Source: an optimization exercise on an open RTL-to-GDS flow (aim: small area, a short achievable clock period and few clock cycles). Production flows keep margins and buffers that such runs may drop.
Only simulation tests tie the RTL to the original design; equivalence was not proved.
The series may have gaps, and a smaller design here may also do less where the tests do not look.

[flow/run.sh]
#!/bin/bash
# synth_recipe.tcl (not shown) runs the flow's synth.tcl, then flattens the netlist and writes it again
# the make line also repeats each setting of config.mk as NAME=value (left out here)
make -C /OpenROAD-flow-scripts/flow DESIGN_CONFIG=/design/flow/config.mk WORK_HOME=/design/flow/orfs CLKGATE_MAP_FILE= SYNTH_SCRIPT=/design/flow/synth_recipe.tcl finish
[flow/config.mk]
export PLATFORM = sky130hd
export DESIGN_NAME = PriorityQueue
export DESIGN_NICKNAME = PriorityQueue
export VERILOG_FILES = /design/flow/design.v
export SDC_FILE = /design/flow/constraint.sdc
export NUM_CORES = 4
export LEC_CHECK = 0
export CAP_MARGIN = 20
export CORE_MARGIN = 2
export CORE_UTILIZATION = 30
export SETUP_SLACK_MARGIN = 0.6
export SLEW_MARGIN = 20
[flow/constraint.sdc]
create_clock -name core_clock -period 12.0 [get_ports {clock}]
set_input_delay 2.4000 -clock core_clock [delete_from_list [all_inputs] [get_ports {clock}]]
set_output_delay 2.4000 -clock core_clock [all_outputs]
set_load 0.01 [all_outputs]
[flow/design.v]
module pq_search_mem (
  input             clock,
  input             reset,
  input      [2:0]  rd_address,
  output     [71:0] rd_data,
  input      [2:0]  wr_address,
  input      [3:0]  wr_mask,
  input      [71:0] wr_data,
  input             wr_write,
  input      [5:0]  srch_refID,
  input      [5:0]  srch_heapSize,
  output     [5:0]  srch_res,
  input             srch_search,
  output            srch_error,
  output reg        srch_done
);
  localparam S_IDLE = 2'd0, S_SEARCH = 2'd1, S_SETUP = 2'd2;
  reg [71:0] mem [0:7];
  reg [2:0]  rdAddrReg;
  reg [2:0]  wrAddrReg;
  reg [1:0]  stateReg;
  reg [5:0]  pointerReg;
  reg        errorFlag;
  reg [2:0]  rdAddr;
  reg [2:0]  wrAddr;
  reg [71:0] wrData;
  reg [3:0]  wrMask;
  reg        write;
  reg [1:0]  stateNext;
  reg [5:0]  pointerNext;
  reg        errorNext;
  wire [71:0] rdData = mem[rdAddrReg];
  assign rd_data = rdData;
  wire [3:0] resVec;
  assign resVec[0] = rdData[5:0]   == srch_refID;
  assign resVec[1] = rdData[23:18] == srch_refID;
  assign resVec[2] = rdData[41:36] == srch_refID;
  assign resVec[3] = rdData[59:54] == srch_refID;
  wire [1:0] resIdx = resVec[0] ? 2'd0 : resVec[1] ? 2'd1 : resVec[2] ? 2'd2 : 2'd3;
  wire [5:0] heapSizeM1 = srch_heapSize - 6'd1;
  wire [5:0] lastAddr = (srch_heapSize == 6'd0) ? 6'd0 : {2'b00, heapSizeM1[5:2]};
  wire [5:0] pointerInc = pointerReg + 6'd1;
  assign srch_res = pointerReg;
  assign srch_error = errorFlag;
  always @* begin
    rdAddr = rd_address;
    wrAddr = wr_address;
    wrData = wr_data;
    wrMask = wr_mask;
    write = wr_write;
    srch_done = 1'b1;
    stateNext = stateReg;
    pointerNext = pointerReg;
    errorNext = errorFlag;
    case (stateReg)
      S_SETUP: begin
        srch_done = 1'b0;
        pointerNext = pointerInc;
        wrAddr = pointerReg[2:0];
        wrData = {72{1'b1}};
        wrMask = 4'hf;
        write = 1'b1;
        if (pointerReg == 6'd9) stateNext = S_IDLE;
      end
      S_IDLE: begin
        if (srch_search) begin
          pointerNext = 6'd0;
          rdAddr = 3'd0;
          errorNext = 1'b0;
          stateNext = S_SEARCH;
        end
      end
      S_SEARCH: begin
        errorNext = 1'b0;
        srch_done = 1'b0;
        rdAddr = pointerInc[2:0];
        pointerNext = pointerInc;
        if ((resVec != 4'd0) || !srch_search) begin
          stateNext = S_IDLE;
          pointerNext = {pointerReg[3:0], 2'b00} + {4'd0, resIdx} + 6'd1;
        end else if (pointerReg >= lastAddr) begin
          errorNext = 1'b1;
          stateNext = S_IDLE;
        end
      end
      default: ;
    endcase
  end
  always @(posedge clock) begin
    rdAddrReg <= rdAddr;
    wrAddrReg <= wrAddr;
    if (write) begin
      if (wrMask[0]) mem[wrAddrReg][17:0]  <= wrData[17:0];
      if (wrMask[1]) mem[wrAddrReg][35:18] <= wrData[35:18];
      if (wrMask[2]) mem[wrAddrReg][53:36] <= wrData[53:36];
      if (wrMask[3]) mem[wrAddrReg][71:54] <= wrData[71:54];
    end
    if (reset) begin
      stateReg <= S_SETUP;
      pointerReg <= 6'd0;
      errorFlag <= 1'b0;
    end else begin
      stateReg <= stateNext;
      pointerReg <= pointerNext;
      errorFlag <= errorNext;
    end
  end
endmodule
module pq_min_finder (
  input  [17:0] v0,
  input  [17:0] v1,
  input  [17:0] v2,
  input  [17:0] v3,
  input  [17:0] v4,
  output [17:0] res,
  output [2:0]  index
);
  wire s01 = (((v0[9:6]) < (v1[9:6])) || (((v0[9:6]) == (v1[9:6])) && ((v0[17:10]) < (v1[17:10])))) || (((v0[9:6]) == (v1[9:6])) && ((v0[17:10]) == (v1[17:10])));
  wire [17:0] r01 = s01 ? v0 : v1;
  wire [2:0]  i01 = s01 ? 3'd0 : 3'd1;
  wire s012 = (((r01[9:6]) < (v2[9:6])) || (((r01[9:6]) == (v2[9:6])) && ((r01[17:10]) < (v2[17:10])))) || (((r01[9:6]) == (v2[9:6])) && ((r01[17:10]) == (v2[17:10])));
  wire [17:0] r012 = s012 ? r01 : v2;
  wire [2:0]  i012 = s012 ? i01 : 3'd2;
  wire s0123 = (((r012[9:6]) < (v3[9:6])) || (((r012[9:6]) == (v3[9:6])) && ((r012[17:10]) < (v3[17:10])))) || (((r012[9:6]) == (v3[9:6])) && ((r012[17:10]) == (v3[17:10])));
  wire [17:0] r0123 = s0123 ? r012 : v3;
  wire [2:0]  i0123 = s0123 ? i012 : 3'd3;
  wire s4 = (((r0123[9:6]) < (v4[9:6])) || (((r0123[9:6]) == (v4[9:6])) && ((r0123[17:10]) < (v4[17:10])))) || (((r0123[9:6]) == (v4[9:6])) && ((r0123[17:10]) == (v4[17:10])));
  assign res = s4 ? r0123 : v4;
  assign index = s4 ? i0123 : 3'd4;
endmodule
module pq_heapifier (
  input             clock,
  input             reset,
  input             heapifyUp,
  input             heapifyDown,
  output reg        done,
  output            swapped,
  input      [5:0]  idx,
  input      [5:0]  heapSize,
  output reg [2:0]  rd_address,
  input      [71:0] rd_data,
  output reg [2:0]  wr_address,
  output reg [3:0]  wr_mask,
  output reg [71:0] wr_data,
  output reg        wr_write,
  input      [17:0] head_rdData,
  output reg [17:0] head_wrData,
  output reg        head_write
);
  localparam IDLE = 4'd0, PRE_UP1 = 4'd1, PRE_DOWN1 = 4'd2, PRE_UP2 = 4'd3, PRE_DOWN2 = 4'd4,
             READ_UP = 4'd5, READ_DOWN = 4'd6, WB_UP1 = 4'd7, WB_DOWN1 = 4'd8,
             WB_UP2 = 4'd9, WB_DOWN2 = 4'd10;
  reg [3:0]  stateReg;
  reg [5:0]  indexReg;
  reg        swappedReg;
  reg [71:0] parentReg;
  reg [71:0] childrenReg;
  reg [2:0]  minIndexReg;
  reg [3:0]  stateNext;
  reg [5:0]  indexNext;
  reg        swappedNext;
  reg [71:0] parentNext;
  reg [71:0] childrenNext;
  reg [5:0]  addressIndex;
  wire [5:0] addrM1 = addressIndex - 6'd1;
  wire [2:0] ramAddressChildren = addressIndex[2:0];
  wire [2:0] ramAddressParent = addrM1[4:2];
  wire [5:0] idxM1 = indexReg - 6'd1;
  wire [1:0] parentOffset = (indexReg == 6'd0) ? 2'd0 : idxM1[1:0];
  wire [17:0] parent = parentReg[parentOffset*18 +: 18];
  wire [17:0] minRes;
  wire [2:0]  minIndex;
  pq_min_finder u_minFinder (
    .v0(parent), .v1(childrenReg[17:0]), .v2(childrenReg[35:18]),
    .v3(childrenReg[53:36]), .v4(childrenReg[71:54]),
    .res(minRes), .index(minIndex)
  );
  wire [5:0] nextIndexUp = {2'b00, idxM1[5:2]};
  wire [7:0] nextIndexDownW = {indexReg, 2'b00} + {5'd0, minIndexReg};
  wire [5:0] nextIndexDown = nextIndexDownW[5:0];
  wire [7:0] nextIndexDownSh = {nextIndexDown, 2'b00};
  wire swapRequired = minIndex != 3'd0;
  wire [2:0] minIndexM1 = minIndex - 3'd1;
  wire [1:0] childSlot = minIndexM1[1:0];
  assign swapped = swappedReg;
  always @* begin
    done = 1'b0;
    stateNext = stateReg;
    indexNext = indexReg;
    swappedNext = swappedReg;
    addressIndex = indexReg;
    case (stateReg)
      IDLE: begin
        done = 1'b1;
        indexNext = idx;
        if (heapifyUp) begin
          swappedNext = 1'b0;
          stateNext = PRE_UP1;
        end else if (heapifyDown) begin
          swappedNext = 1'b0;
          stateNext = PRE_DOWN1;
        end else begin
          stateNext = IDLE;
        end
      end
      PRE_UP1: stateNext = PRE_UP2;
      PRE_UP2: stateNext = READ_UP;
      READ_UP: stateNext = WB_UP1;
      WB_UP1: begin
        stateNext = WB_UP2;
        if (!swapRequired) stateNext = IDLE;
        else swappedNext = 1'b1;
      end
      WB_UP2: begin
        stateNext = READ_UP;
        indexNext = nextIndexUp;
        addressIndex = nextIndexUp;
        if (indexReg == 6'd0) stateNext = IDLE;
      end
      PRE_DOWN1: stateNext = PRE_DOWN2;
      PRE_DOWN2: stateNext = READ_DOWN;
      READ_DOWN: stateNext = WB_DOWN1;
      WB_DOWN1: begin
        stateNext = WB_DOWN2;
        if (!swapRequired) stateNext = IDLE;
        else swappedNext = 1'b1;
      end
      WB_DOWN2: begin
        stateNext = READ_DOWN;
        indexNext = nextIndexDown;
        addressIndex = nextIndexDown;
        if (nextIndexDownSh >= {2'b00, heapSize}) stateNext = IDLE;
      end
      default: ;
    endcase
  end
  always @* begin
    rd_address = 3'd0;
    wr_address = 3'd0;
    wr_data = childrenReg;
    wr_write = 1'b0;
    wr_mask = 4'hf;
    head_write = 1'b0;
    head_wrData = parentReg[17:0];
    parentNext = parentReg;
    childrenNext = childrenReg;
    case (stateReg)
      PRE_UP1: rd_address = ramAddressChildren;
      PRE_UP2: begin
        rd_address = ramAddressParent;
        childrenNext = rd_data;
      end
      READ_UP: begin
        wr_address = ramAddressChildren;
        if (indexReg == 6'd0) parentNext[17:0] = head_rdData;
        else parentNext = rd_data;
      end
      WB_UP1: begin
        wr_address = ramAddressParent;
        if (swapRequired) begin
          wr_data = childrenReg;
          wr_data[childSlot*18 +: 18] = parent;
          wr_write = 1'b1;
        end
      end
      WB_UP2: begin
        rd_address = ramAddressParent;
        childrenNext = parentReg;
        childrenNext[parentOffset*18 +: 18] = minRes;
        if (swapRequired) begin
          if (indexReg == 6'd0) begin
            head_wrData = minRes;
            head_write = 1'b1;
          end else begin
            wr_data = parentReg;
            wr_data[parentOffset*18 +: 18] = minRes;
            wr_write = 1'b1;
          end
        end
      end
      PRE_DOWN1: rd_address = ramAddressParent;
      PRE_DOWN2: begin
        rd_address = ramAddressChildren;
        if (indexReg == 6'd0) parentNext[17:0] = head_rdData;
        else parentNext = rd_data;
      end
      READ_DOWN: begin
        wr_address = ramAddressParent;
        childrenNext = rd_data;
      end
      WB_DOWN1: begin
        wr_address = ramAddressChildren;
        if (swapRequired) begin
          if (indexReg == 6'd0) begin
            head_wrData = minRes;
            head_write = 1'b1;
          end else begin
            wr_data = parentReg;
            wr_data[parentOffset*18 +: 18] = minRes;
            wr_write = 1'b1;
          end
        end
      end
      WB_DOWN2: begin
        rd_address = ramAddressChildren;
        parentNext = childrenReg;
        parentNext[childSlot*18 +: 18] = parent;
        if (swapRequired) begin
          wr_data = childrenReg;
          wr_data[childSlot*18 +: 18] = parent;
          wr_write = 1'b1;
        end
      end
      default: ;
    endcase
  end
  always @(posedge clock) begin
    minIndexReg <= minIndex;
    if (reset) begin
      stateReg <= IDLE;
      indexReg <= 6'd0;
      swappedReg <= 1'b0;
      parentReg <= 72'd0;
      childrenReg <= 72'd0;
    end else begin
      stateReg <= stateNext;
      indexReg <= indexNext;
      swappedReg <= swappedNext;
      parentReg <= parentNext;
      childrenReg <= childrenNext;
    end
  end
endmodule
module pq_queue_control (
  input             clock,
  input             reset,
  output            head_valid,
  output            head_none,
  output     [17:0] head_data,
  input             cmd_valid,
  input             cmd_op,
  input      [11:0] cmd_prio,      
  input      [5:0]  cmd_refID,
  output reg        cmd_done,
  output            cmd_result,
  output     [11:0] cmd_rm_prio,   
  output reg [2:0]  rd_address,
  input      [71:0] rd_data,
  output reg [2:0]  wr_address,
  output reg [3:0]  wr_mask,
  output reg [71:0] wr_data,
  output reg        wr_write,
  output     [5:0]  srch_refID,
  output     [5:0]  srch_heapSize,
  input      [5:0]  srch_res,
  output reg        srch_search,
  input             srch_error,
  input             srch_done
);
  localparam IDLE = 4'd0, HEAD_INSERTION = 4'd1, NORMAL_INSERTION = 4'd2, INIT_SEARCH = 4'd3,
             WAIT_FOR_SEARCH = 4'd4, RESET_CELL = 4'd5, LAST_REMOVAL = 4'd6, HEAD_REMOVAL = 4'd7,
             TAIL_REMOVAL = 4'd8, REMOVAL = 4'd9, WAIT_FOR_HEAPIFY_UP = 4'd10,
             WAIT_FOR_HEAPIFY_DOWN = 4'd11;
  reg [3:0]  stateReg;
  reg [5:0]  heapSizeReg;
  reg [17:0] headReg;
  reg [71:0] tempReg;
  reg [5:0]  removalIndex;
  reg [11:0] removedPrio;
  reg        headValid;
  reg        errorReg;
  reg [3:0]  stateNext;
  reg [5:0]  heapSizeNext;
  reg [17:0] headNext;
  reg [71:0] tempNext;
  reg [5:0]  removalIndexNext;
  reg [11:0] removedPrioNext;
  reg        headValidNext;
  reg        errorNext;
  reg [5:0]  wrIndex;
  reg [5:0]  rdIndex;
  wire [5:0] wrIndexM1 = wrIndex - 6'd1;
  wire [5:0] rdIndexM1 = rdIndex - 6'd1;
  wire [2:0] wrIndexToRam = wrIndexM1[4:2];
  wire [2:0] rdIndexToRam = rdIndexM1[4:2];
  wire [1:0] wrIndexOffset = (wrIndex == 6'd0) ? 2'd0 : wrIndexM1[1:0];
  wire [1:0] rdIndexOffset = (rdIndex == 6'd0) ? 2'd0 : rdIndexM1[1:0];
  wire [5:0] incHeapsize = heapSizeReg + 6'd1;
  wire [5:0] decHeapsize = heapSizeReg - 6'd1;
  reg        hf_heapifyUp;
  reg        hf_heapifyDown;
  reg [5:0]  hf_idx;
  wire       hf_done;
  wire       hf_swapped;
  wire [2:0] hf_rd_address;
  wire [2:0] hf_wr_address;
  wire [3:0] hf_wr_mask;
  wire [71:0] hf_wr_data;
  wire       hf_wr_write;
  wire [17:0] hf_head_wrData;
  wire       hf_head_write;
  pq_heapifier u_heapifier (
    .clock(clock), .reset(reset),
    .heapifyUp(hf_heapifyUp), .heapifyDown(hf_heapifyDown),
    .done(hf_done), .swapped(hf_swapped), .idx(hf_idx), .heapSize(heapSizeReg),
    .rd_address(hf_rd_address), .rd_data(rd_data),
    .wr_address(hf_wr_address), .wr_mask(hf_wr_mask), .wr_data(hf_wr_data), .wr_write(hf_wr_write),
    .head_rdData(headReg), .head_wrData(hf_head_wrData), .head_write(hf_head_write)
  );
  wire [17:0] cmdElem = {cmd_prio, cmd_refID};
  wire [17:0] tempAtRd = tempReg[rdIndexOffset*18 +: 18];
  wire [17:0] rdAtRd = rd_data[rdIndexOffset*18 +: 18];
  wire [17:0] rdAtWr = rd_data[wrIndexOffset*18 +: 18];
  wire [7:0]  remShift = {removalIndex, 2'b00} + 8'd1;
  wire [5:0]  removalIndexM1 = removalIndex - 6'd1;
  wire [5:0]  heapSizeM1 = heapSizeReg - 6'd1;
  assign head_data = headReg;
  assign head_none = heapSizeReg == 6'd0;
  assign head_valid = headValid;
  assign cmd_result = errorReg;
  assign cmd_rm_prio = removedPrio;
  assign srch_refID = cmd_refID;
  assign srch_heapSize = heapSizeReg;
  always @* begin
    stateNext = stateReg;
    heapSizeNext = heapSizeReg;
    headNext = hf_head_write ? hf_head_wrData : headReg;
    tempNext = tempReg;
    removalIndexNext = removalIndex;
    removedPrioNext = removedPrio;
    headValidNext = headValid;
    errorNext = errorReg;
    wrIndex = 6'd0;
    rdIndex = 6'd0;
    hf_heapifyUp = 1'b0;
    hf_heapifyDown = 1'b0;
    hf_idx = heapSizeReg;
    rd_address = hf_rd_address;
    wr_address = hf_wr_address;
    wr_data = hf_wr_data;
    wr_write = hf_wr_write;
    wr_mask = hf_wr_mask;
    cmd_done = 1'b0;
    srch_search = 1'b0;
    case (stateReg)
      IDLE: begin
        cmd_done = 1'b1;
        wrIndex = heapSizeReg;
        rdIndex = decHeapsize;
        wr_address = wrIndexToRam;
        rd_address = rdIndexToRam;
        if (heapSizeReg != 6'd0) headValidNext = 1'b1;
        if (cmd_valid) begin
          errorNext = 1'b0;
          if (cmd_op) begin
            headValidNext = 1'b0;
            stateNext = NORMAL_INSERTION;
            if (heapSizeReg == 6'd33) begin
              errorNext = 1'b1;
              stateNext = IDLE;
            end else if (heapSizeReg == 6'd0) begin
              stateNext = HEAD_INSERTION;
            end
          end else begin
            headValidNext = 1'b0;
            if (heapSizeReg != 6'd0) begin
              if (heapSizeReg == 6'd1 && headReg[5:0] != cmd_refID) begin
                errorNext = 1'b1;
                stateNext = IDLE;
                removedPrioNext = 12'd0;
              end else if (heapSizeReg == 6'd1 && headReg[5:0] == cmd_refID) begin
                stateNext = LAST_REMOVAL;
              end else begin
                stateNext = INIT_SEARCH;
              end
            end else begin
              removedPrioNext = 12'd0;
              stateNext = IDLE;
              errorNext = 1'b1;
            end
          end
        end
      end
      HEAD_INSERTION: begin
        headNext = cmdElem;
        heapSizeNext = incHeapsize;
        stateNext = IDLE;
      end
      NORMAL_INSERTION: begin
        wrIndex = heapSizeReg;
        wr_data[wrIndexOffset*18 +: 18] = cmdElem;
        wr_mask = 4'b0001 << wrIndexOffset;
        wr_write = 1'b1;
        heapSizeNext = incHeapsize;
        hf_idx = (heapSizeReg < 6'd5) ? 6'd0 : {2'b00, heapSizeM1[5:2]};
        hf_heapifyUp = 1'b1;
        stateNext = WAIT_FOR_HEAPIFY_UP;
      end
      INIT_SEARCH: begin
        srch_search = 1'b1;
        heapSizeNext = decHeapsize;
        rdIndex = decHeapsize;
        tempNext = rd_data;
        wrIndex = decHeapsize;
        wr_address = wrIndexToRam;
        stateNext = WAIT_FOR_SEARCH;
        headValidNext = 1'b1;
        if (headReg[5:0] == cmd_refID) begin
          stateNext = HEAD_REMOVAL;
          headValidNext = 1'b0;
          removedPrioNext = headReg[17:6];
        end else if (rdAtRd[5:0] == cmd_refID) begin
          stateNext = TAIL_REMOVAL;
          removedPrioNext = rdAtRd[17:6];
        end
      end
      WAIT_FOR_SEARCH: begin
        wrIndex = heapSizeReg;
        wr_address = wrIndexToRam;
        rdIndex = srch_res;
        rd_address = rdIndexToRam;
        srch_search = 1'b1;
        if (srch_error) begin
          removedPrioNext = 12'd0;
          errorNext = 1'b1;
          stateNext = IDLE;
          heapSizeNext = incHeapsize;
          srch_search = 1'b0;
        end else if (srch_done) begin
          removalIndexNext = srch_res;
          stateNext = RESET_CELL;
          srch_search = 1'b0;
        end
      end
      RESET_CELL: begin
        rdIndex = heapSizeReg;
        wr_data[rdIndexOffset*18 +: 18] = {18{1'b1}};
        wr_mask = 4'b0001 << rdIndexOffset;
        wr_write = 1'b1;
        wrIndex = removalIndex;
        wr_address = wrIndexToRam;
        removedPrioNext = rdAtWr[17:6];
        stateNext = REMOVAL;
      end
      LAST_REMOVAL: begin
        removedPrioNext = headReg[17:6];
        heapSizeNext = decHeapsize;
        stateNext = IDLE;
      end
      HEAD_REMOVAL: begin
        rdIndex = heapSizeReg;
        wrIndex = removalIndex;
        headNext = tempAtRd;
        wr_data[rdIndexOffset*18 +: 18] = {18{1'b1}};
        wr_mask = 4'b0001 << rdIndexOffset;
        wr_write = 1'b1;
        hf_heapifyDown = 1'b1;
        hf_idx = 6'd0;
        stateNext = WAIT_FOR_HEAPIFY_DOWN;
      end
      TAIL_REMOVAL: begin
        wrIndex = heapSizeReg;
        wr_data[wrIndexOffset*18 +: 18] = {18{1'b1}};
        wr_mask = 4'b0001 << wrIndexOffset;
        wr_write = 1'b1;
        stateNext = IDLE;
      end
      REMOVAL: begin
        wrIndex = removalIndex;
        rdIndex = heapSizeReg;
        wr_data[wrIndexOffset*18 +: 18] = tempAtRd;
        wr_mask = 4'b0001 << wrIndexOffset;
        wr_write = 1'b1;
        hf_heapifyUp = 1'b1;
        hf_idx = (removalIndex < 6'd5) ? 6'd0 : {2'b00, removalIndexM1[5:2]};
        stateNext = WAIT_FOR_HEAPIFY_UP;
      end
      WAIT_FOR_HEAPIFY_UP: begin
        stateNext = WAIT_FOR_HEAPIFY_UP;
        if (hf_done) begin
          stateNext = IDLE;
          if (!cmd_op && !hf_swapped && (remShift < 8'd33)) begin
            hf_idx = removalIndex;
            hf_heapifyDown = 1'b1;
            stateNext = WAIT_FOR_HEAPIFY_DOWN;
          end
        end else begin
          hf_heapifyUp = 1'b1;
        end
      end
      WAIT_FOR_HEAPIFY_DOWN: begin
        stateNext = WAIT_FOR_HEAPIFY_DOWN;
        if (hf_done) stateNext = IDLE;
        else hf_heapifyDown = 1'b1;
      end
      default: ;
    endcase
  end
  always @(posedge clock) begin
    if (reset) begin
      stateReg <= IDLE;
      heapSizeReg <= 6'd0;
      headReg <= {18{1'b1}};
      tempReg <= 72'd0;
      removalIndex <= 6'd0;
      removedPrio <= 12'd0;
      headValid <= 1'b1;
      errorReg <= 1'b0;
    end else begin
      stateReg <= stateNext;
      heapSizeReg <= heapSizeNext;
      headReg <= headNext;
      tempReg <= tempNext;
      removalIndex <= removalIndexNext;
      removedPrio <= removedPrioNext;
      headValid <= headValidNext;
      errorReg <= errorNext;
    end
  end
endmodule
module PriorityQueue (
  input         clock,
  input         reset,
  output        io_head_valid,
  output        io_head_none,
  output [7:0]  io_head_prio_cycle,
  output [3:0]  io_head_prio_superCycle,
  output [5:0]  io_head_refID,
  input         io_cmd_valid,
  input         io_cmd_op,
  input  [7:0]  io_cmd_prio_cycle,
  input  [3:0]  io_cmd_prio_superCycle,
  input  [5:0]  io_cmd_refID,
  output        io_cmd_done,
  output        io_cmd_result,
  output [7:0]  io_cmd_rm_prio_cycle,
  output [3:0]  io_cmd_rm_prio_superCycle
);
  wire [2:0]  rd_address;
  wire [71:0] rd_data;
  wire [2:0]  wr_address;
  wire [3:0]  wr_mask;
  wire [71:0] wr_data;
  wire        wr_write;
  wire [5:0]  srch_refID;
  wire [5:0]  srch_heapSize;
  wire [5:0]  srch_res;
  wire        srch_search;
  wire        srch_error;
  wire        srch_done;
  wire        queue_done;
  wire [17:0] head_data;
  wire [11:0] rm_prio;
  pq_search_mem u_mem (
    .clock(clock), .reset(reset),
    .rd_address(rd_address), .rd_data(rd_data),
    .wr_address(wr_address), .wr_mask(wr_mask), .wr_data(wr_data), .wr_write(wr_write),
    .srch_refID(srch_refID), .srch_heapSize(srch_heapSize), .srch_res(srch_res),
    .srch_search(srch_search), .srch_error(srch_error), .srch_done(srch_done)
  );
  pq_queue_control u_queue (
    .clock(clock), .reset(reset),
    .head_valid(io_head_valid), .head_none(io_head_none), .head_data(head_data),
    .cmd_valid(io_cmd_valid), .cmd_op(io_cmd_op),
    .cmd_prio({io_cmd_prio_cycle, io_cmd_prio_superCycle}), .cmd_refID(io_cmd_refID),
    .cmd_done(queue_done), .cmd_result(io_cmd_result), .cmd_rm_prio(rm_prio),
    .rd_address(rd_address), .rd_data(rd_data),
    .wr_address(wr_address), .wr_mask(wr_mask), .wr_data(wr_data), .wr_write(wr_write),
    .srch_refID(srch_refID), .srch_heapSize(srch_heapSize), .srch_res(srch_res),
    .srch_search(srch_search), .srch_error(srch_error), .srch_done(srch_done)
  );
  assign io_head_prio_cycle = head_data[17:10];
  assign io_head_prio_superCycle = head_data[9:6];
  assign io_head_refID = head_data[5:0];
  assign io_cmd_done = srch_done && queue_done;
  assign io_cmd_rm_prio_cycle = rm_prio[11:4];
  assign io_cmd_rm_prio_superCycle = rm_prio[3:0];
endmodule
Fig. 1: run 1, sequential cells coloured by netlist name
Other sequential cells in the stronger grey, the rest of the logic in the fainter grey.
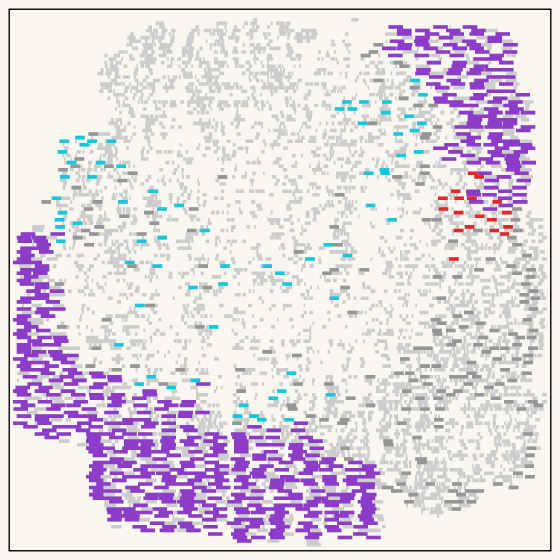
[purple] `u_mem.mem` | placed flops: 576 | where: spread over the die
[red] `u_queue.headReg` | placed flops: 18
[cyan] `u_queue.u_heapifier.parentReg` | placed flops: 72
not coloured: 203

Fig. 2: run 1, the worst timing path
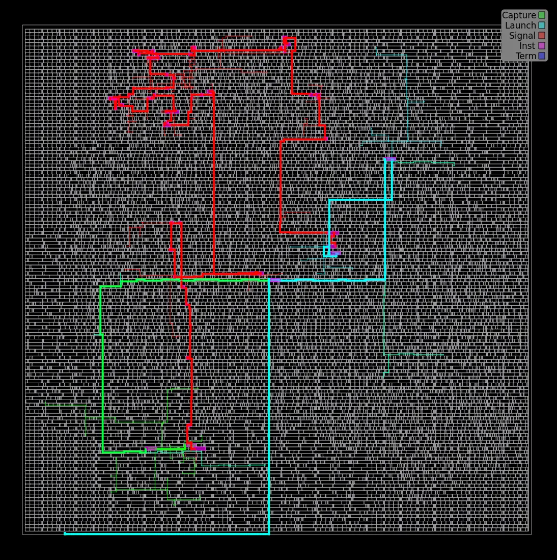
minimum clock period after layout: 11.14 ns
Core Util, Final: 0.362

Fig. 3: run 1, wire density map
The die is cut into 21 by 21 equal tiles; dark purple is low, yellow is high, scaled to the fullest tile. Values are wire area over tile area, all layers added.
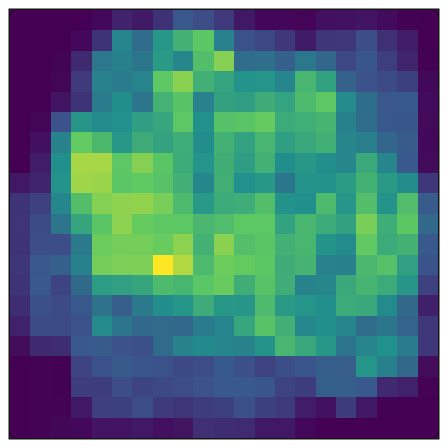
fullest tile: 0.82
tiles over half the peak: 37%
nearly empty tiles: 11%
emptiest ninth of the die: bottom left

==> run summary, run 1 <==
status=timing/DRC/antenna clean; TritonCTS clock tree=done; row cnt=149; Clock Latency Late Sink=approximately 0.8 ns; Top delay family on crit path=compound AO/OA/AOI/OAI gates; Layout area overhead=19.9%; Starting Density=0.302; mean routed wirelength per cell=between 40 and 50 microns; TritonCTS buffer count=between 90 and 100; gr ovfl total=0; Final Worst Setup Slack=0.864 ns; Vias/cell=6.45; final WL=between 300000 and 400000 microns; share of cells above drive strength 1=0.199; antenna violations before repair=33; top_reg_cell synth=edfxtp_1; area occupied by multi-input gates=between 0.02 and 0.03 sq mm; largest net degree at the start of global routing=between 70 and 80; Hold WC Path Type=reg -> reg; Clock Sinks=869; Post-DP HPWL=between 200000 and 250000 microns; gate count after technology mapping=slightly below 5000; Final nets=5318; worst slack, placed=-0.155 ns; Setup TNS=0 ns; GP Congestion=around 1.1; all-layer global routing usage=0.353; drt drc=0; Reg clk slew, reported paths=0.06 ns; Max Freq=89.8 MHz; DR pass1 iterations=7; crit path kind=reg -> reg; post-synth cell types=103; count leader, synth=nor2_1; R2R Setup Slk=a little under 0.9 ns; Die X=between 400 and 500 microns; CP Max Fanout=18; PortBufs=55; DRT iter0 DRCs=between 7000 and 8000; critical path capture point type=flop; Post-synth top cells=nor2_1, edfxtp_1, nand2_1; CP most frequent cell=buf_4; Period Utilization, post-route=0.928; Final Max Tran Viols=0; clk_skew=about 0.062 ns; height of the chip=411 microns; register area=roughly 0.023 sq mm; CP Buf/Inv Count=12; first-pass GRT wire length=around 400000 microns; Synth area leader=edfxtp_1; syn avg cell area=10.2 sq um; Via Count=between 40000 and 50000; Final Hold Fails=0; Slowest cell on crit path=a211oi_1; fill count=approximately 17000; Critical Path RT=about 13 ns; Slew HR=0.180; die area=roughly 0.17 sq mm; Arr. time, crit path=between 10 and 15 ns; number of max-cap violations=0; FFs w/ async S/R, synth=0; top cell type's share of synthesized area=0.347; Core ar.=0.165 sq mm; RSZ-0062 raised after global routing=false; Critical Path Source Type=flop; Final setup viols=0; Post-synth EDFFs=576; post-cts hold buffer count=0; H-tree Lvls=3; sequential area share after synthesis=0.465; flops & latches, synth=a little under 900; I/O pin cnt=56; top cells by area, synth=edfxtp_1, dfxtp_1, mux4_2; DRT antenna net count=0; Post-Synthesis Cell Area=0.0498 sq mm; clk buf depth=3; CTS root buffer=clkbuf_16; Worst path max stage delay=between 0.5 and 0.6 ns; worst slew pin tran=roughly 1.2 ns; vias in the first global route=45100; Yosys warnings=3
Testbench counts for the RTL of run 1, summed over its fixed seeds: cycles 35,271.
run 1: layout make-up:
cell class	instances	share of cell area
multi-input combinational	3522	0.422
sequential	869	0.388
timing repair buffer	576	0.0773
tap	2189	0.0459
clock buffer	113	0.0426
clock inverter	72	0.0150
inverter	133	0.00838
antenna	17	0.000713
run 1: state kept, by name, summed over array words and instances, names as in the netlist, named ones only:
name / count
u_queue.stateReg: 4
u_queue.errorReg: 1
u_queue.u_heapifier.indexReg: 6
u_mem.pointerReg: 6
u_queue.u_heapifier.stateReg: 4
u_queue.u_heapifier.parentReg: 72
u_mem.wrAddrReg: 3
u_queue.tempReg: 72
u_mem.mem: 576
u_queue.removedPrio: 12
u_mem.errorFlag: 1
u_queue.heapSizeReg: 6
u_queue.headValid: 1
u_queue.u_heapifier.swappedReg: 1
u_mem.stateReg: 2
u_queue.u_heapifier.childrenReg: 72
u_queue.headReg: 18
u_queue.removalIndex: 6
u_queue.u_heapifier.minIndexReg: 3
run 1: stage by stage:
step,std cells,hold WS [ns],cell area [sq um],util
after floorplan,4899,0.432,49800,-
after global placement,7279,0.442,55800,0.339
after detailed placement,7280,0.451,55900,0.339
after CTS,7469,0.459,59400,0.360
after global routing,7474,0.487,59600,0.362
final,7491,0.464,59700,0.362
run 1: logic make-up (layout without fill, tap and decap cells):
logic type | Yosys count | after routing | share of synthesized area
compound gates | 1561 | 1562 | 0.225
flops | 869 | 869 | 0.465
xor+xnor | 59 | 59 | 0.0104
mux | 330 | 330 | 0.101
simple gates | 1475 | 1475 | 0.133
buf+inv | 509 | 894 | 0.0419
other cells | 0 | 17 | 0
fa+ha+maj | 96 | 96 | 0.0241
run 1: cells in the final DEF, fill, tap and decap left out, types with 26 or more instances in the layout:
cell type,count
edfxtp_1,576
a222oi_1,26
dfxtp_1,289
ha_1,92
o221ai_1,51
clkbuf_16,99
and2_1,48
o21ai_1,29
nor2_1,566
a22oi_1,96
a221o_1,44
nor2_2,43
nor2b_1,42
nand2_1,380
nor3_1,110
mux4_2,133
nand4_1,39
mux2i_1,138
a21o_1,33
a31oi_1,54
a22o_1,34
buf_4,505
nand3_1,91
mux2_2,39
clkdlybuf4s50_1,54
o22ai_1,80
a21oi_1,258
xnor2_1,39
inv_1,125
o21ai_0,219
nand2b_1,32
a211oi_1,114
a221oi_1,140
o211ai_1,74
run 1: path summary, 6_finish.rpt:
kind              cells after the start                                to                                    startpoint
setup reg to reg                     50        u_mem.mem[1][24]$_DFFE_PP_  u_queue.u_heapifier.indexReg[0]$_SDFFE_PP0P_
setup / recovery                     50        u_mem.mem[1][24]$_DFFE_PP_  u_queue.u_heapifier.indexReg[0]$_SDFFE_PP0P_
hold reg to reg                       2  u_queue.tempReg[18]$_SDFFE_PP0P_              u_queue.tempReg[18]$_SDFFE_PP0P_
hold / removal                        2  u_queue.tempReg[18]$_SDFFE_PP0P_              u_queue.tempReg[18]$_SDFFE_PP0P_
run 1: layer usage:
layer  vias to the layer above  global-route usage  wire [microns]
met5                         -                   0             170
met4                        22               0.210           22600
met3                       871              0.0981           31800
met2                      3252               0.515          128000
met1                     24400               0.463          125000
li1                      19700                   -               -
run 1: worst min-delay path, stage by stage (launching register included):
cell and delay (ns):
dfxtp_1 0.31, nand2_1 0.05, a21oi_1 0.06
run 1: what timing repair did:
action,4_1_cts,5_1_grt
resized for setup,15,45
gates cloned,0,1
pin swaps,2,4
buffers inserted,4,3
setup endpoints to repair,511,1221
Fig. 4: run 1, met3 routing
The bar under the picture is 100 microns long.
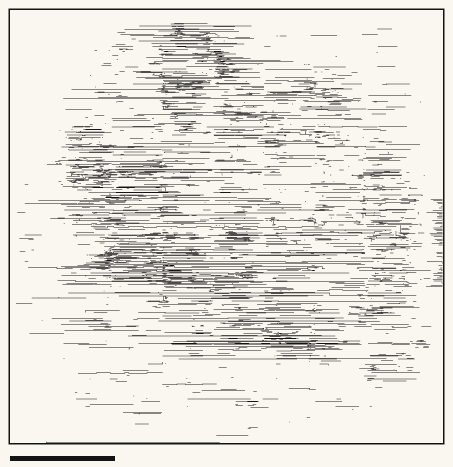

## Run 2: files that changed since run 1, shown whole
removed: flow/run.sh
==> flow/design.v <==
module pq_le12 (
  input  [11:0] na,    
  input  [11:0] b,
  output        le
);
  wire [11:0] g = b & na;
  wire [11:0] p = b | na;
  wire [5:0]  g1, p1;
  wire [2:0]  g2, p2;
  genvar j;
  generate
    for (j = 0; j < 6; j = j + 1) begin : g_l1
      assign g1[j] = g[2*j+1] | (p[2*j+1] & g[2*j]);
      assign p1[j] = p[2*j+1] & p[2*j];
    end
    for (j = 0; j < 3; j = j + 1) begin : g_l2
      assign g2[j] = g1[2*j+1] | (p1[2*j+1] & g1[2*j]);
      assign p2[j] = p1[2*j+1] & p1[2*j];
    end
  endgenerate
  assign le = g2[2] | (p2[2] & (g2[1] | (p2[1] & (g2[0] | p2[0]))));
endmodule
module pq_slotmux #(parameter W = 18) (
  input          selL,
  input          selN,
  input          selR,
  input          selH,
  input  [W-1:0] left,
  input  [W-1:0] newe,
  input  [W-1:0] right,
  input  [W-1:0] hold,
  output [W-1:0] out
);
  assign out = ({W{selL}} & left) | ({W{selN}} & newe) |
               ({W{selR}} & right) | ({W{selH}} & hold);
endmodule
module PriorityQueue (
  input         clock,
  input         reset,
  output        io_head_valid,
  output        io_head_none,
  output [7:0]  io_head_prio_cycle,
  output [3:0]  io_head_prio_superCycle,
  output [5:0]  io_head_refID,
  input         io_cmd_valid,
  input         io_cmd_op,
  input  [7:0]  io_cmd_prio_cycle,
  input  [3:0]  io_cmd_prio_superCycle,
  input  [5:0]  io_cmd_refID,
  output        io_cmd_done,
  output        io_cmd_result,
  output [7:0]  io_cmd_rm_prio_cycle,
  output [3:0]  io_cmd_rm_prio_superCycle
);
  localparam N = 33;
  localparam W = 18;             
  reg  [W-1:0] s [0:N-1];
  reg          pValid;           
  reg          pOp;
  reg  [W-1:0] pElem;            
  reg  [N-1:0] le;               
  reg  [N-1:0] match;            
  reg  [5:0]   clrCnt;           
  reg          idle;             
  reg  [W-1:0] headReg;
  reg          headNone;
  reg          headValid;
  reg          resultReg;
  reg  [11:0]  rmPrioReg;
  wire         full = ~&s[N-1][5:0];
  wire         ins = pValid & pOp & ~full;
  wire         rem = pValid & ~pOp;
  wire [N-1:0] after;    
  wire [W-1:0] sn [0:N-1];
  wire [11:0]  ck = {io_cmd_prio_superCycle, io_cmd_prio_cycle};
  wire [11:0]  nck = ~ck;
  wire [W-1:0] cElem = {ck, io_cmd_refID};
  wire         cValid = io_cmd_valid & idle;
  wire [N-1:0] cLe;      
  wire [N-1:0] cMatch;   
  wire [11:0]  cRm [0:N-1];
  genvar i;
  generate
    for (i = 0; i < N; i = i + 1) begin : g_slot
      if (i == 0) begin : g_first
        assign after[i] = match[i];
        assign cRm[i] = {12{cMatch[i]}} & sn[i][17:6];
      end else begin : g_rest
        assign after[i] = after[i-1] | match[i];
        assign cRm[i] = cRm[i-1] | ({12{cMatch[i]}} & sn[i][17:6]);
      end
      wire [W-1:0] left  = (i == 0) ? {W{1'b0}} : s[(i == 0) ? 0 : i-1];
      wire [W-1:0] right = (i == N-1) ? {W{1'b1}} : s[(i == N-1) ? i : i+1];
      wire         lle   = (i == 0) ? 1'b0 : le[(i == 0) ? 0 : i-1];
      wire selL = ins & lle;
      wire selN = ins & le[i] & ~lle;
      wire selR = ~idle | (rem & after[i]);
      wire selH = ~(selL | selN | selR);
      pq_slotmux #(.W(W)) u_mux (
        .selL(selL), .selN(selN), .selR(selR), .selH(selH),
        .left(left), .newe(pElem), .right(right), .hold(s[i]), .out(sn[i])
      );
      if (i == N-1) begin : g_lelast
        assign cLe[i] = 1'b1;
      end else begin : g_le
        pq_le12 u_le (.na(nck), .b(sn[i][17:6]), .le(cLe[i]));
      end
      assign cMatch[i] = sn[i][5:0] == io_cmd_refID;
      always @(posedge clock) begin
        s[i] <= sn[i];
        le[i] <= cLe[i];
        match[i] <= cMatch[i];
      end
    end
  endgenerate
  wire fullN = ~&sn[N-1][5:0];
  wire cIns = cValid & io_cmd_op & ~fullN & cLe[0];
  wire cRemHead = cValid & ~io_cmd_op & cMatch[0];
  wire [W-1:0] headNext = cIns ? cElem : cRemHead ? sn[1] : sn[0];
  wire headNoneNext = ~cIns & (cRemHead ? &sn[1][5:0] : &sn[0][5:0]);
  always @(posedge clock) begin
    pValid <= cValid & ~reset;
    pOp <= io_cmd_op;
    pElem <= cElem;
    headReg <= headNext;
    headNone <= headNoneNext;
    headValid <= ~headNoneNext;
    resultReg <= io_cmd_op ? fullN : ~|cMatch;
    rmPrioReg <= cRm[N-1];
    if (reset) begin
      clrCnt <= N;
      idle <= 1'b0;
    end else if (!idle) begin
      clrCnt <= clrCnt - 6'd1;
      idle <= clrCnt == 6'd1;
    end
  end
  assign io_cmd_done = idle;
  assign io_cmd_result = resultReg;
  assign io_cmd_rm_prio_superCycle = rmPrioReg[11:8];
  assign io_cmd_rm_prio_cycle = rmPrioReg[7:0];
  assign io_head_none = headNone;
  assign io_head_valid = headValid;
  assign io_head_prio_superCycle = headReg[17:14];
  assign io_head_prio_cycle = headReg[13:6];
  assign io_head_refID = headReg[5:0];
endmodule
==> flow/flow/run.sh <==
#!/bin/bash
set -euo pipefail
MARGIN=$(cat flow/margin.txt)
bash standard.sh SETUP_SLACK_MARGIN=$MARGIN finish > flow_make.log 2>&1
==> flow/flow/margin.txt <==
8.0
==> flow/standard.sh <==
#!/bin/bash
# synth_recipe.tcl (not shown) runs the flow's synth.tcl, then flattens the netlist and writes it again
# the make line also repeats each setting of config.mk as NAME=value (left out here)
make -C /OpenROAD-flow-scripts/flow DESIGN_CONFIG=/design/flow/config.mk WORK_HOME=/design/flow/orfs CLKGATE_MAP_FILE= SYNTH_SCRIPT=/design/flow/synth_recipe.tcl "${@:-finish}"
==> flow/config.mk <==
export PLATFORM = sky130hd
export DESIGN_NAME = PriorityQueue
export DESIGN_NICKNAME = PriorityQueue
export VERILOG_FILES = /design/flow/design.v
export SDC_FILE = /design/flow/constraint.sdc
export NUM_CORES = 4
export LEC_CHECK = 0
export CAP_MARGIN = 20
export CORE_MARGIN = 2
export CORE_UTILIZATION = 30
export SLEW_MARGIN = 20
export SYNTH_HIERARCHICAL = 1
Fig. 5: run 2, met3 routing
The bar under the picture is 100 microns long.
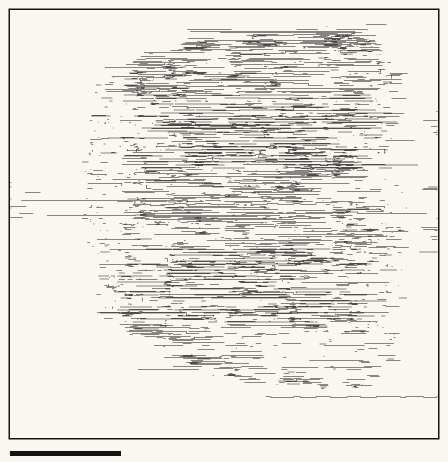
nets with wire on the layer: 941
share of all routed wire: 12%
wire length on this layer: 29.0 mm
longest straight run: 148 microns
main direction: horizontal

Fig. 6: run 2, wire density map
The die is cut into 39 by 39 equal tiles; dark purple is low, yellow is high, scaled to the fullest tile. Values are wire area over tile area, all layers added.
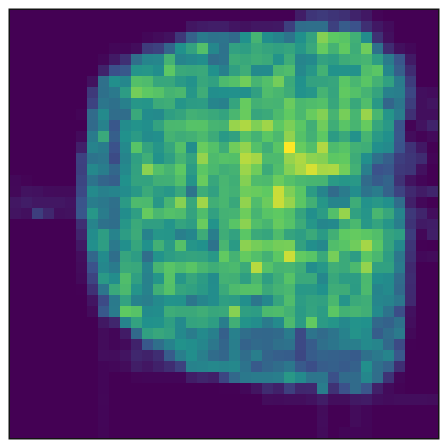
emptiest ninth of the die: bottom left
densest ninth of the die: middle
nearly empty tiles: 32%
final WL: 233000 microns
Via Count: 45300
mean routed wirelength per cell: 33.5 microns
all-layer global routing usage: 0.298

==> run summary, run 2 <==
Setup TNS=0 ns (unchanged); Non-Filler Instances=6971 (was 7491); number of max-cap violations=0 (unchanged); gate count after technology mapping=4763 (was 4899); Clock Latency Late Sink=0.70 ns (was 0.78 ns); post-cts hold buffer count=0 (unchanged); top cells by area, synth=dfxtp_1, a22oi_1, a22oi_2 (was edfxtp_1, dfxtp_1, mux4_2); top cell type's share of synthesized area=0.330 (was 0.347); drt drc=0 (unchanged); Core ar.=0.145 sq mm (was 0.165 sq mm); clk_skew=0.0295 ns (was 0.0621 ns); sequential area share after synthesis=0.330 (was 0.465); DRT iter0 DRCs=7334 (was 7758); Yosys warnings=9 (was 3); worst slew pin tran=1.11 ns (was 1.23 ns); Synth area leader=dfxtp_1 (was edfxtp_1); Compound-Gate Fraction of Synth Area=0.366 (was 0.225); main combinational cell family by area after synthesis=compound AO/OA/AOI/OAI gates (unchanged); Die X=386 microns (was 411 microns); Arr. time, crit path=4.67 ns (was 11.65 ns); first-pass GRT wire length=320000 microns (was 408000 microns); Synth Area in XOR/XNOR=0.0421 (was 0.0104); I/O pin cnt=56 (unchanged); flops & latches, synth=719 (was 869); Final Worst Setup Slack=7.88 ns (was 0.864 ns); FFs w/ async S/R, synth=0 (unchanged); Final nets=5011 (was 5318); share of cells above drive strength 1=0.285 (was 0.199); vias in the first global route=41400 (was 45100); Final Hold Fails=0 (unchanged); Post-DP HPWL=156000 microns (was 235000 microns); critical path capture point type=flop (unchanged); Slew HR=0.262 (was 0.180); GP Congestion=1.10 (was 1.08); Inst Count DP=6589 (was 7280); worst slack, placed=6.03 ns (was -0.155 ns); Reg clk slew, reported paths=0.07 ns (was 0.06 ns); DRT antenna net count=0 (unchanged); die area=0.149 sq mm (was 0.169 sq mm); status=timing/DRC/antenna clean (unchanged); CTS root buffer=clkbuf_16 (unchanged); Layout area overhead=20.7% (was 19.9%); max reg flops=594 (was 576); post-synthesis mux area share=0.00413 (was 0.101); fill count=14700 (was 16500); adder-cell area share of the yosys netlist=0.000573 (was 0.0241); RSZ-0062 raised after global routing=true (was false); commonest cells after routing, fill and taps aside=a22oi_1, nand2_1, dfxtp_1 (was edfxtp_1, nor2_1, buf_4); TritonCTS buffer count=85 (was 99); Clock Sinks=719 (was 869); Final Max Tran Viols=0 (unchanged); Hold WC Path Type=reg -> reg (unchanged); syn avg cell area=9.17 sq um (was 10.2 sq um); Period Utilization, post-route=0.344 (was 0.928); TritonCTS clock tree=done (unchanged); H-tree Lvls=3 (unchanged); clk buf depth=3 (unchanged); height of the chip=386 microns (was 411 microns); CP Max Fanout=5 (was 18); PortBufs=55 (unchanged); Largest Register=s (was u_mem.mem); gr ovfl total=0 (unchanged)
Testbench counts for the RTL of run 2, summed over its fixed seeds: cycles 3,200.
Fig. 7: run 2, sequential cells coloured by netlist name
Other sequential cells in the stronger grey, the rest of the logic in the fainter grey.
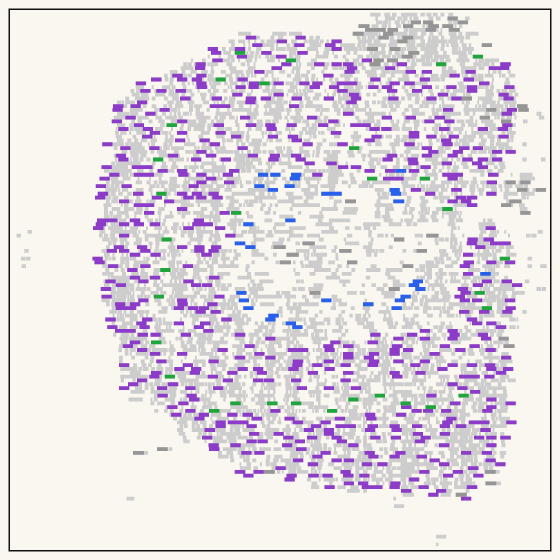
[purple] `s` | placed flops: 594 | where: spread over the die
[blue] `match` | placed flops: 33 | where: middle
[green] `g_slot.lle` | placed flops: 32
Core Util, Final: 0.363
sequential share of cell area: 0.274
register area: 0.0144 sq mm

## run 2: Yosys stat by module, one instance, submodules excluded, excerpt
module / area [sq um] / flops+latches
PriorityQueue: 22200 / 719
pq_le12: 171 / 0
## run 2: worst max-delay path: stages, from the launching register on
cell and delay [ns]:
dfxtp_2 0.32, or4_4 0.57, nor4_4 0.19, buf_6 0.19, buf_6 0.12, buf_4 0.11, nand2_4 0.06, o21ai_2 0.14
nand2_2 0.08, buf_12 0.14, nor3_4 0.15, buf_6 0.14, a22oi_1 0.07, nand2_1 0.17, xor2_2 0.21, nor4_4 0.07
buf_4 0.17, nand3_1 0.15, nand4_1 0.29, nor4_2 0.49, nand3_1 0.13
## run 2: kinds of logic after synthesis
family,after synthesis
fa+ha+maj,2
buf+inv,372
simple gates,1558
xor+xnor,203
other cells,2
mux,18
flops,719
compound gates,1889
## run 2: what timing repair did
action	in CTS	in global routing
cloned	28	10
pin swaps	45	67
resized for setup	462	194
endpoints found under the setup margin	116	43
endpoints found under the hold margin	0	0
buffers inserted	100	89
## run 2: through the flow
| step | cell area [sq um] | hold WS [ns] |
|---|---|---|
| after floorplan | 44300 | 0.463 |
| after global placement | 45000 | 0.488 |
| after detailed placement | 45000 | 0.492 |
| after CTS | 51000 | 0.508 |
| after global routing | 52700 | 0.547 |
| final | 52700 | 0.502 |
## run 2: per-layer routing
layer,wire [microns],GRT usage
met1,89300,0.383
met2,95200,0.429
met3,29000,0.0796
met4,19900,0.212
met5,64,0
## run 2: path summary, 6_finish.rpt
path / depth (start not counted) / slack [ns] / endpoint / start
min reg2reg: 2 / 0.50 / clrCnt[5]$_SDFFE_PP1N_ / clrCnt[5]$_SDFFE_PP1N_
min: 2 / 0.50 / clrCnt[5]$_SDFFE_PP1N_ / clrCnt[5]$_SDFFE_PP1N_
max: 20 / 7.88 / rmPrioReg[1]$_DFF_P_ / match[1]$_DFF_P_
max reg2reg: 20 / 7.88 / rmPrioReg[1]$_DFF_P_ / match[1]$_DFF_P_
## run 2: final cells by class
cell class | instances | area share
repair buffers | 446 | 0.0907
repair inverters | 4 | 0.000427
multi-input cells | 3711 | 0.533
well taps | 1917 | 0.0455
clock inverters | 28 | 0.00534
inverters | 20 | 0.00254
flip-flops and latches | 719 | 0.274
clock buffers | 123 | 0.0479
diodes | 3 | 0.000142
Fig. 8: run 2, the worst timing path
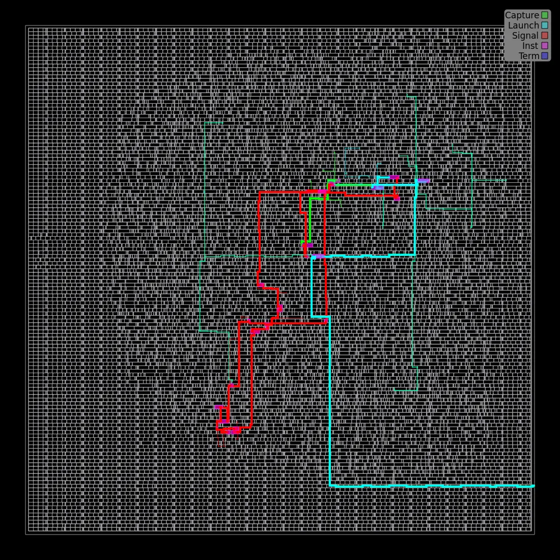

--- run 3 (diff from run 2) ---
--- a/flow/design.v
+++ b/flow/design.v
@@ -35,2 +35,23 @@
                ({W{selR}} & right) | ({W{selH}} & hold);
+endmodule
+module pq_prefix_or #(parameter N = 33) (
+  input  [N-1:0] x,
+  output [N-1:0] y
+);
+  localparam L = 6;            
+  wire [N-1:0] t [0:L];
+  assign t[0] = x;
+  genvar k, i;
+  generate
+    for (k = 0; k < L; k = k + 1) begin : g_lvl
+      for (i = 0; i < N; i = i + 1) begin : g_bit
+        if ((i >> k) & 1) begin : g_or
+          assign t[k+1][i] = t[k][i] | t[k][((i >> (k+1)) << (k+1)) + (1 << k) - 1];
+        end else begin : g_pass
+          assign t[k+1][i] = t[k][i];
+        end
+      end
+    end
+  endgenerate
+  assign y = t[L];
 endmodule
@@ -81,2 +102,3 @@
   wire [11:0]  cRm [0:N-1];
+  pq_prefix_or #(.N(N)) u_after (.x(match), .y(after));
   genvar i;
@@ -85,6 +107,4 @@
       if (i == 0) begin : g_first
-        assign after[i] = match[i];
         assign cRm[i] = {12{cMatch[i]}} & sn[i][17:6];
       end else begin : g_rest
-        assign after[i] = after[i-1] | match[i];
         assign cRm[i] = cRm[i-1] | ({12{cMatch[i]}} & sn[i][17:6]);
==> flow/flow/margin.txt (replaced) <==
8.2
Fig. 9: run 3, the worst timing path
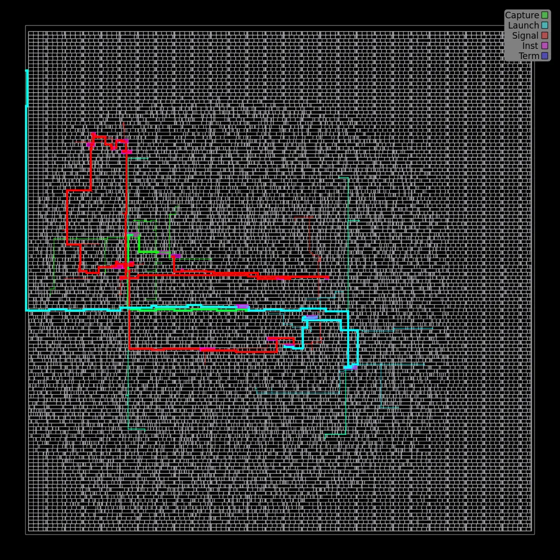
Final Worst Setup Slack: 7.91 ns
Non-Filler Instances: 6961

Fig. 10: run 3, wire density map
The die is cut into 39 by 39 equal tiles; dark purple is low, yellow is high, scaled to the fullest tile. Values are wire area over tile area, all layers added.
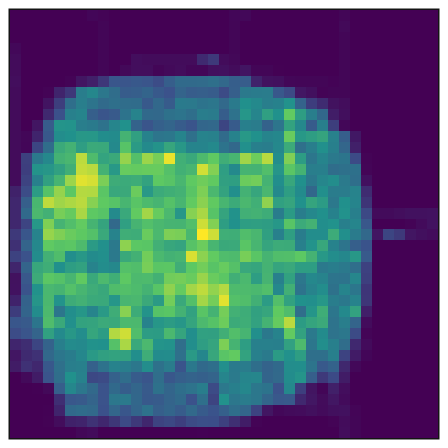
fullest tile: 0.91
nearly empty tiles: 33%
emptiest ninth of the die: top right

==> run summary, run 3 <==
status=timing/DRC/antenna clean (unchanged); fill count=14500 (was 14700); vias in the first global route=40900 (was 41400); Via Count=45800 (was 45300); post-route design area=0.0530 sq mm (was 0.0527 sq mm); Final Hold Fails=0 (unchanged); Largest Register=s (unchanged); minimum clock period after layout=4.09 ns (was 4.12 ns); final WL=232000 microns (was 233000 microns); TritonCTS clock tree=done (unchanged); Period Utilization, post-route=0.341 (was 0.344); gate count after technology mapping=4750 (was 4763); GP Congestion=1.10 (about the same); Reg clk slew, reported paths=0.07 ns (about the same); H-tree Lvls=3 (unchanged); Final nets=5009 (was 5011); clk buf depth=3 (unchanged); FFs w/ async S/R, synth=0 (unchanged); crit path kind=reg -> reg (unchanged); post-cts hold buffer count=0 (unchanged); top cell type's share of synthesized area=0.330 (about the same); Clock Sinks=719 (unchanged); DRT iter0 DRCs=7105 (was 7334); Layout area overhead=21.5% (was 20.7%); TritonCTS buffer count=84 (was 85); Critical Path RT=12.61 ns (was 12.55 ns); share of cells above drive strength 1=0.281 (was 0.285); height of the chip=385 microns (was 386 microns); Final setup viols=0 (unchanged); row cnt=139 (was 140); worst slew pin tran=0.961 ns (was 1.11 ns); max reg flops=594 (unchanged); syn avg cell area=9.19 sq um (was 9.17 sq um); Setup TNS=0 ns (unchanged); Critical Path Source Type=flop (unchanged); number of max-cap violations=0 (unchanged); top_reg_cell synth=dfxtp_1 (unchanged); Final Max Tran Viols=0 (unchanged); Clock Latency Late Sink=0.69 ns (was 0.70 ns); register area=0.0144 sq mm (about the same); CTS root buffer=clkbuf_16 (unchanged); Post-synth top cells=a22oi_1, nand2_1, dfxtp_1 (unchanged); sequential area share after synthesis=0.330 (about the same); area occupied by multi-input gates=0.0282 sq mm (was 0.0281 sq mm); Max Freq=244 MHz (was 242 MHz); top cells by area, synth=dfxtp_1, a22oi_1, a22oi_2 (unchanged); commonest cells after routing, fill and taps aside=a22oi_1, nand2_1, dfxtp_1 (unchanged); DR pass1 iterations=9 (was 6); Arr. time, crit path=4.70 ns (was 4.67 ns); Post-synth EDFFs=0 (unchanged); DRT antenna net count=0 (unchanged); Die X=385 microns (was 386 microns); CP Max Fanout=19 (was 5); mean routed wirelength per cell=33.4 microns (was 33.5 microns); count leader, synth=a22oi_1 (unchanged); die area=0.149 sq mm (about the same); Starting Density=0.303 (was 0.301)
Testbench counts for the RTL of run 3, summed over its fixed seeds: cycles 3,200.
Fig. 11: run 3, met3 routing
The bar under the picture is 100 microns long.
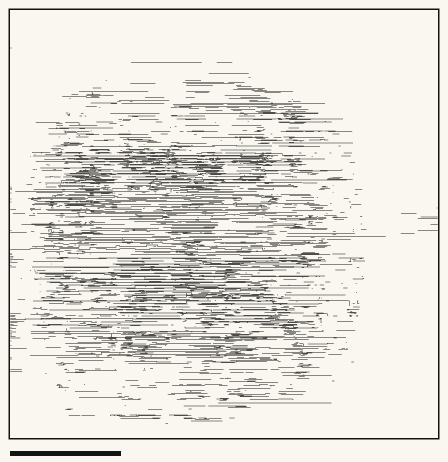
wire length on this layer: 30.3 mm
nets with wire on the layer: 1036

==> run 3: cell count changes in the layout (fill, tap and decap cells not counted), moves of 15 or more <==
| cell | before | now |
|---|---|---|
| buf_4 | 280 | 264 |
| nand3_1 | 151 | 136 |
| a2111oi_4 | 28 | 13 |
| xor2_2 | 61 | 80 |
| a22oi_2 | 391 | 373 |
| and2_4 | 31 | 55 |
| buf_12 | 21 | 38 |
| xor2_1 | 135 | 102 |
| nand2_1 | 688 | 724 |
| clkdlybuf4s50_1 | 19 | 2 |
| nor4_4 | 24 | 43 |
| a22oi_1 | 812 | 865 |
==> run 3: logic make-up (layout without fill, tap and decap cells) <==
kind of cell             count (synthesis)  count (layout)  synth area share
other                                    2              50          0.000172
buffers and inverters                  363             609            0.0859
AND/OR/NAND/NOR                       1565            1579             0.173
adder cells (fa/ha/maj)                  2               2          0.000573
flip-flops                             719             719             0.330
multiplexers                            18              18           0.00413
XOR/XNOR                               203             203            0.0414
AO/OA/AOI/OAI                         1878            1878             0.365
==> run 3: timing repair <==
item,4_1_cts,5_1_grt
pin swaps,34,71
setup buffers,73,135
cloned,38,15
gates resized for setup,470,275
setup endpoints to repair,132,61
==> run 3: worst max-delay path, cell delays in order, from the launching register on <==
cell and delay (ns):
dfxtp_2 0.34, nor4_4 0.38, and4_4 0.32, buf_12 0.17, nand4b_1 0.12, nand2_1 0.08, nand2_1 0.09, buf_12 0.20
nor3_4 0.19, buf_4 0.18, a22oi_1 0.07, nand2_1 0.15, xor2_2 0.10, nor4_4 0.60, nand3_1 0.45, nand4_1 0.33
nor4_4 0.10, nand3_1 0.11
==> run 3: stage by stage <==
step | std cells | hold slack, ns | setup slack [ns] | utilization
detailed placement | 6541 | 0.496 | 5.75 | 0.309
floorplan | 4785 | 0.463 | 7.11 | -
global placement | 6541 | 0.484 | 5.78 | 0.309
global route | 6950 | 0.546 | 7.98 | 0.368
CTS | 6798 | 0.515 | 7.98 | 0.350
finish | 6961 | 0.521 | 7.91 | 0.368
==> run 3: path summary, 6_finish.rpt <==
check / start / endpoint / slack [ns] / cells past startpoint
max: match[11]$_DFF_P_ / rmPrioReg[1]$_DFF_P_ / 7.91 / 17
min: clrCnt[5]$_SDFFE_PP1N_ / clrCnt[5]$_SDFFE_PP1N_ / 0.52 / 2
max reg2reg: match[11]$_DFF_P_ / rmPrioReg[1]$_DFF_P_ / 7.91 / 17
min reg2reg: clrCnt[5]$_SDFFE_PP1N_ / clrCnt[5]$_SDFFE_PP1N_ / 0.52 / 2
==> run 3: final cells by class <==
type | instances | area share
clock buffer | 120 | 0.0458
clock inverter | 26 | 0.00548
antenna | 13 | 0.000614
inverter | 16 | 0.00189
timing repair inverter | 5 | 0.000661
tap | 1903 | 0.0449
multi-input combinational | 3717 | 0.532
timing repair buffer | 442 | 0.0964
sequential | 719 | 0.272
==> run 3: modules after synthesis, one instance, submodules excluded, a selection <==
module,flip-flops and latches,cells inside
pq_le12,0,27
PriorityQueue,719,1785
==> run 3: metal layers <==
| layer | share of wire | up-vias | GRT usage |
|---|---|---|---|
| li1 | - | 19000 | - |
| met1 | 0.39 | 22300 | 0.385 |
| met2 | 0.40 | 3614 | 0.410 |
| met3 | 0.13 | 843 | 0.0914 |
| met4 | 0.077 | 22 | 0.183 |
| met5 | 0.00066 | - | 0.000975 |
Fig. 12: run 3, sequential cells coloured by netlist name
Other sequential cells in the stronger grey, the rest of the logic in the fainter grey.
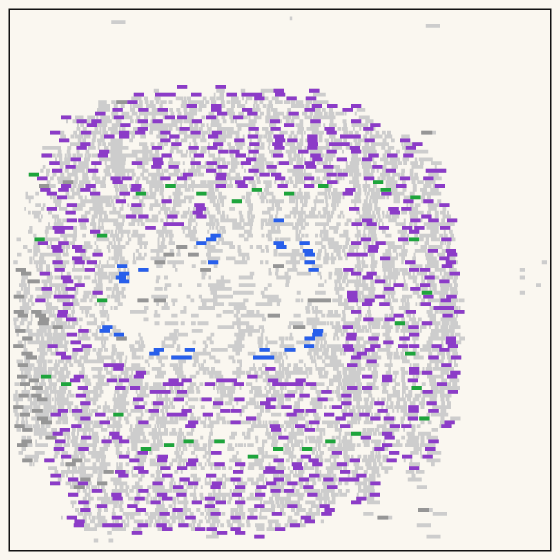

--- run 4 (diff from run 3) ---
--- a/flow/design.v
+++ b/flow/design.v
@@ -101,3 +101,7 @@
   wire [N-1:0] cMatch;   
-  wire [11:0]  cRm [0:N-1];
+  wire [11:0]  cRm [0:N-1];    
+  wire [N-1:0] eqS;      
+  wire         eqP = pElem[5:0] == io_cmd_refID;
+  wire         pRemSame = pValid & ~pOp & eqP;
+  wire         pInsSame = pValid & pOp & ~full & eqP;
   pq_prefix_or #(.N(N)) u_after (.x(match), .y(after));
@@ -107,5 +111,5 @@
       if (i == 0) begin : g_first
-        assign cRm[i] = {12{cMatch[i]}} & sn[i][17:6];
+        assign cRm[i] = {12{eqS[i]}} & s[i][17:6];
       end else begin : g_rest
-        assign cRm[i] = cRm[i-1] | ({12{cMatch[i]}} & sn[i][17:6]);
+        assign cRm[i] = cRm[i-1] | ({12{eqS[i]}} & s[i][17:6]);
       end
@@ -127,3 +131,6 @@
       end
-      assign cMatch[i] = sn[i][5:0] == io_cmd_refID;
+      assign eqS[i] = s[i][5:0] == io_cmd_refID;
+      wire eqLeft  = (i == 0) ? 1'b0 : eqS[(i == 0) ? 0 : i-1];
+      wire eqRight = (i == N-1) ? 1'b0 : eqS[(i == N-1) ? i : i+1];
+      assign cMatch[i] = (selL & eqLeft) | (selN & eqP) | (selR & eqRight) | (selH & eqS[i]);
       always @(posedge clock) begin
@@ -147,4 +154,4 @@
     headValid <= ~headNoneNext;
-    resultReg <= io_cmd_op ? fullN : ~|cMatch;
-    rmPrioReg <= cRm[N-1];
+    resultReg <= io_cmd_op ? fullN : (pRemSame | (~pInsSame & ~|eqS));
+    rmPrioReg <= pRemSame ? 12'd0 : pInsSame ? pElem[17:6] : cRm[N-1];
     if (reset) begin
==> flow/flow/margin.txt (replaced) <==
8.3
Fig. 13: run 4, sequential cells coloured by netlist name
Other sequential cells in the stronger grey, the rest of the logic in the fainter grey.
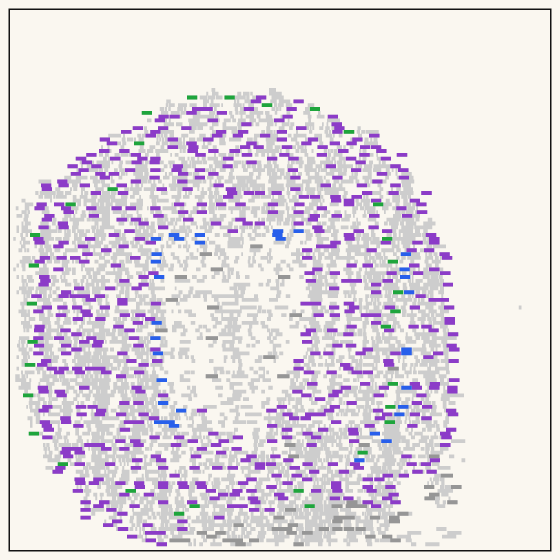
[purple] `s` | placed flops: 594 | where: spread over the die
[blue] `match` | placed flops: 33
[green] `g_slot.lle` | placed flops: 32 | where: spread over the die
not coloured: 60
Core Util, Final: 0.367
register area: 0.0145 sq mm
sequential share of cell area: 0.274

Fig. 14: run 4, the worst timing path
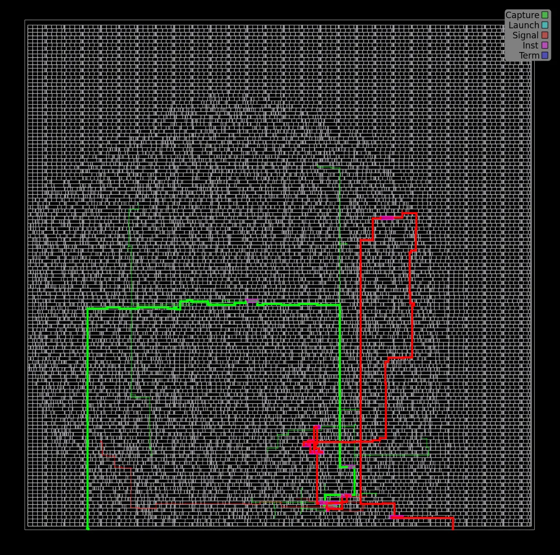
Setup TNS: 0 ns
Final Worst Setup Slack: 8.12 ns

==> run summary, run 4 <==
R2R Setup Slk=8.35 ns (was 7.91 ns); crit path kind=in -> reg (was reg -> reg); largest net degree at the start of global routing=58 (was 85); minimum clock period after layout=3.88 ns (was 4.09 ns); post-synthesis mux area share=0.00463 (was 0.00413); hold path startpoint=clrCnt[1]$_SDFFE_PP0N_ (was clrCnt[5]$_SDFFE_PP1N_); Clock Latency Late Sink=0.71 ns (was 0.69 ns); Setup crit start=io_cmd_refID[4] (was match[11]$_DFF_P_); gr ovfl total=0 (unchanged); worst slew pin tran=0.968 ns (was 0.961 ns); clk_skew=0.0319 ns (was 0.0269 ns); met2 usage=0.435 (was 0.410); Post-DP HPWL=147000 microns (was 152000 microns); syn avg cell area=9.11 sq um (was 9.19 sq um); H-tree Lvls=3 (unchanged); DR pass1 iterations=9 (unchanged); PortBufs=55 (unchanged); vias in the first global route=42800 (was 40900); sequential area share after synthesis=0.331 (was 0.330); fill count=14500 (about the same); die area=0.148 sq mm (was 0.149 sq mm); crit path capture=headReg[2]$_DFF_P_ (was rmPrioReg[1]$_DFF_P_); I/O pin cnt=56 (unchanged); Synth Area in XOR/XNOR=0.0421 (was 0.0414); gr busiest metal=met2 (unchanged); height of the chip=385 microns (about the same); mean routed wirelength per cell=33.8 microns (was 33.4 microns); commonest non-fill, non-tap cell in the layout=a22oi_1 (unchanged); Final setup viols=0 (unchanged); Compound-Gate Fraction of Synth Area=0.396 (was 0.365); met3 Track Usage GR=0.0985 (was 0.0914); Synth area leader=dfxtp_1 (unchanged); max reg flops=594 (unchanged); Layout area overhead=21.4% (was 21.5%); DRT antenna net count=0 (unchanged); Final Hold Fails=0 (unchanged); Reg2Reg Depth=13 (was 17); GP Congestion=1.07 (was 1.10); top cell type's share of synthesized area=0.331 (was 0.330); flops & latches, synth=719 (unchanged); FFs w/ async S/R, synth=0 (unchanged); Slew HR=0.353 (was 0.360); main combinational cell family by area after synthesis=compound AO/OA/AOI/OAI gates (unchanged); launch point of the worst reg-to-reg path=s[32][2]$_DFF_P_ (was match[11]$_DFF_P_); antenna violations before repair=33 (was 22); Yosys warnings=10 (unchanged); critical path capture point type=flop (unchanged); Hold WC Path Type=reg -> reg (unchanged); RR Endpoint=g_slot[7].lle$_DFF_P_ (was rmPrioReg[1]$_DFF_P_); Post-synth EDFFs=0 (unchanged); Reg clk slew, reported paths=0.06 ns (was 0.07 ns); CP Max Fanout=8 (was 19); post-synth cell types=63 (unchanged); Critical Path Source Type=primary input (was flop); Starting Density=0.303 (about the same); Largest Register=s (unchanged); number of max-cap violations=0 (unchanged); Final nets=5006 (was 5009); commonest cells after routing, fill and taps aside=a22oi_1, nand2_1, dfxtp_1 (unchanged); Vias/cell=6.68 (was 6.58); Critical Path RT=12.58 ns (was 12.61 ns); GR Layer Usage met1=0.380 (was 0.385); RSZ-0062 raised after global routing=true (unchanged); area occupied by multi-input gates=0.0274 sq mm (was 0.0282 sq mm); worst slack, placed=6.24 ns (was 5.75 ns); Clock Sinks=719 (unchanged); Post-Synthesis Cell Area=0.0435 sq mm (was 0.0436 sq mm); Synth Area in Simple Gates=0.141 (was 0.173); Core ar.=0.144 sq mm (about the same); status=timing/DRC/antenna clean (unchanged); TritonCTS clock tree=done (unchanged); adder-cell area share of the yosys netlist=0.000576 (was 0.000573); Post-synth top cells=a22oi_1, nand2_1, dfxtp_1 (unchanged); CTS root buffer=clkbuf_16 (unchanged); count leader, synth=a22oi_1 (unchanged)
Testbench counts for the RTL of run 4, summed over its fixed seeds: cycles 3,200.
Fig. 15: run 4, met3 routing
The bar under the picture is 100 microns long.
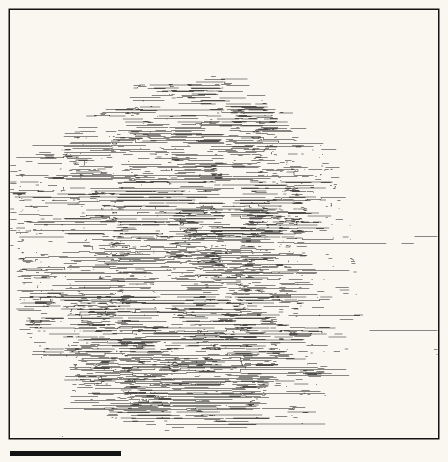
longest straight run: 180 microns
nets with wire on the layer: 954
main direction: horizontal
wire length on this layer: 31.8 mm
share of all routed wire: 14%
final WL: 236000 microns
Via Count: 46500

run 4: changes by cell type in the layout (fill, tap and decap cells not counted), moves of 41 or more:
| cell | before | now |
|---|---|---|
| a22oi_1 | 865 | 908 |
| and3_1 | 78 | 8 |
| nand2_1 | 724 | 798 |
| nand3_1 | 136 | 18 |
| xnor2_1 | 3 | 86 |
| xor2_1 | 102 | 61 |
| xor2_2 | 80 | 38 |
run 4: routing by layer:
metal,up-vias,share of wire
met3,966,0.14
li1,19000,-
met5,-,0.00074
met2,3641,0.41
met4,28,0.085
met1,22900,0.37
run 4: how the worst min path moves through the flow:
stage | endpoint | slack, ns | cells after the start
4_1_cts | clrCnt[5]$_SDFFE_PP1N_ | 0.51 | 2
6_report | clrCnt[1]$_SDFFE_PP0N_ | 0.51 | 2
2_1_floorplan | s[32][17]$_DFF_P_ | 0.47 | 2
3_3_place_gp | clrCnt[5]$_SDFFE_PP1N_ | 0.49 | 2
5_1_grt | clrCnt[1]$_SDFFE_PP0N_ | 0.57 | 2
3_5_place_dp | clrCnt[5]$_SDFFE_PP1N_ | 0.50 | 2
run 4: layout make-up:
type                       count  share of cell area
multi-input combinational   3687               0.519
sequential                   719               0.274
timing repair buffer         455              0.0983
clock buffer                 120              0.0476
tap                         1903              0.0451
clock inverter                41              0.0110
inverter                      18             0.00249
timing repair inverter        14             0.00197
antenna                        9            0.000427
run 4: what timing repair did:
item / CTS / global route
setup buffers: 154 / 66
cloned: 39 / 7
hold buffers: 0 / 0
setup endpoints to repair: 142 / 67
resized for setup: 463 / 133
pin swaps: 67 / 54
run 4: per-stage QoR:
| step | hold slack (ns) | std cells | utilization | area (sq um) |
|---|---|---|---|---|
| after global routing | 0.565 | 6958 | 0.367 | 52800 |
| after floorplan | 0.467 | 4805 | - | 44500 |
| after global placement | 0.491 | 6529 | 0.312 | 44800 |
| after CTS | 0.514 | 6884 | 0.359 | 51500 |
| after detailed placement | 0.499 | 6530 | 0.312 | 44800 |
| final | 0.509 | 6966 | 0.367 | 52800 |
run 4: cell families (layout without fill, tap and decap cells):
family | count (synthesis) | after routing
AO/OA/AOI/OAI | 2044 | 2044
AND/OR/NAND/NOR | 1372 | 1375
flip-flops | 719 | 719
buffers and inverters | 402 | 648
XOR/XNOR | 209 | 209
multiplexers | 20 | 20
adder cells (fa/ha/maj) | 2 | 2
other | 2 | 46
run 4: per-module statistics from Yosys (local to each module, per instance), excerpt:
module	copies in the design	flip-flops and latches	cell area, sq um	cells inside
pq_le12	32	0	171	27
PriorityQueue	1	719	21700	1805
run 4: critical path: stages:
cell     delay (ns)
buf_16         0.15
buf_16         0.17
xor2_2         0.15
nor4_2         0.33
and2_4         0.21
a22oi_2        0.07
a211o_4        0.41
buf_12         0.16
buf_6          0.11
mux2i_1        0.17
a21oi_1        0.09
Fig. 16: run 4, wire density map
The die is cut into 38 by 38 equal tiles; dark purple is low, yellow is high, scaled to the fullest tile. Values are wire area over tile area, all layers added.
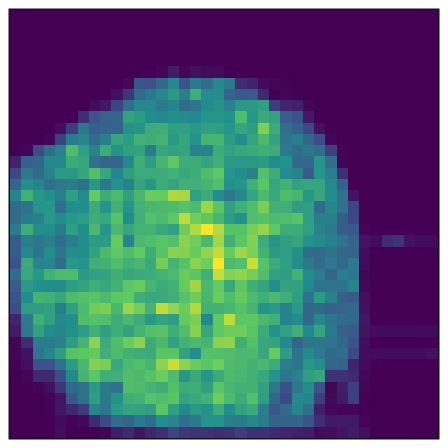

--- run 5 (diff from run 4) ---
--- a/flow/config.mk
+++ b/flow/config.mk
@@ -10,3 +10,5 @@
 export CORE_UTILIZATION = 30
+export CTS_BUF_LIST = sky130_fd_sc_hd__clkbuf_8
 export SLEW_MARGIN = 20
 export SYNTH_HIERARCHICAL = 1
+export TNS_END_PERCENT = 0
Fig. 17: run 5, wire density map
The die is cut into 38 by 38 equal tiles; dark purple is low, yellow is high, scaled to the fullest tile. Values are wire area over tile area, all layers added.
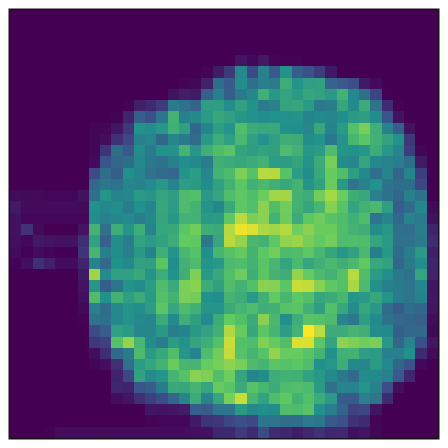
fullest tile: 0.87
nearly empty tiles: 35%
mean over tiles: 0.28
all-layer global routing usage: 0.283
mean routed wirelength per cell: 32.8 microns
final WL: 229000 microns
Via Count: 46000

Fig. 18: run 5, met3 routing
The bar under the picture is 100 microns long.
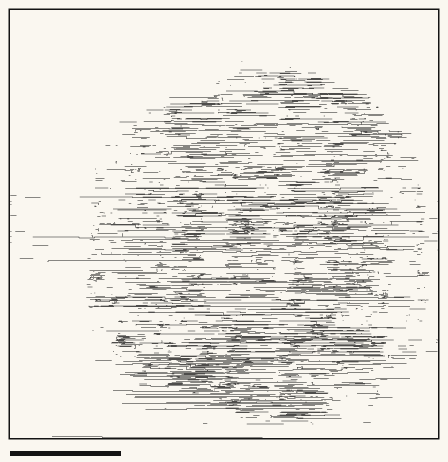
longest straight run: 186 microns
share of all routed wire: 13%
met3 Track Usage GR: 0.0741

==> run summary, run 5 <==
status=timing/DRC/antenna clean (unchanged); vias in the first global route=42100 (was 42800); DR pass1 iterations=19 (was 9); crit path kind=in -> reg (unchanged); Critical Path Source Type=primary input (unchanged); sequential area share after synthesis=0.331 (unchanged); post-synth cell types=63 (unchanged); Starting Density=0.303 (unchanged); Period Utilization, post-route=0.325 (was 0.324); RSZ-0062 raised after global routing=true (unchanged); Final Max Tran Viols=0 (unchanged); I/O pin cnt=56 (unchanged); GP Congestion=1.07 (about the same); largest net degree at the start of global routing=91 (was 58); Synth Area in Simple Gates=0.141 (unchanged); gr ovfl total=0 (unchanged); critical path capture point type=flop (unchanged); Synth Area in XOR/XNOR=0.0421 (unchanged); row cnt=139 (unchanged); DRT antenna net count=0 (unchanged); PortBufs=55 (unchanged); worst slack, placed=6.03 ns (was 6.24 ns); Final Hold Fails=0 (unchanged); max reg flops=594 (unchanged); Final Worst Setup Slack=8.10 ns (was 8.12 ns); Inst Count DP=6552 (was 6530); Compound-Gate Fraction of Synth Area=0.396 (unchanged); adder-cell area share of the yosys netlist=0.000576 (unchanged); Core ar.=0.144 sq mm (unchanged); gate count after technology mapping=4770 (unchanged); minimum clock period after layout=3.90 ns (was 3.88 ns); post-synthesis mux area share=0.00463 (unchanged); clk_skew=0.0547 ns (was 0.0319 ns); FFs w/ async S/R, synth=0 (unchanged); first-pass GRT wire length=307000 microns (was 326000 microns); Reg clk slew, reported paths=0.07 ns (was 0.06 ns); antenna violations before repair=23 (was 33); Layout area overhead=15.0% (was 21.4%); Clock Latency Late Sink=0.87 ns (was 0.71 ns); Clock Sinks=719 (unchanged); Post-Synthesis Cell Area=0.0435 sq mm (unchanged); Post-DP HPWL=147000 microns (about the same); main combinational cell family by area after synthesis=compound AO/OA/AOI/OAI gates (unchanged); Largest Register=s (unchanged); post-cts hold buffer count=0 (unchanged); Non-Filler Instances=6961 (was 6966)
Fig. 19: run 5, sequential cells coloured by netlist name
Other sequential cells in the stronger grey, the rest of the logic in the fainter grey.
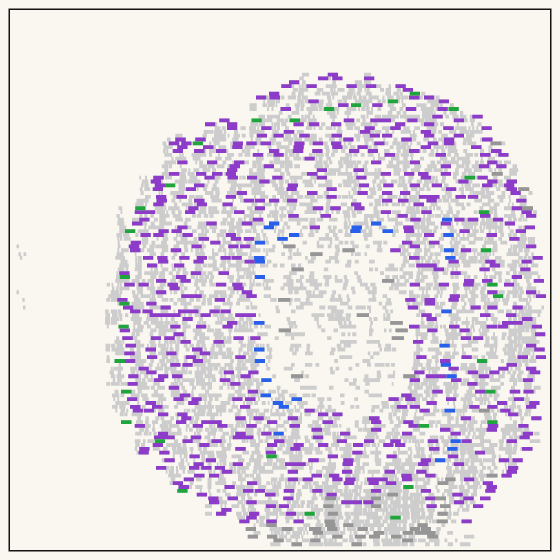
[green] `g_slot.lle` | placed flops: 32 | where: spread over the die
[blue] `match` | placed flops: 33
[purple] `s` | placed flops: 594 | where: spread over the die
not coloured: 60
register area: 0.0145 sq mm
sequential share of cell area: 0.289

run 5: cell counts after synthesis:
Identical to the previous run, type by type.
run 5: cell type report:
cell class / instances / area (sq um) / share of cell area
timing repair buffer: 385 / 4000 / 0.0799
clock inverter: 68 / 355 / 0.00711
antenna: 11 / 27.5 / 0.000551
sequential: 719 / 14500 / 0.289
clock buffer: 166 / 2280 / 0.0457
tap: 1903 / 2380 / 0.0476
timing repair inverter: 7 / 55.1 / 0.00110
multi-input combinational: 3684 / 26300 / 0.526
inverter: 18 / 134 / 0.00268
run 5: path summary, 6_finish.rpt:
path                          startpoint                  endpoint  slack (ns)  cells after the start
setup / recovery         io_cmd_refID[3]  rmPrioReg[10]$_SDFF_PP0_        8.10                     10
hold / removal    clrCnt[5]$_SDFFE_PP1N_    clrCnt[5]$_SDFFE_PP1N_        0.51                      2
setup reg to reg        s[32][5]$_DFF_P_    g_slot[12].lle$_DFF_P_        8.22                     13
hold reg to reg   clrCnt[5]$_SDFFE_PP1N_    clrCnt[5]$_SDFFE_PP1N_        0.51                      2
run 5: what timing repair did:
item | CTS | global route
gates resized for setup | 267 | 145
setup buffers | 37 | 96
cloned | 14 | 17
endpoints found under the hold margin | 0 | 0
pin swaps | 7 | 27
setup endpoints to repair | 136 | 98
run 5: logic make-up after synthesis:
kind of cell | after synthesis
compound gates | 2044
xor+xnor | 209
fa+ha+maj | 2
buf+inv | 402
flops | 719
mux | 20
other cells | 2
simple gates | 1372
run 5: worst max-delay path, cell delays in order:
cell       delay, ns
buf_12          0.17
clkbuf_16       0.31
xor2_1          0.20
nor3_2          0.07
buf_6           0.13
buf_4           0.23
a22o_1          0.27
a221oi_1        0.47
and3_1          0.26
a21oi_1         0.07
run 5: layer usage:
metal	part of all wire	track usage	vias to the layer above
met5	0.00049	0	-
met4	0.083	0.177	18
met3	0.13	0.0741	907
met2	0.41	0.422	3649
met1	0.37	0.361	22500
li1	-	-	19000
run 5: per-module statistics from Yosys, one instance, submodules excluded, a selection:
module	cell area, sq um	cells	copies in the design	flip-flops and latches
PriorityQueue	21700	1805	1	719
pq_le12	171	27	32	0
run 5: per-stage QoR:
step	hold WS, ns	area [sq um]	utilization
CTS	0.512	48300	0.336
floorplan	0.467	43700	-
detailed placement	0.494	44500	0.310
global placement	0.490	44500	0.310
global route	0.551	49900	0.348
finish	0.511	50000	0.348
Fig. 20: run 5, the worst timing path
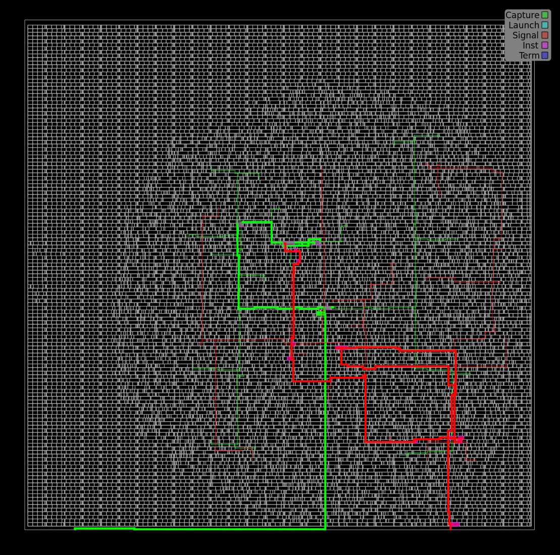

--- run 6 (diff from run 5) ---
--- a/flow/config.mk
+++ b/flow/config.mk
@@ -9,3 +9,3 @@
 export CORE_MARGIN = 2
-export CORE_UTILIZATION = 30
+export CORE_UTILIZATION = 45
 export CTS_BUF_LIST = sky130_fd_sc_hd__clkbuf_8
Fig. 21: run 6, the worst timing path
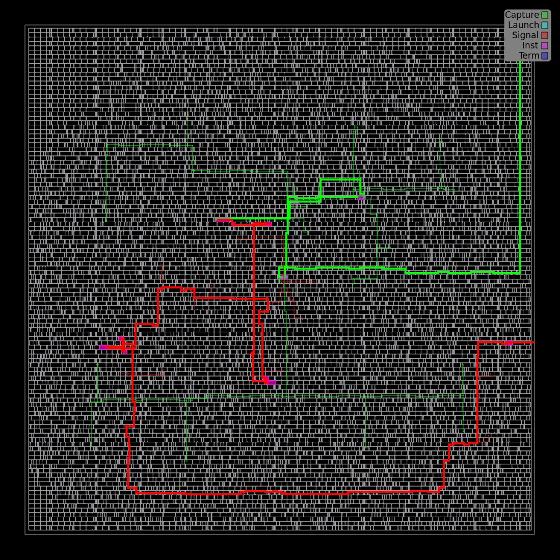
Final Worst Setup Slack: 8.13 ns
minimum clock period after layout: 3.87 ns
Core Util, Final: 0.502

Fig. 22: run 6, drive-strength map
The bar under the picture is 100 microns long.
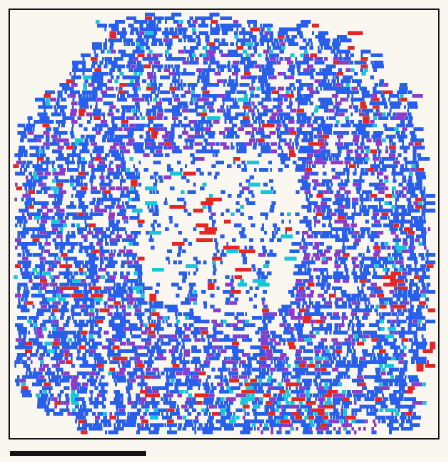
[cyan] drive 3 to 4 | cells: 284
[blue] drive 1 or less | cells: 3847
[purple] drive 2 | cells: 601
[red] drive 6 and up | cells: 242

Fig. 23: run 6, wire density map
The die is cut into 31 by 31 equal tiles; dark purple is low, yellow is high, scaled to the fullest tile. Values are wire area over tile area, all layers added.
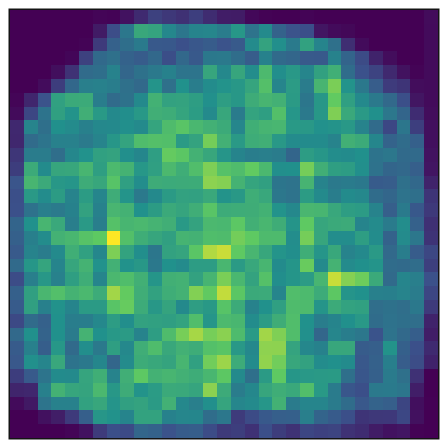
fullest tile: 0.91
mean over tiles: 0.40
tiles over half the peak: 43%
densest ninth of the die: middle
nearly empty tiles: 7.1%

==> run summary, run 6 <==
Starting Density=0.452 (was 0.303); antenna violations before repair=23 (unchanged); worst-path cell chain=buf_6 > xnor2_1 > nand4_1 > nor3_4 > a22o_1 > a221oi_2 > and3_1 > a21oi_1 (was buf_12 > clkbuf_16 > xor2_1 > nor3_2 > buf_6 > buf_4 > a22o_1 > a221oi_1 > and3_1 > a21oi_1); mean routed wirelength per cell=35.1 microns (was 32.8 microns); count leader, synth=a22oi_1 (unchanged); gate count after technology mapping=4770 (unchanged); Final nets=4901 (was 4973); Final setup viols=0 (unchanged); post-cts hold buffer count=0 (unchanged); Period Utilization, post-route=0.322 (was 0.325); crit path kind=in -> reg (unchanged); clk buf depth=3 (unchanged); Die X=315 microns (was 385 microns); Via Count=44700 (was 46000); post-route design area=0.0484 sq mm (was 0.0500 sq mm); Reg clk slew, reported paths=0.07 ns (about the same); top cell type's share of synthesized area=0.331 (unchanged); all-layer global routing usage=0.414 (was 0.283); Slowest cell on crit path=nor3_4 (was a221oi_1); Post-DP HPWL=145000 microns (was 147000 microns); GP Congestion=1.07 (about the same); Vias/cell=7.14 (was 6.61); CTS root buffer=clkbuf_8 (unchanged); Clock Latency Late Sink=0.87 ns (about the same); commonest cells after routing, fill and taps aside=a22oi_1, nand2_1, dfxtp_1 (unchanged); Slew HR=0.279 (was 0.336); final WL=220000 microns (was 229000 microns); flops & latches, synth=719 (unchanged); gr ovfl total=0 (unchanged); CP Max Fanout=18 (was 13); row cnt=114 (was 139); Post-synth top cells=a22oi_1, nand2_1, dfxtp_1 (unchanged); top_reg_cell synth=dfxtp_1 (unchanged); Final Max Tran Viols=0 (unchanged); TritonCTS buffer count=135 (was 134); Post-synth EDFFs=0 (unchanged); Worst path max stage delay=0.85 ns (was 0.47 ns); sequential area share after synthesis=0.331 (unchanged); TritonCTS clock tree=done (unchanged); Yosys warnings=10 (unchanged); vias in the first global route=41200 (was 42100); status=timing/DRC/antenna clean (unchanged); Core ar.=0.0963 sq mm (was 0.144 sq mm); first-pass GRT wire length=299000 microns (was 307000 microns); critical path capture point type=flop (unchanged); Final Hold Fails=0 (unchanged); clk_skew=0.0486 ns (was 0.0547 ns)
run 6: path summary, 6_finish.rpt:
path	from	slack, ns	depth (start not counted)	endpoint
worst max register to register	idle$_SDFF_PP0_	8.23	11	g_slot[7].lle$_DFF_P_
worst min-delay path	clrCnt[5]$_SDFFE_PP1N_	0.52	2	clrCnt[5]$_SDFFE_PP1N_
worst min register to register	clrCnt[5]$_SDFFE_PP1N_	0.52	2	clrCnt[5]$_SDFFE_PP1N_
worst max-delay path	io_cmd_refID[0]	8.13	8	rmPrioReg[10]$_SDFF_PP0_
run 6: cells by family after synthesis:
family	after synthesis	share of synthesized area
other	2	0.000173
AOI/OAI and AO/OA	2044	0.396
buffers and inverters	402	0.0842
and+or+nand+nor	1372	0.141
adders and majority gates	2	0.000576
xor gates and xnor gates	209	0.0421
DFF	719	0.331
muxes	20	0.00463
run 6: metrics by stage:
stage               std cells  worst slack, ns  hold slack (ns)   util
floorplan                4805             7.06            0.467      -
global placement         5915             5.86            0.497  0.453
detailed placement       5915             5.93            0.492  0.453
CTS                      6183             8.17            0.523  0.491
global route             6256             8.13            0.568  0.502
finish                   6269             8.13            0.519  0.502
run 6: Yosys stat by module (local to each module, per instance), a selection:
module,flops+latches,copies in the design
PriorityQueue,719,1
pq_le12,0,32
run 6: layer usage:
layer	track usage	vias up	share of wire
li1	-	18800	-
met1	0.540	21800	0.39
met2	0.599	3270	0.41
met3	0.121	795	0.13
met4	0.250	18	0.071
met5	0	-	0.00067
run 6: critical path, delay by kind of cell:
family                 cells  cell delay (ns)
AND/OR/NAND/NOR            3             1.25
buffers and inverters      1             0.27
AO/OA/AOI/OAI              3             0.48
XOR/XNOR                   1             0.17
run 6: area by class of cell:
class,instances,area [sq um]
Inverter,18,126
Clock buffer,164,2260
Clock inverter,70,438
Sequential cell,719,14500
Fill cell,9180,47900
Antenna cell,19,47.5
Tap cell,1276,1600
Multi-Input combinational cell,3684,26200
Timing Repair inverter,1,8.76
Timing Repair Buffer,318,3210
run 6: repair_timing:
item / 4_1_cts / 5_1_grt
setup endpoints to repair: 219 / 99
buffers inserted: 25 / 53
gates resized for setup: 313 / 104
pin swaps: 8 / 16
gates cloned: 9 / 14
Fig. 24: run 6, met3 routing
The bar under the picture is 100 microns long.
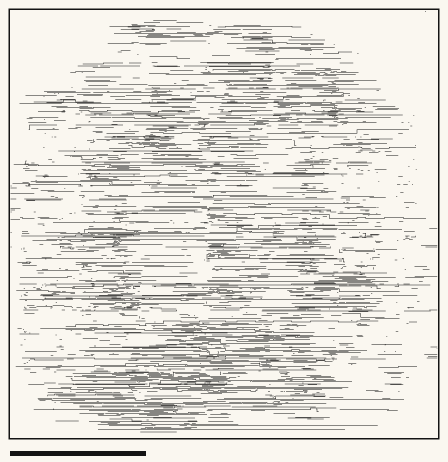

--- run 7 (diff from run 6) ---
--- a/flow/config.mk
+++ b/flow/config.mk
@@ -9,3 +9,3 @@
 export CORE_MARGIN = 2
-export CORE_UTILIZATION = 45
+export CORE_UTILIZATION = 55
 export CTS_BUF_LIST = sky130_fd_sc_hd__clkbuf_8
Fig. 25: run 7, met3 routing
The bar under the picture is 100 microns long.
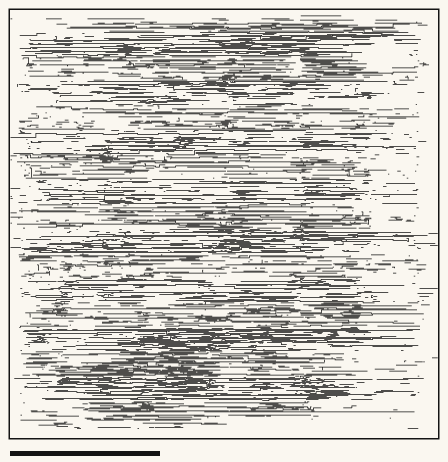
share of all routed wire: 15%
main direction: horizontal
longest straight run: 176 microns
nets with wire on the layer: 943
Via Count: 46200
met3 Track Usage GR: 0.184

Fig. 26: run 7, drive-strength map
The bar under the picture is 100 microns long.
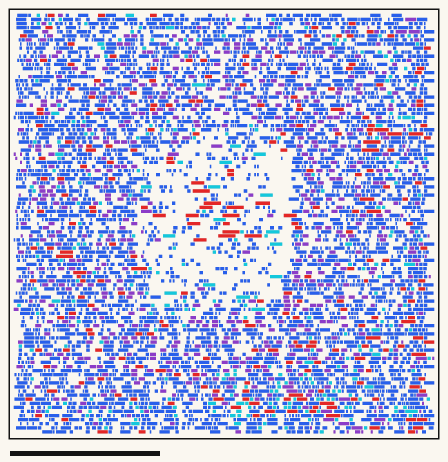
[blue] drive 1 or less | cells: 3848
[purple] drive 2 | cells: 610
[red] drive 6 and up | cells: 243
[cyan] drive 3 to 4 | cells: 284

==> run summary, run 7 <==
Yosys warnings=10 (unchanged); Arr. time, crit path=4.58 ns (was 4.64 ns); height of the chip=285 microns (was 315 microns); post-cts hold buffer count=0 (unchanged); RR Endpoint=g_slot[3].lle$_DFF_P_ (was g_slot[7].lle$_DFF_P_); Final Hold Fails=0 (unchanged); Core ar.=0.0786 sq mm (was 0.0963 sq mm); clk buf depth=3 (unchanged); Final Max Tran Viols=0 (unchanged); clk_skew=0.0352 ns (was 0.0486 ns); mean routed wirelength per cell=36.7 microns (was 35.1 microns); Die X=285 microns (was 315 microns); Reg clk slew, reported paths=0.06 ns (was 0.07 ns); Critical Path Source Type=primary input (unchanged); die area=0.0813 sq mm (was 0.0991 sq mm); share of cells above drive strength 1=0.228 (was 0.227); first-pass GRT wire length=300000 microns (was 299000 microns); Setup TNS=0 ns (unchanged); count leader, synth=a22oi_1 (unchanged); GP Congestion=1.10 (was 1.07); I/O pin cnt=56 (unchanged); Synth area leader=dfxtp_1 (unchanged); Reg2Reg Depth=11 (unchanged); gr ovfl total=0 (unchanged); Critical Path RT=12.70 ns (was 12.77 ns); status=timing/DRC/antenna clean (unchanged); largest net degree at the start of global routing=69 (was 94); critical path capture point type=flop (unchanged); top cell type's share of synthesized area=0.331 (unchanged); FFs w/ async S/R, synth=0 (unchanged); commonest cells after routing, fill and taps aside=a22oi_1, nand2_1, dfxtp_1 (unchanged); TritonCTS buffer count=133 (was 135); max reg flops=594 (unchanged); Slew HR=0.0786 (was 0.279); DR pass1 iterations=9 (was 7); Post-Synthesis Cell Area=0.0435 sq mm (unchanged); post-synth cell types=63 (unchanged); top cells by area, synth=dfxtp_1, a22oi_1, a22oi_2 (unchanged); CP Buf/Inv Count=5 (was 1); final WL=222000 microns (was 220000 microns); top_reg_cell synth=dfxtp_1 (unchanged); Clock Latency Late Sink=0.83 ns (was 0.87 ns)
Fig. 27: run 7, the worst timing path
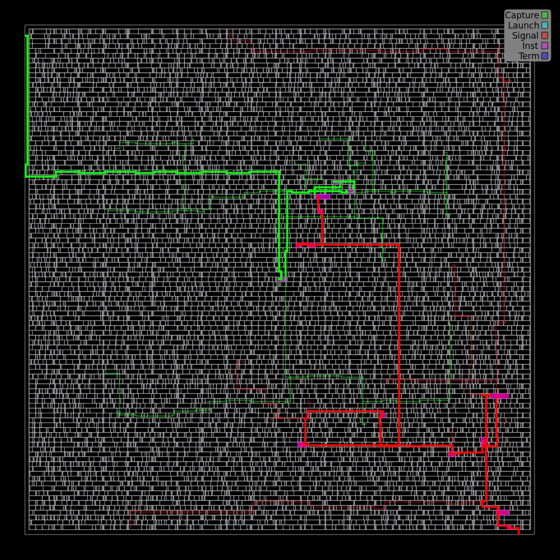
Final Worst Setup Slack: 8.13 ns
Non-Filler Instances: 6054
Core Util, Final: 0.614
minimum clock period after layout: 3.87 ns

[run 7: cell counts after synthesis]
No cell type changed its count.
[run 7: kinds of logic after synthesis]
group                    after synthesis  share of synthesized area
buffers and inverters                402                     0.0842
other                                  2                   0.000173
multiplexers                          20                    0.00463
flip-flops                           719                      0.331
XOR/XNOR                             209                     0.0421
AO/OA/AOI/OAI                       2044                      0.396
adder cells (fa/ha/maj)                2                   0.000576
AND/OR/NAND/NOR                     1372                      0.141
[run 7: tightest hold or removal path, stage by stage (launching register included)]
cell and delay [ns]:
dfxtp_1 0.34, a21oi_1 0.07, nor2_1 0.07
[run 7: cell type report]
| class | instances | area [sq um] | area share |
|---|---|---|---|
| flip-flops and latches | 719 | 14500 | 0.299 |
| well taps | 1050 | 1310 | 0.0272 |
| repair buffers | 319 | 3400 | 0.0705 |
| multi-input cells | 3686 | 26300 | 0.544 |
| clock inverters | 72 | 400 | 0.00829 |
| inverters | 18 | 115 | 0.00238 |
| repair inverters | 9 | 67.6 | 0.00140 |
| diodes | 19 | 47.5 | 0.000984 |
| clock buffers | 162 | 2230 | 0.0462 |
[run 7: per-module statistics from Yosys (local to each module, per instance), a selection]
module         area, sq um  flip-flops and latches  cells  copies in the design
PriorityQueue        21700                     719   1805                     1
pq_le12                171                       0     27                    32
[run 7: repair_timing]
action / CTS / global route
hold endpoints to repair: 0 / 0
gates cloned: 26 / 10
pin swaps: 8 / 15
gates resized for setup: 278 / 122
setup endpoints to repair: 132 / 99
buffers inserted: 37 / 41
[run 7: routing by layer]
layer	wire length, microns	track usage
met1	80600	0.638
met2	88000	0.705
met3	33700	0.184
met4	19900	0.359
met5	148	0
[run 7: worst max-delay path by stage]
stage	end	start	slack, ns
2_1_floorplan	headReg[5]$_DFF_P_	io_cmd_prio_superCycle[2]	7.06
3_3_place_gp	rmPrioReg[5]$_SDFF_PP0_	io_cmd_refID[1]	5.68
3_5_place_dp	headReg[5]$_DFF_P_	io_cmd_prio_superCycle[1]	5.72
4_1_cts	g_slot[12].lle$_DFF_P_	s[32][4]$_DFF_P_	8.15
5_1_grt	resultReg$_DFF_P_	io_cmd_refID[1]	8.14
6_report	rmPrioReg[8]$_SDFF_PP0_	io_cmd_refID[3]	8.13
[run 7: per-stage QoR]
stage | setup slack (ns) | area (sq um) | std cells | hold WS [ns]
2_1_floorplan | 7.06 | 43700 | 4805 | 0.467
3_3_place_gp | 5.68 | 43300 | 5687 | 0.493
3_5_place_dp | 5.72 | 43300 | 5687 | 0.496
4_1_cts | 8.15 | 47400 | 5984 | 0.512
5_1_grt | 8.14 | 48300 | 6037 | 0.551
6_report | 8.13 | 48300 | 6054 | 0.512
Fig. 28: run 7, wire density map
The die is cut into 29 by 29 equal tiles; dark purple is low, yellow is high, scaled to the fullest tile. Values are wire area over tile area, all layers added.
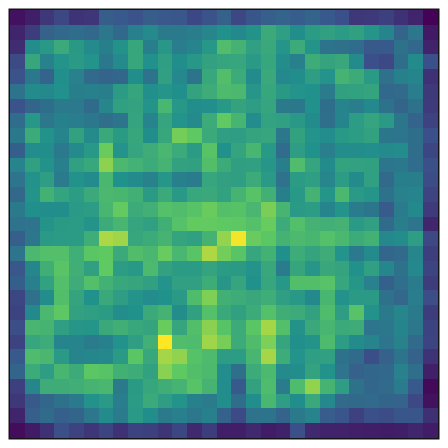

--- run 8 (diff from run 7) ---
--- a/flow/design.v
+++ b/flow/design.v
@@ -90,2 +90,3 @@
   reg  [11:0]  rmPrioReg;
+  wire clearNext = reset | (~idle & (clrCnt != 6'd1));
   wire         full = ~&s[N-1][5:0];
@@ -120,3 +121,3 @@
       wire selN = ins & le[i] & ~lle;
-      wire selR = ~idle | (rem & after[i]);
+      wire selR = rem & after[i];
       wire selH = ~(selL | selN | selR);
@@ -138,3 +139,3 @@
         le[i] <= cLe[i];
-        match[i] <= cMatch[i];
+        match[i] <= cMatch[i] | ((i == 0) & clearNext);
       end
@@ -148,4 +149,4 @@
   always @(posedge clock) begin
-    pValid <= cValid & ~reset;
-    pOp <= io_cmd_op;
+    pValid <= clearNext | (cValid & ~reset);
+    pOp <= io_cmd_op & ~clearNext;
     pElem <= cElem;
==> flow/flow/run.sh (replaced) <==
#!/bin/bash
set -euo pipefail
MARGIN=$(cat flow/margin.txt)
bash standard.sh SETUP_SLACK_MARGIN=$MARGIN \
  "BUFFER_PORTS_ARGS=-buffer_cell sky130_fd_sc_hd__buf_4" finish > flow_make.log 2>&1
==> flow/flow/margin.txt (replaced) <==
8.4
--- a/flow/config.mk
+++ b/flow/config.mk
@@ -9,3 +9,3 @@
 export CORE_MARGIN = 2
-export CORE_UTILIZATION = 55
+export CORE_UTILIZATION = 45
 export CTS_BUF_LIST = sky130_fd_sc_hd__clkbuf_8
Fig. 29: run 8, wire density map
The die is cut into 31 by 31 equal tiles; dark purple is low, yellow is high, scaled to the fullest tile. Values are wire area over tile area, all layers added.
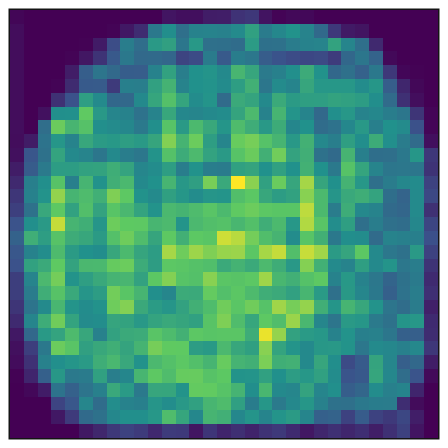
mean over tiles: 0.37
nearly empty tiles: 8.6%
emptiest ninth of the die: top left
densest ninth of the die: middle
final WL: 209000 microns
mean routed wirelength per cell: 33.6 microns
Via Count: 44400

Fig. 30: run 8, the worst timing path
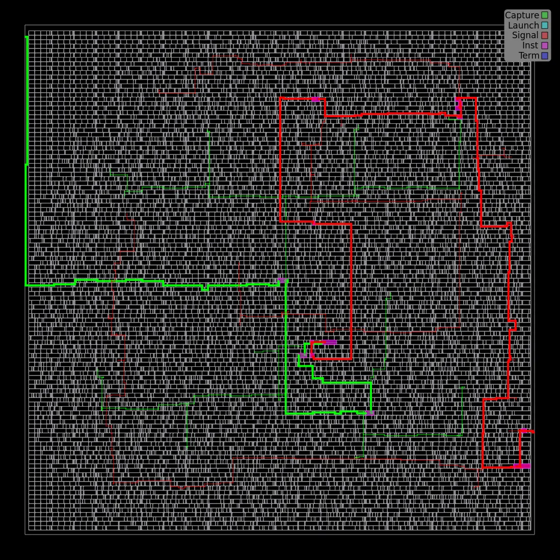
Core Util, Final: 0.500
Final Worst Setup Slack: 8.16 ns
Non-Filler Instances: 6218
minimum clock period after layout: 3.84 ns

==> run summary, run 8 <==
PortBufs=55 (unchanged); sequential area share after synthesis=0.334 (was 0.331); max reg flops=594 (unchanged); Setup TNS=0 ns (unchanged); clk buf depth=3 (unchanged); register area=0.0145 sq mm (about the same); GP Congestion=1.06 (was 1.10); I/O pin cnt=56 (unchanged); syn avg cell area=9.11 sq um (about the same); Critical Path Source Type=primary input (unchanged); critical path capture point type=flop (unchanged); Reg2Reg Depth=16 (was 11); top cell type's share of synthesized area=0.334 (was 0.331); Clock Sinks=719 (unchanged); post-synth cell types=56 (was 63); worst slack, placed=6.25 ns (was 5.72 ns); DRT antenna net count=0 (unchanged); Largest Register=s (unchanged); worst hold margin=0.525 ns (was 0.512 ns); post-route design area=0.0475 sq mm (was 0.0483 sq mm); worst slew pin tran=1.33 ns (was 1.38 ns); RSZ-0062 raised after global routing=true (unchanged); Die X=314 microns (was 285 microns); Post-synth EDFFs=0 (unchanged); CP Max Fanout=35 (was 11); Post-DP HPWL=143000 microns (was 141000 microns); Hold WC Path Type=reg -> reg (unchanged); met2 usage=0.590 (was 0.705); Final Hold Fails=0 (unchanged); Arr. time, crit path=4.57 ns (was 4.58 ns); TritonCTS clock tree=done (unchanged); CTS root buffer=clkbuf_8 (unchanged); status=timing/DRC/antenna clean (unchanged); area occupied by multi-input gates=0.0258 sq mm (was 0.0263 sq mm); Starting Density=0.454 (was 0.553); Final nets=4862 (was 4910); die area=0.0984 sq mm (was 0.0813 sq mm); drt drc=0 (unchanged); GR Layer Usage met1=0.523 (was 0.638); Synth area leader=dfxtp_1 (unchanged); Setup crit start=io_cmd_refID[0] (was io_cmd_refID[3]); Critical Path RT=12.72 ns (was 12.70 ns); Layout area overhead=9.99% (was 11.1%); Inst Count DP=5906 (was 5687); largest net degree at the start of global routing=96 (was 69); DR pass1 iterations=8 (was 9); H-tree Lvls=4 (unchanged); count leader, synth=a22oi_1 (unchanged); FFs w/ async S/R, synth=0 (unchanged); Post-Synthesis Cell Area=0.0432 sq mm (was 0.0435 sq mm); Core ar.=0.0950 sq mm (was 0.0786 sq mm); commonest non-fill, non-tap cell in the layout=a22oi_1 (unchanged); Final Max Tran Viols=0 (unchanged); share of cells above drive strength 1=0.215 (was 0.228); TritonCTS buffer count=138 (was 133); number of max-cap violations=0 (unchanged); row cnt=113 (was 103); antenna violations before repair=19 (was 27); crit path kind=in -> reg (unchanged); fill count=9240 (was 6928); flops & latches, synth=719 (unchanged); crit path capture=rmPrioReg[6]$_SDFF_PP0_ (was rmPrioReg[8]$_SDFF_PP0_); height of the chip=314 microns (was 285 microns); Clock Latency Late Sink=0.87 ns (was 0.83 ns); Max Freq=260 MHz (was 258 MHz); Reg clk slew, reported paths=0.07 ns (was 0.06 ns); Post-synth top cells=a22oi_1, nand2_1, dfxtp_1 (unchanged); gate count after technology mapping=4739 (was 4770); top_reg_cell synth=dfxtp_1 (unchanged); Yosys warnings=10 (unchanged); R2R Setup Slk=8.32 ns (was 8.25 ns); gr ovfl total=0 (unchanged); Slew HR=0.105 (was 0.0786); Final setup viols=0 (unchanged); DRT iter0 DRCs=6574 (was 8128); RR Endpoint=headReg[10]$_DFF_P_ (was g_slot[3].lle$_DFF_P_); all-layer global routing usage=0.398 (was 0.504); Period Utilization, post-route=0.320 (was 0.323); commonest cells after routing, fill and taps aside=a22oi_1, nand2_1, dfxtp_1 (unchanged); gr busiest metal=met2 (unchanged); clk_skew=0.0492 ns (was 0.0352 ns); launch point of the worst reg-to-reg path=s[32][1]$_DFF_P_ (was idle$_SDFF_PP0_)
Testbench counts for the RTL of run 8, summed over its fixed seeds: cycles 3,200.
Fig. 31: run 8, met3 routing
The bar under the picture is 100 microns long.
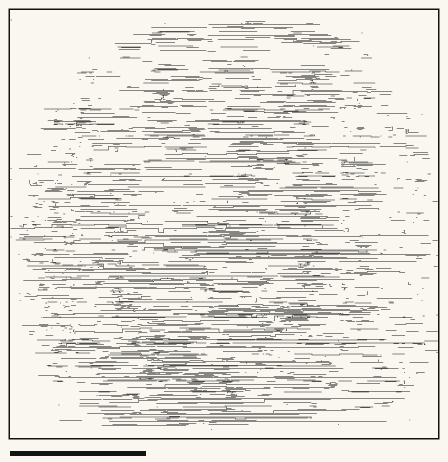
wire length on this layer: 25.0 mm
share of all routed wire: 12%
main direction: horizontal
longest straight run: 248 microns
met3 Track Usage GR: 0.108

==> run 8: cell types whose count changed in the layout (fill, tap and decap cells not counted), sizes merged, moves of 11 or more <==
cell and change:
a22oi +63, a221o +27, and2 -12, nand2 -49, a222oi -29, diode -11
inv +34, nor2 +22, nand4 +11, clkinvlp +11, xor2 -25, xnor2 +24
nor2b -27, a221oi -26
==> run 8: metal layers <==
metal | part of all wire | routed length, microns
met2 | 0.42 | 88200
met1 | 0.39 | 81800
met3 | 0.12 | 25000
met5 | 0.00058 | 122
met4 | 0.066 | 13800
==> run 8: timing repair <==
| item | CTS | global route |
|---|---|---|
| hold buffers | 0 | 0 |
| cloned | 3 | 11 |
| buffers inserted | 27 | 16 |
| pin swaps | 11 | 5 |
| hold endpoints to repair | 0 | 0 |
| resized for setup | 78 | 89 |
| endpoints found under the setup margin | 132 | 99 |
==> run 8: worst min-delay path by stage <==
| stage | slack [ns] | start | cells past startpoint | endpoint |
|---|---|---|---|---|
| floorplan | 0.47 | s[32][17]$_DFF_P_ | 2 | s[32][17]$_DFF_P_ |
| finish | 0.53 | clrCnt[1]$_SDFFE_PP0N_ | 2 | clrCnt[1]$_SDFFE_PP0N_ |
| global route | 0.58 | s[32][7]$_DFF_P_ | 2 | s[32][7]$_DFF_P_ |
| CTS | 0.53 | clrCnt[1]$_SDFFE_PP0N_ | 2 | clrCnt[1]$_SDFFE_PP0N_ |
| detailed placement | 0.52 | clrCnt[1]$_SDFFE_PP0N_ | 2 | clrCnt[1]$_SDFFE_PP0N_ |
| global placement | 0.50 | clrCnt[1]$_SDFFE_PP0N_ | 2 | clrCnt[1]$_SDFFE_PP0N_ |
==> run 8: Yosys stat by module, one instance, submodules excluded, excerpt <==
module / times used / flip-flops and latches
PriorityQueue: 1 / 719
pq_le12: 32 / 0
==> run 8: final cells by class <==
cell class	count	area share
antenna	8	0.000422
clock buffer	173	0.0502
clock inverter	74	0.00765
inverter	56	0.00577
multi-input combinational	3649	0.544
sequential	719	0.305
tap	1265	0.0333
timing repair buffer	266	0.0534
timing repair inverter	8	0.00100
==> run 8: cells by family after synthesis <==
family	share of synthesized area
AOI/OAI and AO/OA	0.402
xor gates and xnor gates	0.0422
adders and majority gates	0.000580
buffers and inverters	0.0832
DFF	0.334
muxes	0.00441
other	0.000174
and+or+nand+nor	0.134
==> run 8: critical path, stage by stage <==
cell and delay, ns:
buf_4 0.12, buf_16 0.31, xnor2_1 0.13, nand4_1 0.11, nor3_2 0.04, buf_4 0.25, a22oi_2 0.40, nand2_1 0.26
nor4_1 0.34, a21oi_1 0.11
Fig. 32: run 8, sequential cells coloured by netlist name
Other sequential cells in the stronger grey, the rest of the logic in the fainter grey.
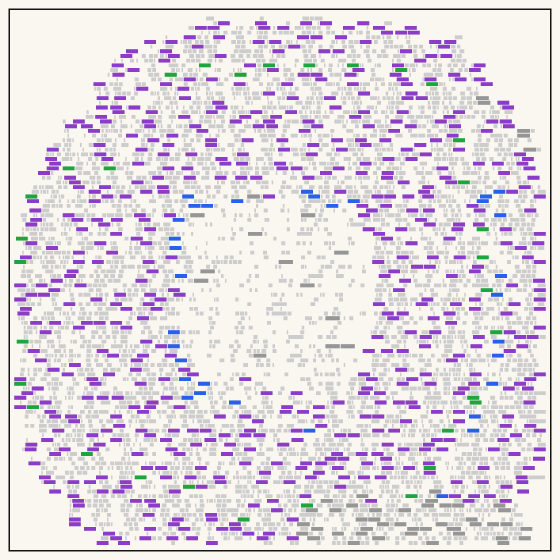

--- run 9 (diff from run 8) ---
--- a/flow/config.mk
+++ b/flow/config.mk
@@ -10,3 +10,2 @@
 export CORE_UTILIZATION = 45
-export CTS_BUF_LIST = sky130_fd_sc_hd__clkbuf_8
 export SLEW_MARGIN = 20
Fig. 33: run 9, sequential cells coloured by netlist name
Other sequential cells in the stronger grey, the rest of the logic in the fainter grey.
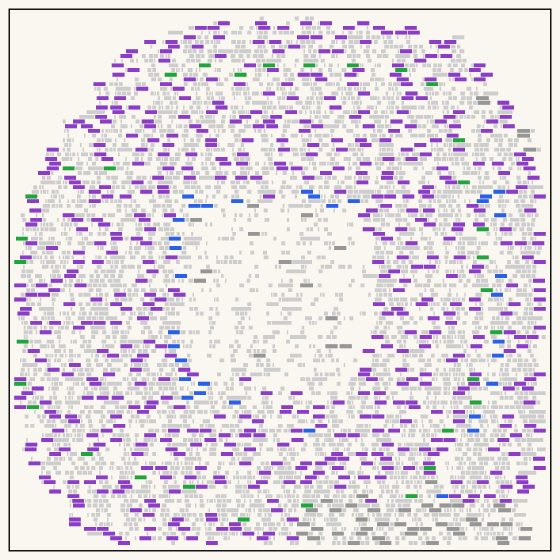
[green] `g_slot.lle` | placed flops: 32 | where: spread over the die
[blue] `match` | placed flops: 33
[purple] `s` | placed flops: 594 | where: spread over the die
not coloured: 60
Core Util, Final: 0.507
sequential share of cell area: 0.299

Fig. 34: run 9, met3 routing
The bar under the picture is 100 microns long.
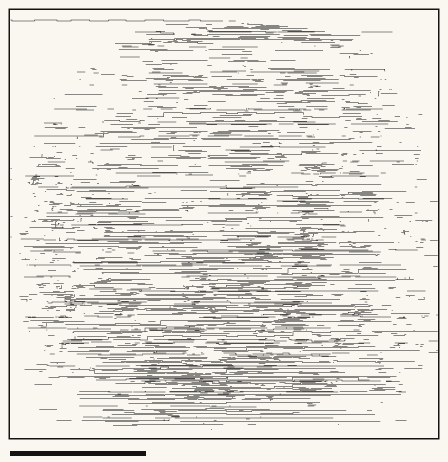
nets with wire on the layer: 843
wire length on this layer: 26.9 mm
longest straight run: 248 microns
Via Count: 44200
met3 Track Usage GR: 0.126

==> run summary, run 9 <==
status=timing/DRC/antenna clean (unchanged); height of the chip=314 microns (unchanged); FFs w/ async S/R, synth=0 (unchanged); Post-synth top cells=a22oi_1, nand2_1, dfxtp_1 (unchanged); clk_skew=0.0399 ns (was 0.0492 ns); Setup TNS=0 ns (unchanged); Final nets=4826 (was 4862); Slowest cell on crit path=dfxtp_1 (was a22oi_2); Hold WC Path Type=reg -> reg (unchanged); Vias/cell=7.20 (was 7.14); flops & latches, synth=719 (unchanged); Largest Register=s (unchanged); worst hold margin=0.525 ns (about the same); count leader, synth=a22oi_1 (unchanged); syn avg cell area=9.11 sq um (unchanged); hold path depth=2 (unchanged); max reg flops=594 (unchanged); DRT iter0 DRCs=6903 (was 6574); CTS root buffer=clkbuf_16 (was clkbuf_8); Top delay family on crit path=simple AND/OR/NAND/NOR gates (unchanged); worst slew pin tran=1.15 ns (was 1.33 ns); row cnt=113 (unchanged); Post-synth EDFFs=0 (unchanged); Critical Path Source Type=flop (was primary input); DR pass1 iterations=7 (was 8); post-synth cell types=56 (unchanged); TritonCTS clock tree=done (unchanged); register area=0.0144 sq mm (was 0.0145 sq mm); Arr. time, crit path=4.43 ns (was 4.57 ns); all-layer global routing usage=0.420 (was 0.398); commonest cells after routing, fill and taps aside=a22oi_1, nand2_1, dfxtp_1 (unchanged); CP Max Fanout=37 (was 35); share of cells above drive strength 1=0.208 (was 0.215); vias in the first global route=40700 (was 40500); post-cts hold buffer count=0 (unchanged); PortBufs=55 (unchanged); Yosys warnings=10 (unchanged); H-tree Lvls=3 (was 4); first-pass GRT wire length=303000 microns (was 291000 microns); Core ar.=0.0950 sq mm (unchanged); Slew HR=0.231 (was 0.105); final WL=214000 microns (was 209000 microns)
Fig. 35: run 9, drive-strength map
The bar under the picture is 100 microns long.
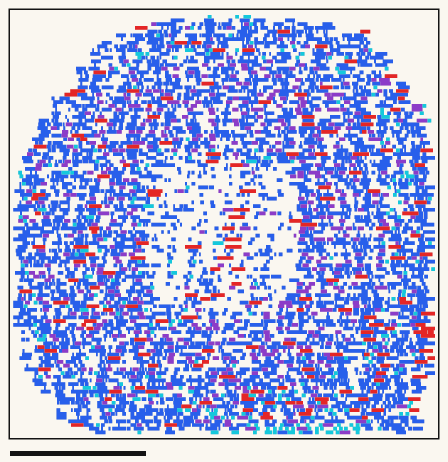
[blue] drive 1 or less | cells: 3855
[purple] drive 2 | cells: 566
[cyan] drive 3 to 4 | cells: 266
[red] drive 6 and up | cells: 179
Layout area overhead: 11.6%
post-route design area: 0.0482 sq mm
nonclk buf count: 285
Final Worst Setup Slack: 8.13 ns

[run 9: changes by cell type in the layout (fill, tap and decap cells not counted), moves of 9 or more]
| cell | change |
|---|---|
| clkbuf_1 | +13 |
| bufbuf_16 | +13 |
| bufinv_16 | +9 |
| clkbuf_8 | -156 |
| buf_6 | -10 |
| buf_12 | +12 |
| dfxtp_1 | +13 |
| clkbuf_16 | +82 |
| inv_1 | -43 |
| dfxtp_4 | -12 |
[run 9: timing repair]
action | in CTS | in global routing
gates cloned | 22 | 0
buffers inserted | 52 | 0
endpoints found under the hold margin | 0 | 0
setup endpoints to repair | 118 | 79
gates resized for setup | 119 | 28
pin swaps | 21 | 3
[run 9: layout make-up]
cell class              instances  area share
repair buffers                285      0.0645
multi-input cells            3649       0.537
well taps                    1265      0.0329
clock buffers                 115      0.0507
diodes                         10    0.000520
repair inverters                6    0.000883
clock inverters                36     0.00907
flip-flops and latches        719       0.299
inverters                      56     0.00522
[run 9: worst register-to-register path: stages (launching register included)]
cell and delay, ns:
dfxtp_1 0.55, nand4_1 0.27, nor2_4 0.19, buf_12 0.28, nand2_1 0.16, inv_1 0.11
buf_6 0.29, a22oi_1 0.16, nand2_1 0.24, o22a_1 0.16, a221oi_1 0.07, or3_1 0.42
a211oi_2 0.27, nand4_1 0.16, buf_4 0.24, nor2_1 0.13, a21oi_1 0.05
[run 9: final timing paths]
path                           from                      to  slack (ns)
max                     pOp$_DFF_P_     headReg[10]$_DFF_P_        8.13
max reg2reg             pOp$_DFF_P_     headReg[10]$_DFF_P_        8.13
min          clrCnt[1]$_SDFFE_PP0N_  clrCnt[1]$_SDFFE_PP0N_        0.53
min reg2reg  clrCnt[1]$_SDFFE_PP0N_  clrCnt[1]$_SDFFE_PP0N_        0.53
[run 9: layer usage]
| metal | vias up | track usage | routed length (microns) | share of wire |
|---|---|---|---|---|
| met5 | - | 0.0116 | 228 | 0.0011 |
| li1 | 18700 | - | - | - |
| met2 | 3193 | 0.601 | 88200 | 0.41 |
| met3 | 724 | 0.126 | 26900 | 0.13 |
| met1 | 21600 | 0.545 | 82800 | 0.39 |
| met4 | 12 | 0.273 | 15800 | 0.074 |
[run 9: cells by family after synthesis]
family | count (synthesis) | synth area share
AND/OR/NAND/NOR | 1312 | 0.134
XOR/XNOR | 208 | 0.0422
other | 2 | 0.000174
buffers and inverters | 406 | 0.0832
adder cells (fa/ha/maj) | 2 | 0.000580
flip-flops | 719 | 0.334
AO/OA/AOI/OAI | 2071 | 0.402
multiplexers | 19 | 0.00441
[run 9: metrics by stage]
| step | setup WS, ns | std cells |
|---|---|---|
| after detailed placement | 6.25 | 5906 |
| after global routing | 8.06 | 6132 |
| after floorplan | 7.06 | 4774 |
| final | 8.13 | 6141 |
| after CTS | 8.26 | 6131 |
| after global placement | 6.32 | 5906 |
[run 9: modules after synthesis (local to each module, per instance), excerpt]
module / area, sq um / flip-flops and latches / cells / copies in the design
pq_le12: 171 / 0 / 27 / 32
PriorityQueue: 21300 / 719 / 1774 / 1
Fig. 36: run 9, wire density map
The die is cut into 31 by 31 equal tiles; dark purple is low, yellow is high, scaled to the fullest tile. Values are wire area over tile area, all layers added.
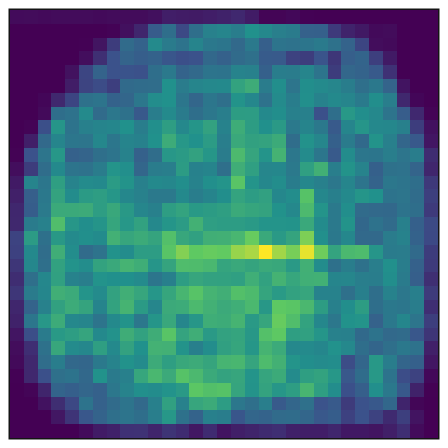

--- run 10 (diff from run 9) ---
--- a/flow/config.mk
+++ b/flow/config.mk
@@ -10,2 +10,4 @@
 export CORE_UTILIZATION = 45
+export CTS_BUF_LIST = sky130_fd_sc_hd__clkbuf_8
+export PLACE_DENSITY = 0.75
 export SLEW_MARGIN = 20
Fig. 37: run 10, wire density map
The die is cut into 31 by 31 equal tiles; dark purple is low, yellow is high, scaled to the fullest tile. Values are wire area over tile area, all layers added.
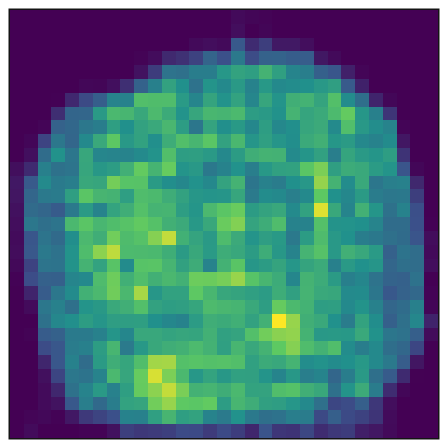
mean over tiles: 0.37
fullest tile: 0.96
tiles over half the peak: 43%
emptiest ninth of the die: top left
nearly empty tiles: 21%

Fig. 38: run 10, the worst timing path
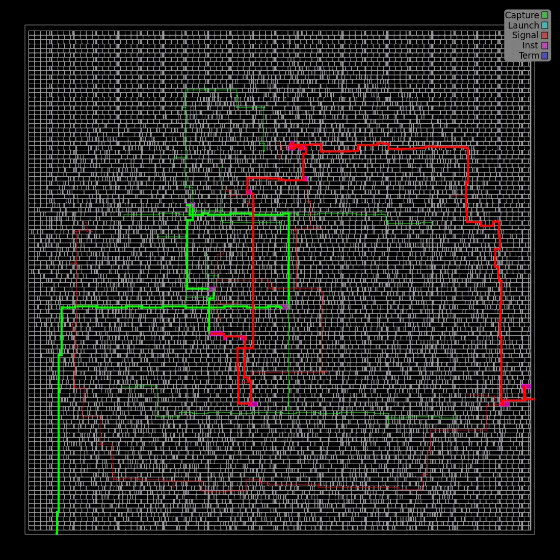
Core Util, Final: 0.496
Final Worst Setup Slack: 8.16 ns
Non-Filler Instances: 6188

Fig. 39: run 10, sequential cells coloured by netlist name
Other sequential cells in the stronger grey, the rest of the logic in the fainter grey.
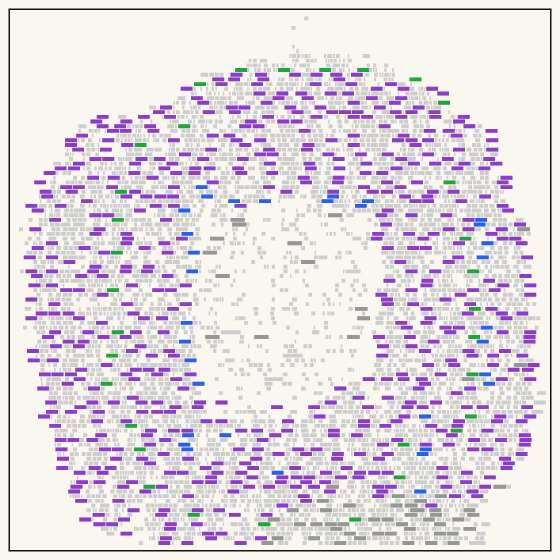
[blue] `match` | placed flops: 33
[purple] `s` | placed flops: 594 | where: spread over the die
[green] `g_slot.lle` | placed flops: 32 | where: spread over the die

==> run summary, run 10 <==
status=timing/DRC/antenna clean (unchanged); max reg flops=594 (unchanged); final WL=197000 microns (was 214000 microns); Clock Latency Late Sink=0.81 ns (was 0.69 ns); Max Freq=260 MHz (was 258 MHz); row cnt=113 (unchanged); Synth area leader=dfxtp_1 (unchanged); DP Area=0.0433 sq mm (was 0.0434 sq mm); RSZ-0062 raised after global routing=true (unchanged); Yosys warnings=10 (unchanged); I/O pin cnt=56 (unchanged); worst slack, placed=6.47 ns (was 6.25 ns); drt drc=0 (unchanged); post-route design area=0.0472 sq mm (was 0.0482 sq mm); Reg clk slew, reported paths=0.07 ns (was 0.06 ns); top cells by area, synth=dfxtp_1, a22oi_1, a22oi_2 (unchanged); Via Count=44700 (was 44200); DRT antenna net count=0 (unchanged); Final setup viols=0 (unchanged); minimum clock period after layout=3.84 ns (was 3.87 ns); Clock Sinks=719 (unchanged); Setup TNS=0 ns (unchanged); Final Max Tran Viols=0 (unchanged); H-tree Lvls=3 (unchanged); Die X=314 microns (unchanged); sequential area share after synthesis=0.334 (unchanged); Post-synth top cells=a22oi_1, nand2_1, dfxtp_1 (unchanged); Critical Path RT=12.73 ns (was 12.56 ns); TritonCTS clock tree=done (unchanged); critical path capture point type=flop (unchanged); Core ar.=0.0950 sq mm (unchanged); gate count after technology mapping=4739 (unchanged); Hold WC Path Type=reg -> reg (unchanged); Slew HR=0.141 (was 0.231); top cell type's share of synthesized area=0.334 (unchanged); antenna violations before repair=21 (was 15); largest net degree at the start of global routing=96 (was 73); Starting Density=0.454 (unchanged); count leader, synth=a22oi_1 (unchanged); GP Congestion=1.09 (was 1.06); DRT iter0 DRCs=7565 (was 6903); DR pass1 iterations=9 (was 7); all-layer global routing usage=0.381 (was 0.420); Inst Count DP=5884 (was 5906); number of max-cap violations=0 (unchanged); top_reg_cell synth=dfxtp_1 (unchanged); TritonCTS buffer count=120 (was 85); Post-DP HPWL=134000 microns (was 143000 microns); Layout area overhead=9.29% (was 11.6%); commonest non-fill, non-tap cell in the layout=a22oi_1 (unchanged); Post-synth EDFFs=0 (unchanged); share of cells above drive strength 1=0.213 (was 0.208); Period Utilization, post-route=0.320 (was 0.322); Critical Path Source Type=primary input (was flop); first-pass GRT wire length=282000 microns (was 303000 microns); syn avg cell area=9.11 sq um (unchanged); die area=0.0984 sq mm (unchanged); height of the chip=314 microns (unchanged); worst slew pin tran=1.29 ns (was 1.15 ns); crit path kind=in -> reg (was reg -> reg); CTS root buffer=clkbuf_8 (was clkbuf_16); CP Max Fanout=19 (was 37); Final nets=4844 (was 4826); flops & latches, synth=719 (unchanged); R2R Setup Slk=8.28 ns (was 8.13 ns); commonest cells after routing, fill and taps aside=a22oi_1, nand2_1, dfxtp_1 (unchanged); post-cts hold buffer count=0 (unchanged); Final Hold Fails=0 (unchanged); PortBufs=55 (unchanged)
## run 10: critical path, cell delays in order
cell      delay [ns]
buf_8           0.25
buf_8           0.28
xnor2_1         0.16
nand4_1         0.12
nor3_2          0.16
buf_4           0.35
a22o_1          0.36
a221oi_2        0.09
and4_1          0.24
a21oi_1         0.13
## run 10: Yosys stat by module (local to each module, per instance), a selection
module         copies in the design  flip-flops and latches
PriorityQueue                     1                     719
pq_le12                          32                       0
## run 10: final cells by class
type	count	area, sq um
diodes	6	15.0
clock buffers	153	2110
clock inverters	66	303
fillers	8799	47800
inverters	56	303
multi-input cells	3650	25900
flip-flops and latches	719	14500
well taps	1265	1580
repair buffers	265	2470
repair inverters	8	45.0
## run 10: final timing paths
path | end | start | cells past startpoint
worst max-delay path | rmPrioReg[1]$_SDFF_PP0_ | io_cmd_refID[5] | 10
worst min-delay path | clrCnt[1]$_SDFFE_PP0N_ | clrCnt[1]$_SDFFE_PP0N_ | 2
worst max register to register | headReg[1]$_DFF_P_ | pValid$_DFF_P_ | 16
worst min register to register | clrCnt[1]$_SDFFE_PP0N_ | clrCnt[1]$_SDFFE_PP0N_ | 2
## run 10: routing by layer
layer  track usage  part of all wire  vias to the layer above
met4         0.263             0.081                       20
met3         0.134              0.14                      984
met1         0.471              0.36                    21300
met5             0           0.00078                        -
met2         0.553              0.41                     3688
li1              -                 -                    18700
## run 10: cells by family (layout without fill, tap and decap cells)
logic type / Yosys count / in the layout / synth area share
AOI/OAI and AO/OA: 2071 / 2071 / 0.402
and+or+nand+nor: 1312 / 1313 / 0.134
DFF: 719 / 719 / 0.334
buffers and inverters: 406 / 548 / 0.0832
xor gates and xnor gates: 208 / 208 / 0.0422
muxes: 19 / 19 / 0.00441
adders and majority gates: 2 / 2 / 0.000580
other: 2 / 43 / 0.000174
## run 10: repair_timing
action	in CTS	in global routing
pin swaps	13	10
buffers inserted	39	27
endpoints found under the setup margin	131	100
cloned	7	6
hold endpoints to repair	0	0
resized for setup	109	52

[port drivers added, routing unchanged]
The flow's constraints put no driver on any port. The routed layouts listed below were extracted and timed again, unchanged, in two steps.
Step 1: set_driving_cell puts a clkbuf_16 on clock and a buf_2 on each other input, an assumption about the parent block.
Step 2 adds t to the input delays and takes it off the output delays; t is the mean of the earliest and latest rising clock arrival at the registers after step 1. Input paths then give back, and output paths get back, about the clock's delay inside the block.
a / b / c = no drivers / after step 1 / after step 2; a / b = the first two.
| run | t (ns) | setup slack, ns | worst data-port slew with drivers (ns) |
|---|---|---|---|
| run 1 | 0.820 | 0.864 / 0.864 / 0.864 | 0.08 |
| run 2 | 0.764 | 7.875 / 7.875 / 7.175 | 0.06 |
| run 3 | 0.754 | 7.909 / 7.909 / 7.207 | 0.09 |
| run 4 | 0.774 | 8.115 / 7.975 / 7.201 | 0.33 |
| run 5 | 0.907 | 8.104 / 8.025 / 7.117 | 0.20 |
| run 6 | 0.922 | 8.131 / 8.122 / 7.238 | 0.06 |
| run 7 | 0.889 | 8.129 / 8.121 / 7.266 | 0.07 |
| run 8 | 0.907 | 8.156 / 8.165 / 7.258 | 0.30 |
| run 9 | 0.745 | 8.131 / 8.035 / 7.290 | 0.29 |
| run 10 | 0.859 | 8.158 / 8.171 / 7.316 | 0.08 |
After both steps every run listed still meets setup and hold. For run 5, which loses most, drivers alone change the setup slack by -0.079 ns; drivers and shift together by -0.987 ns.
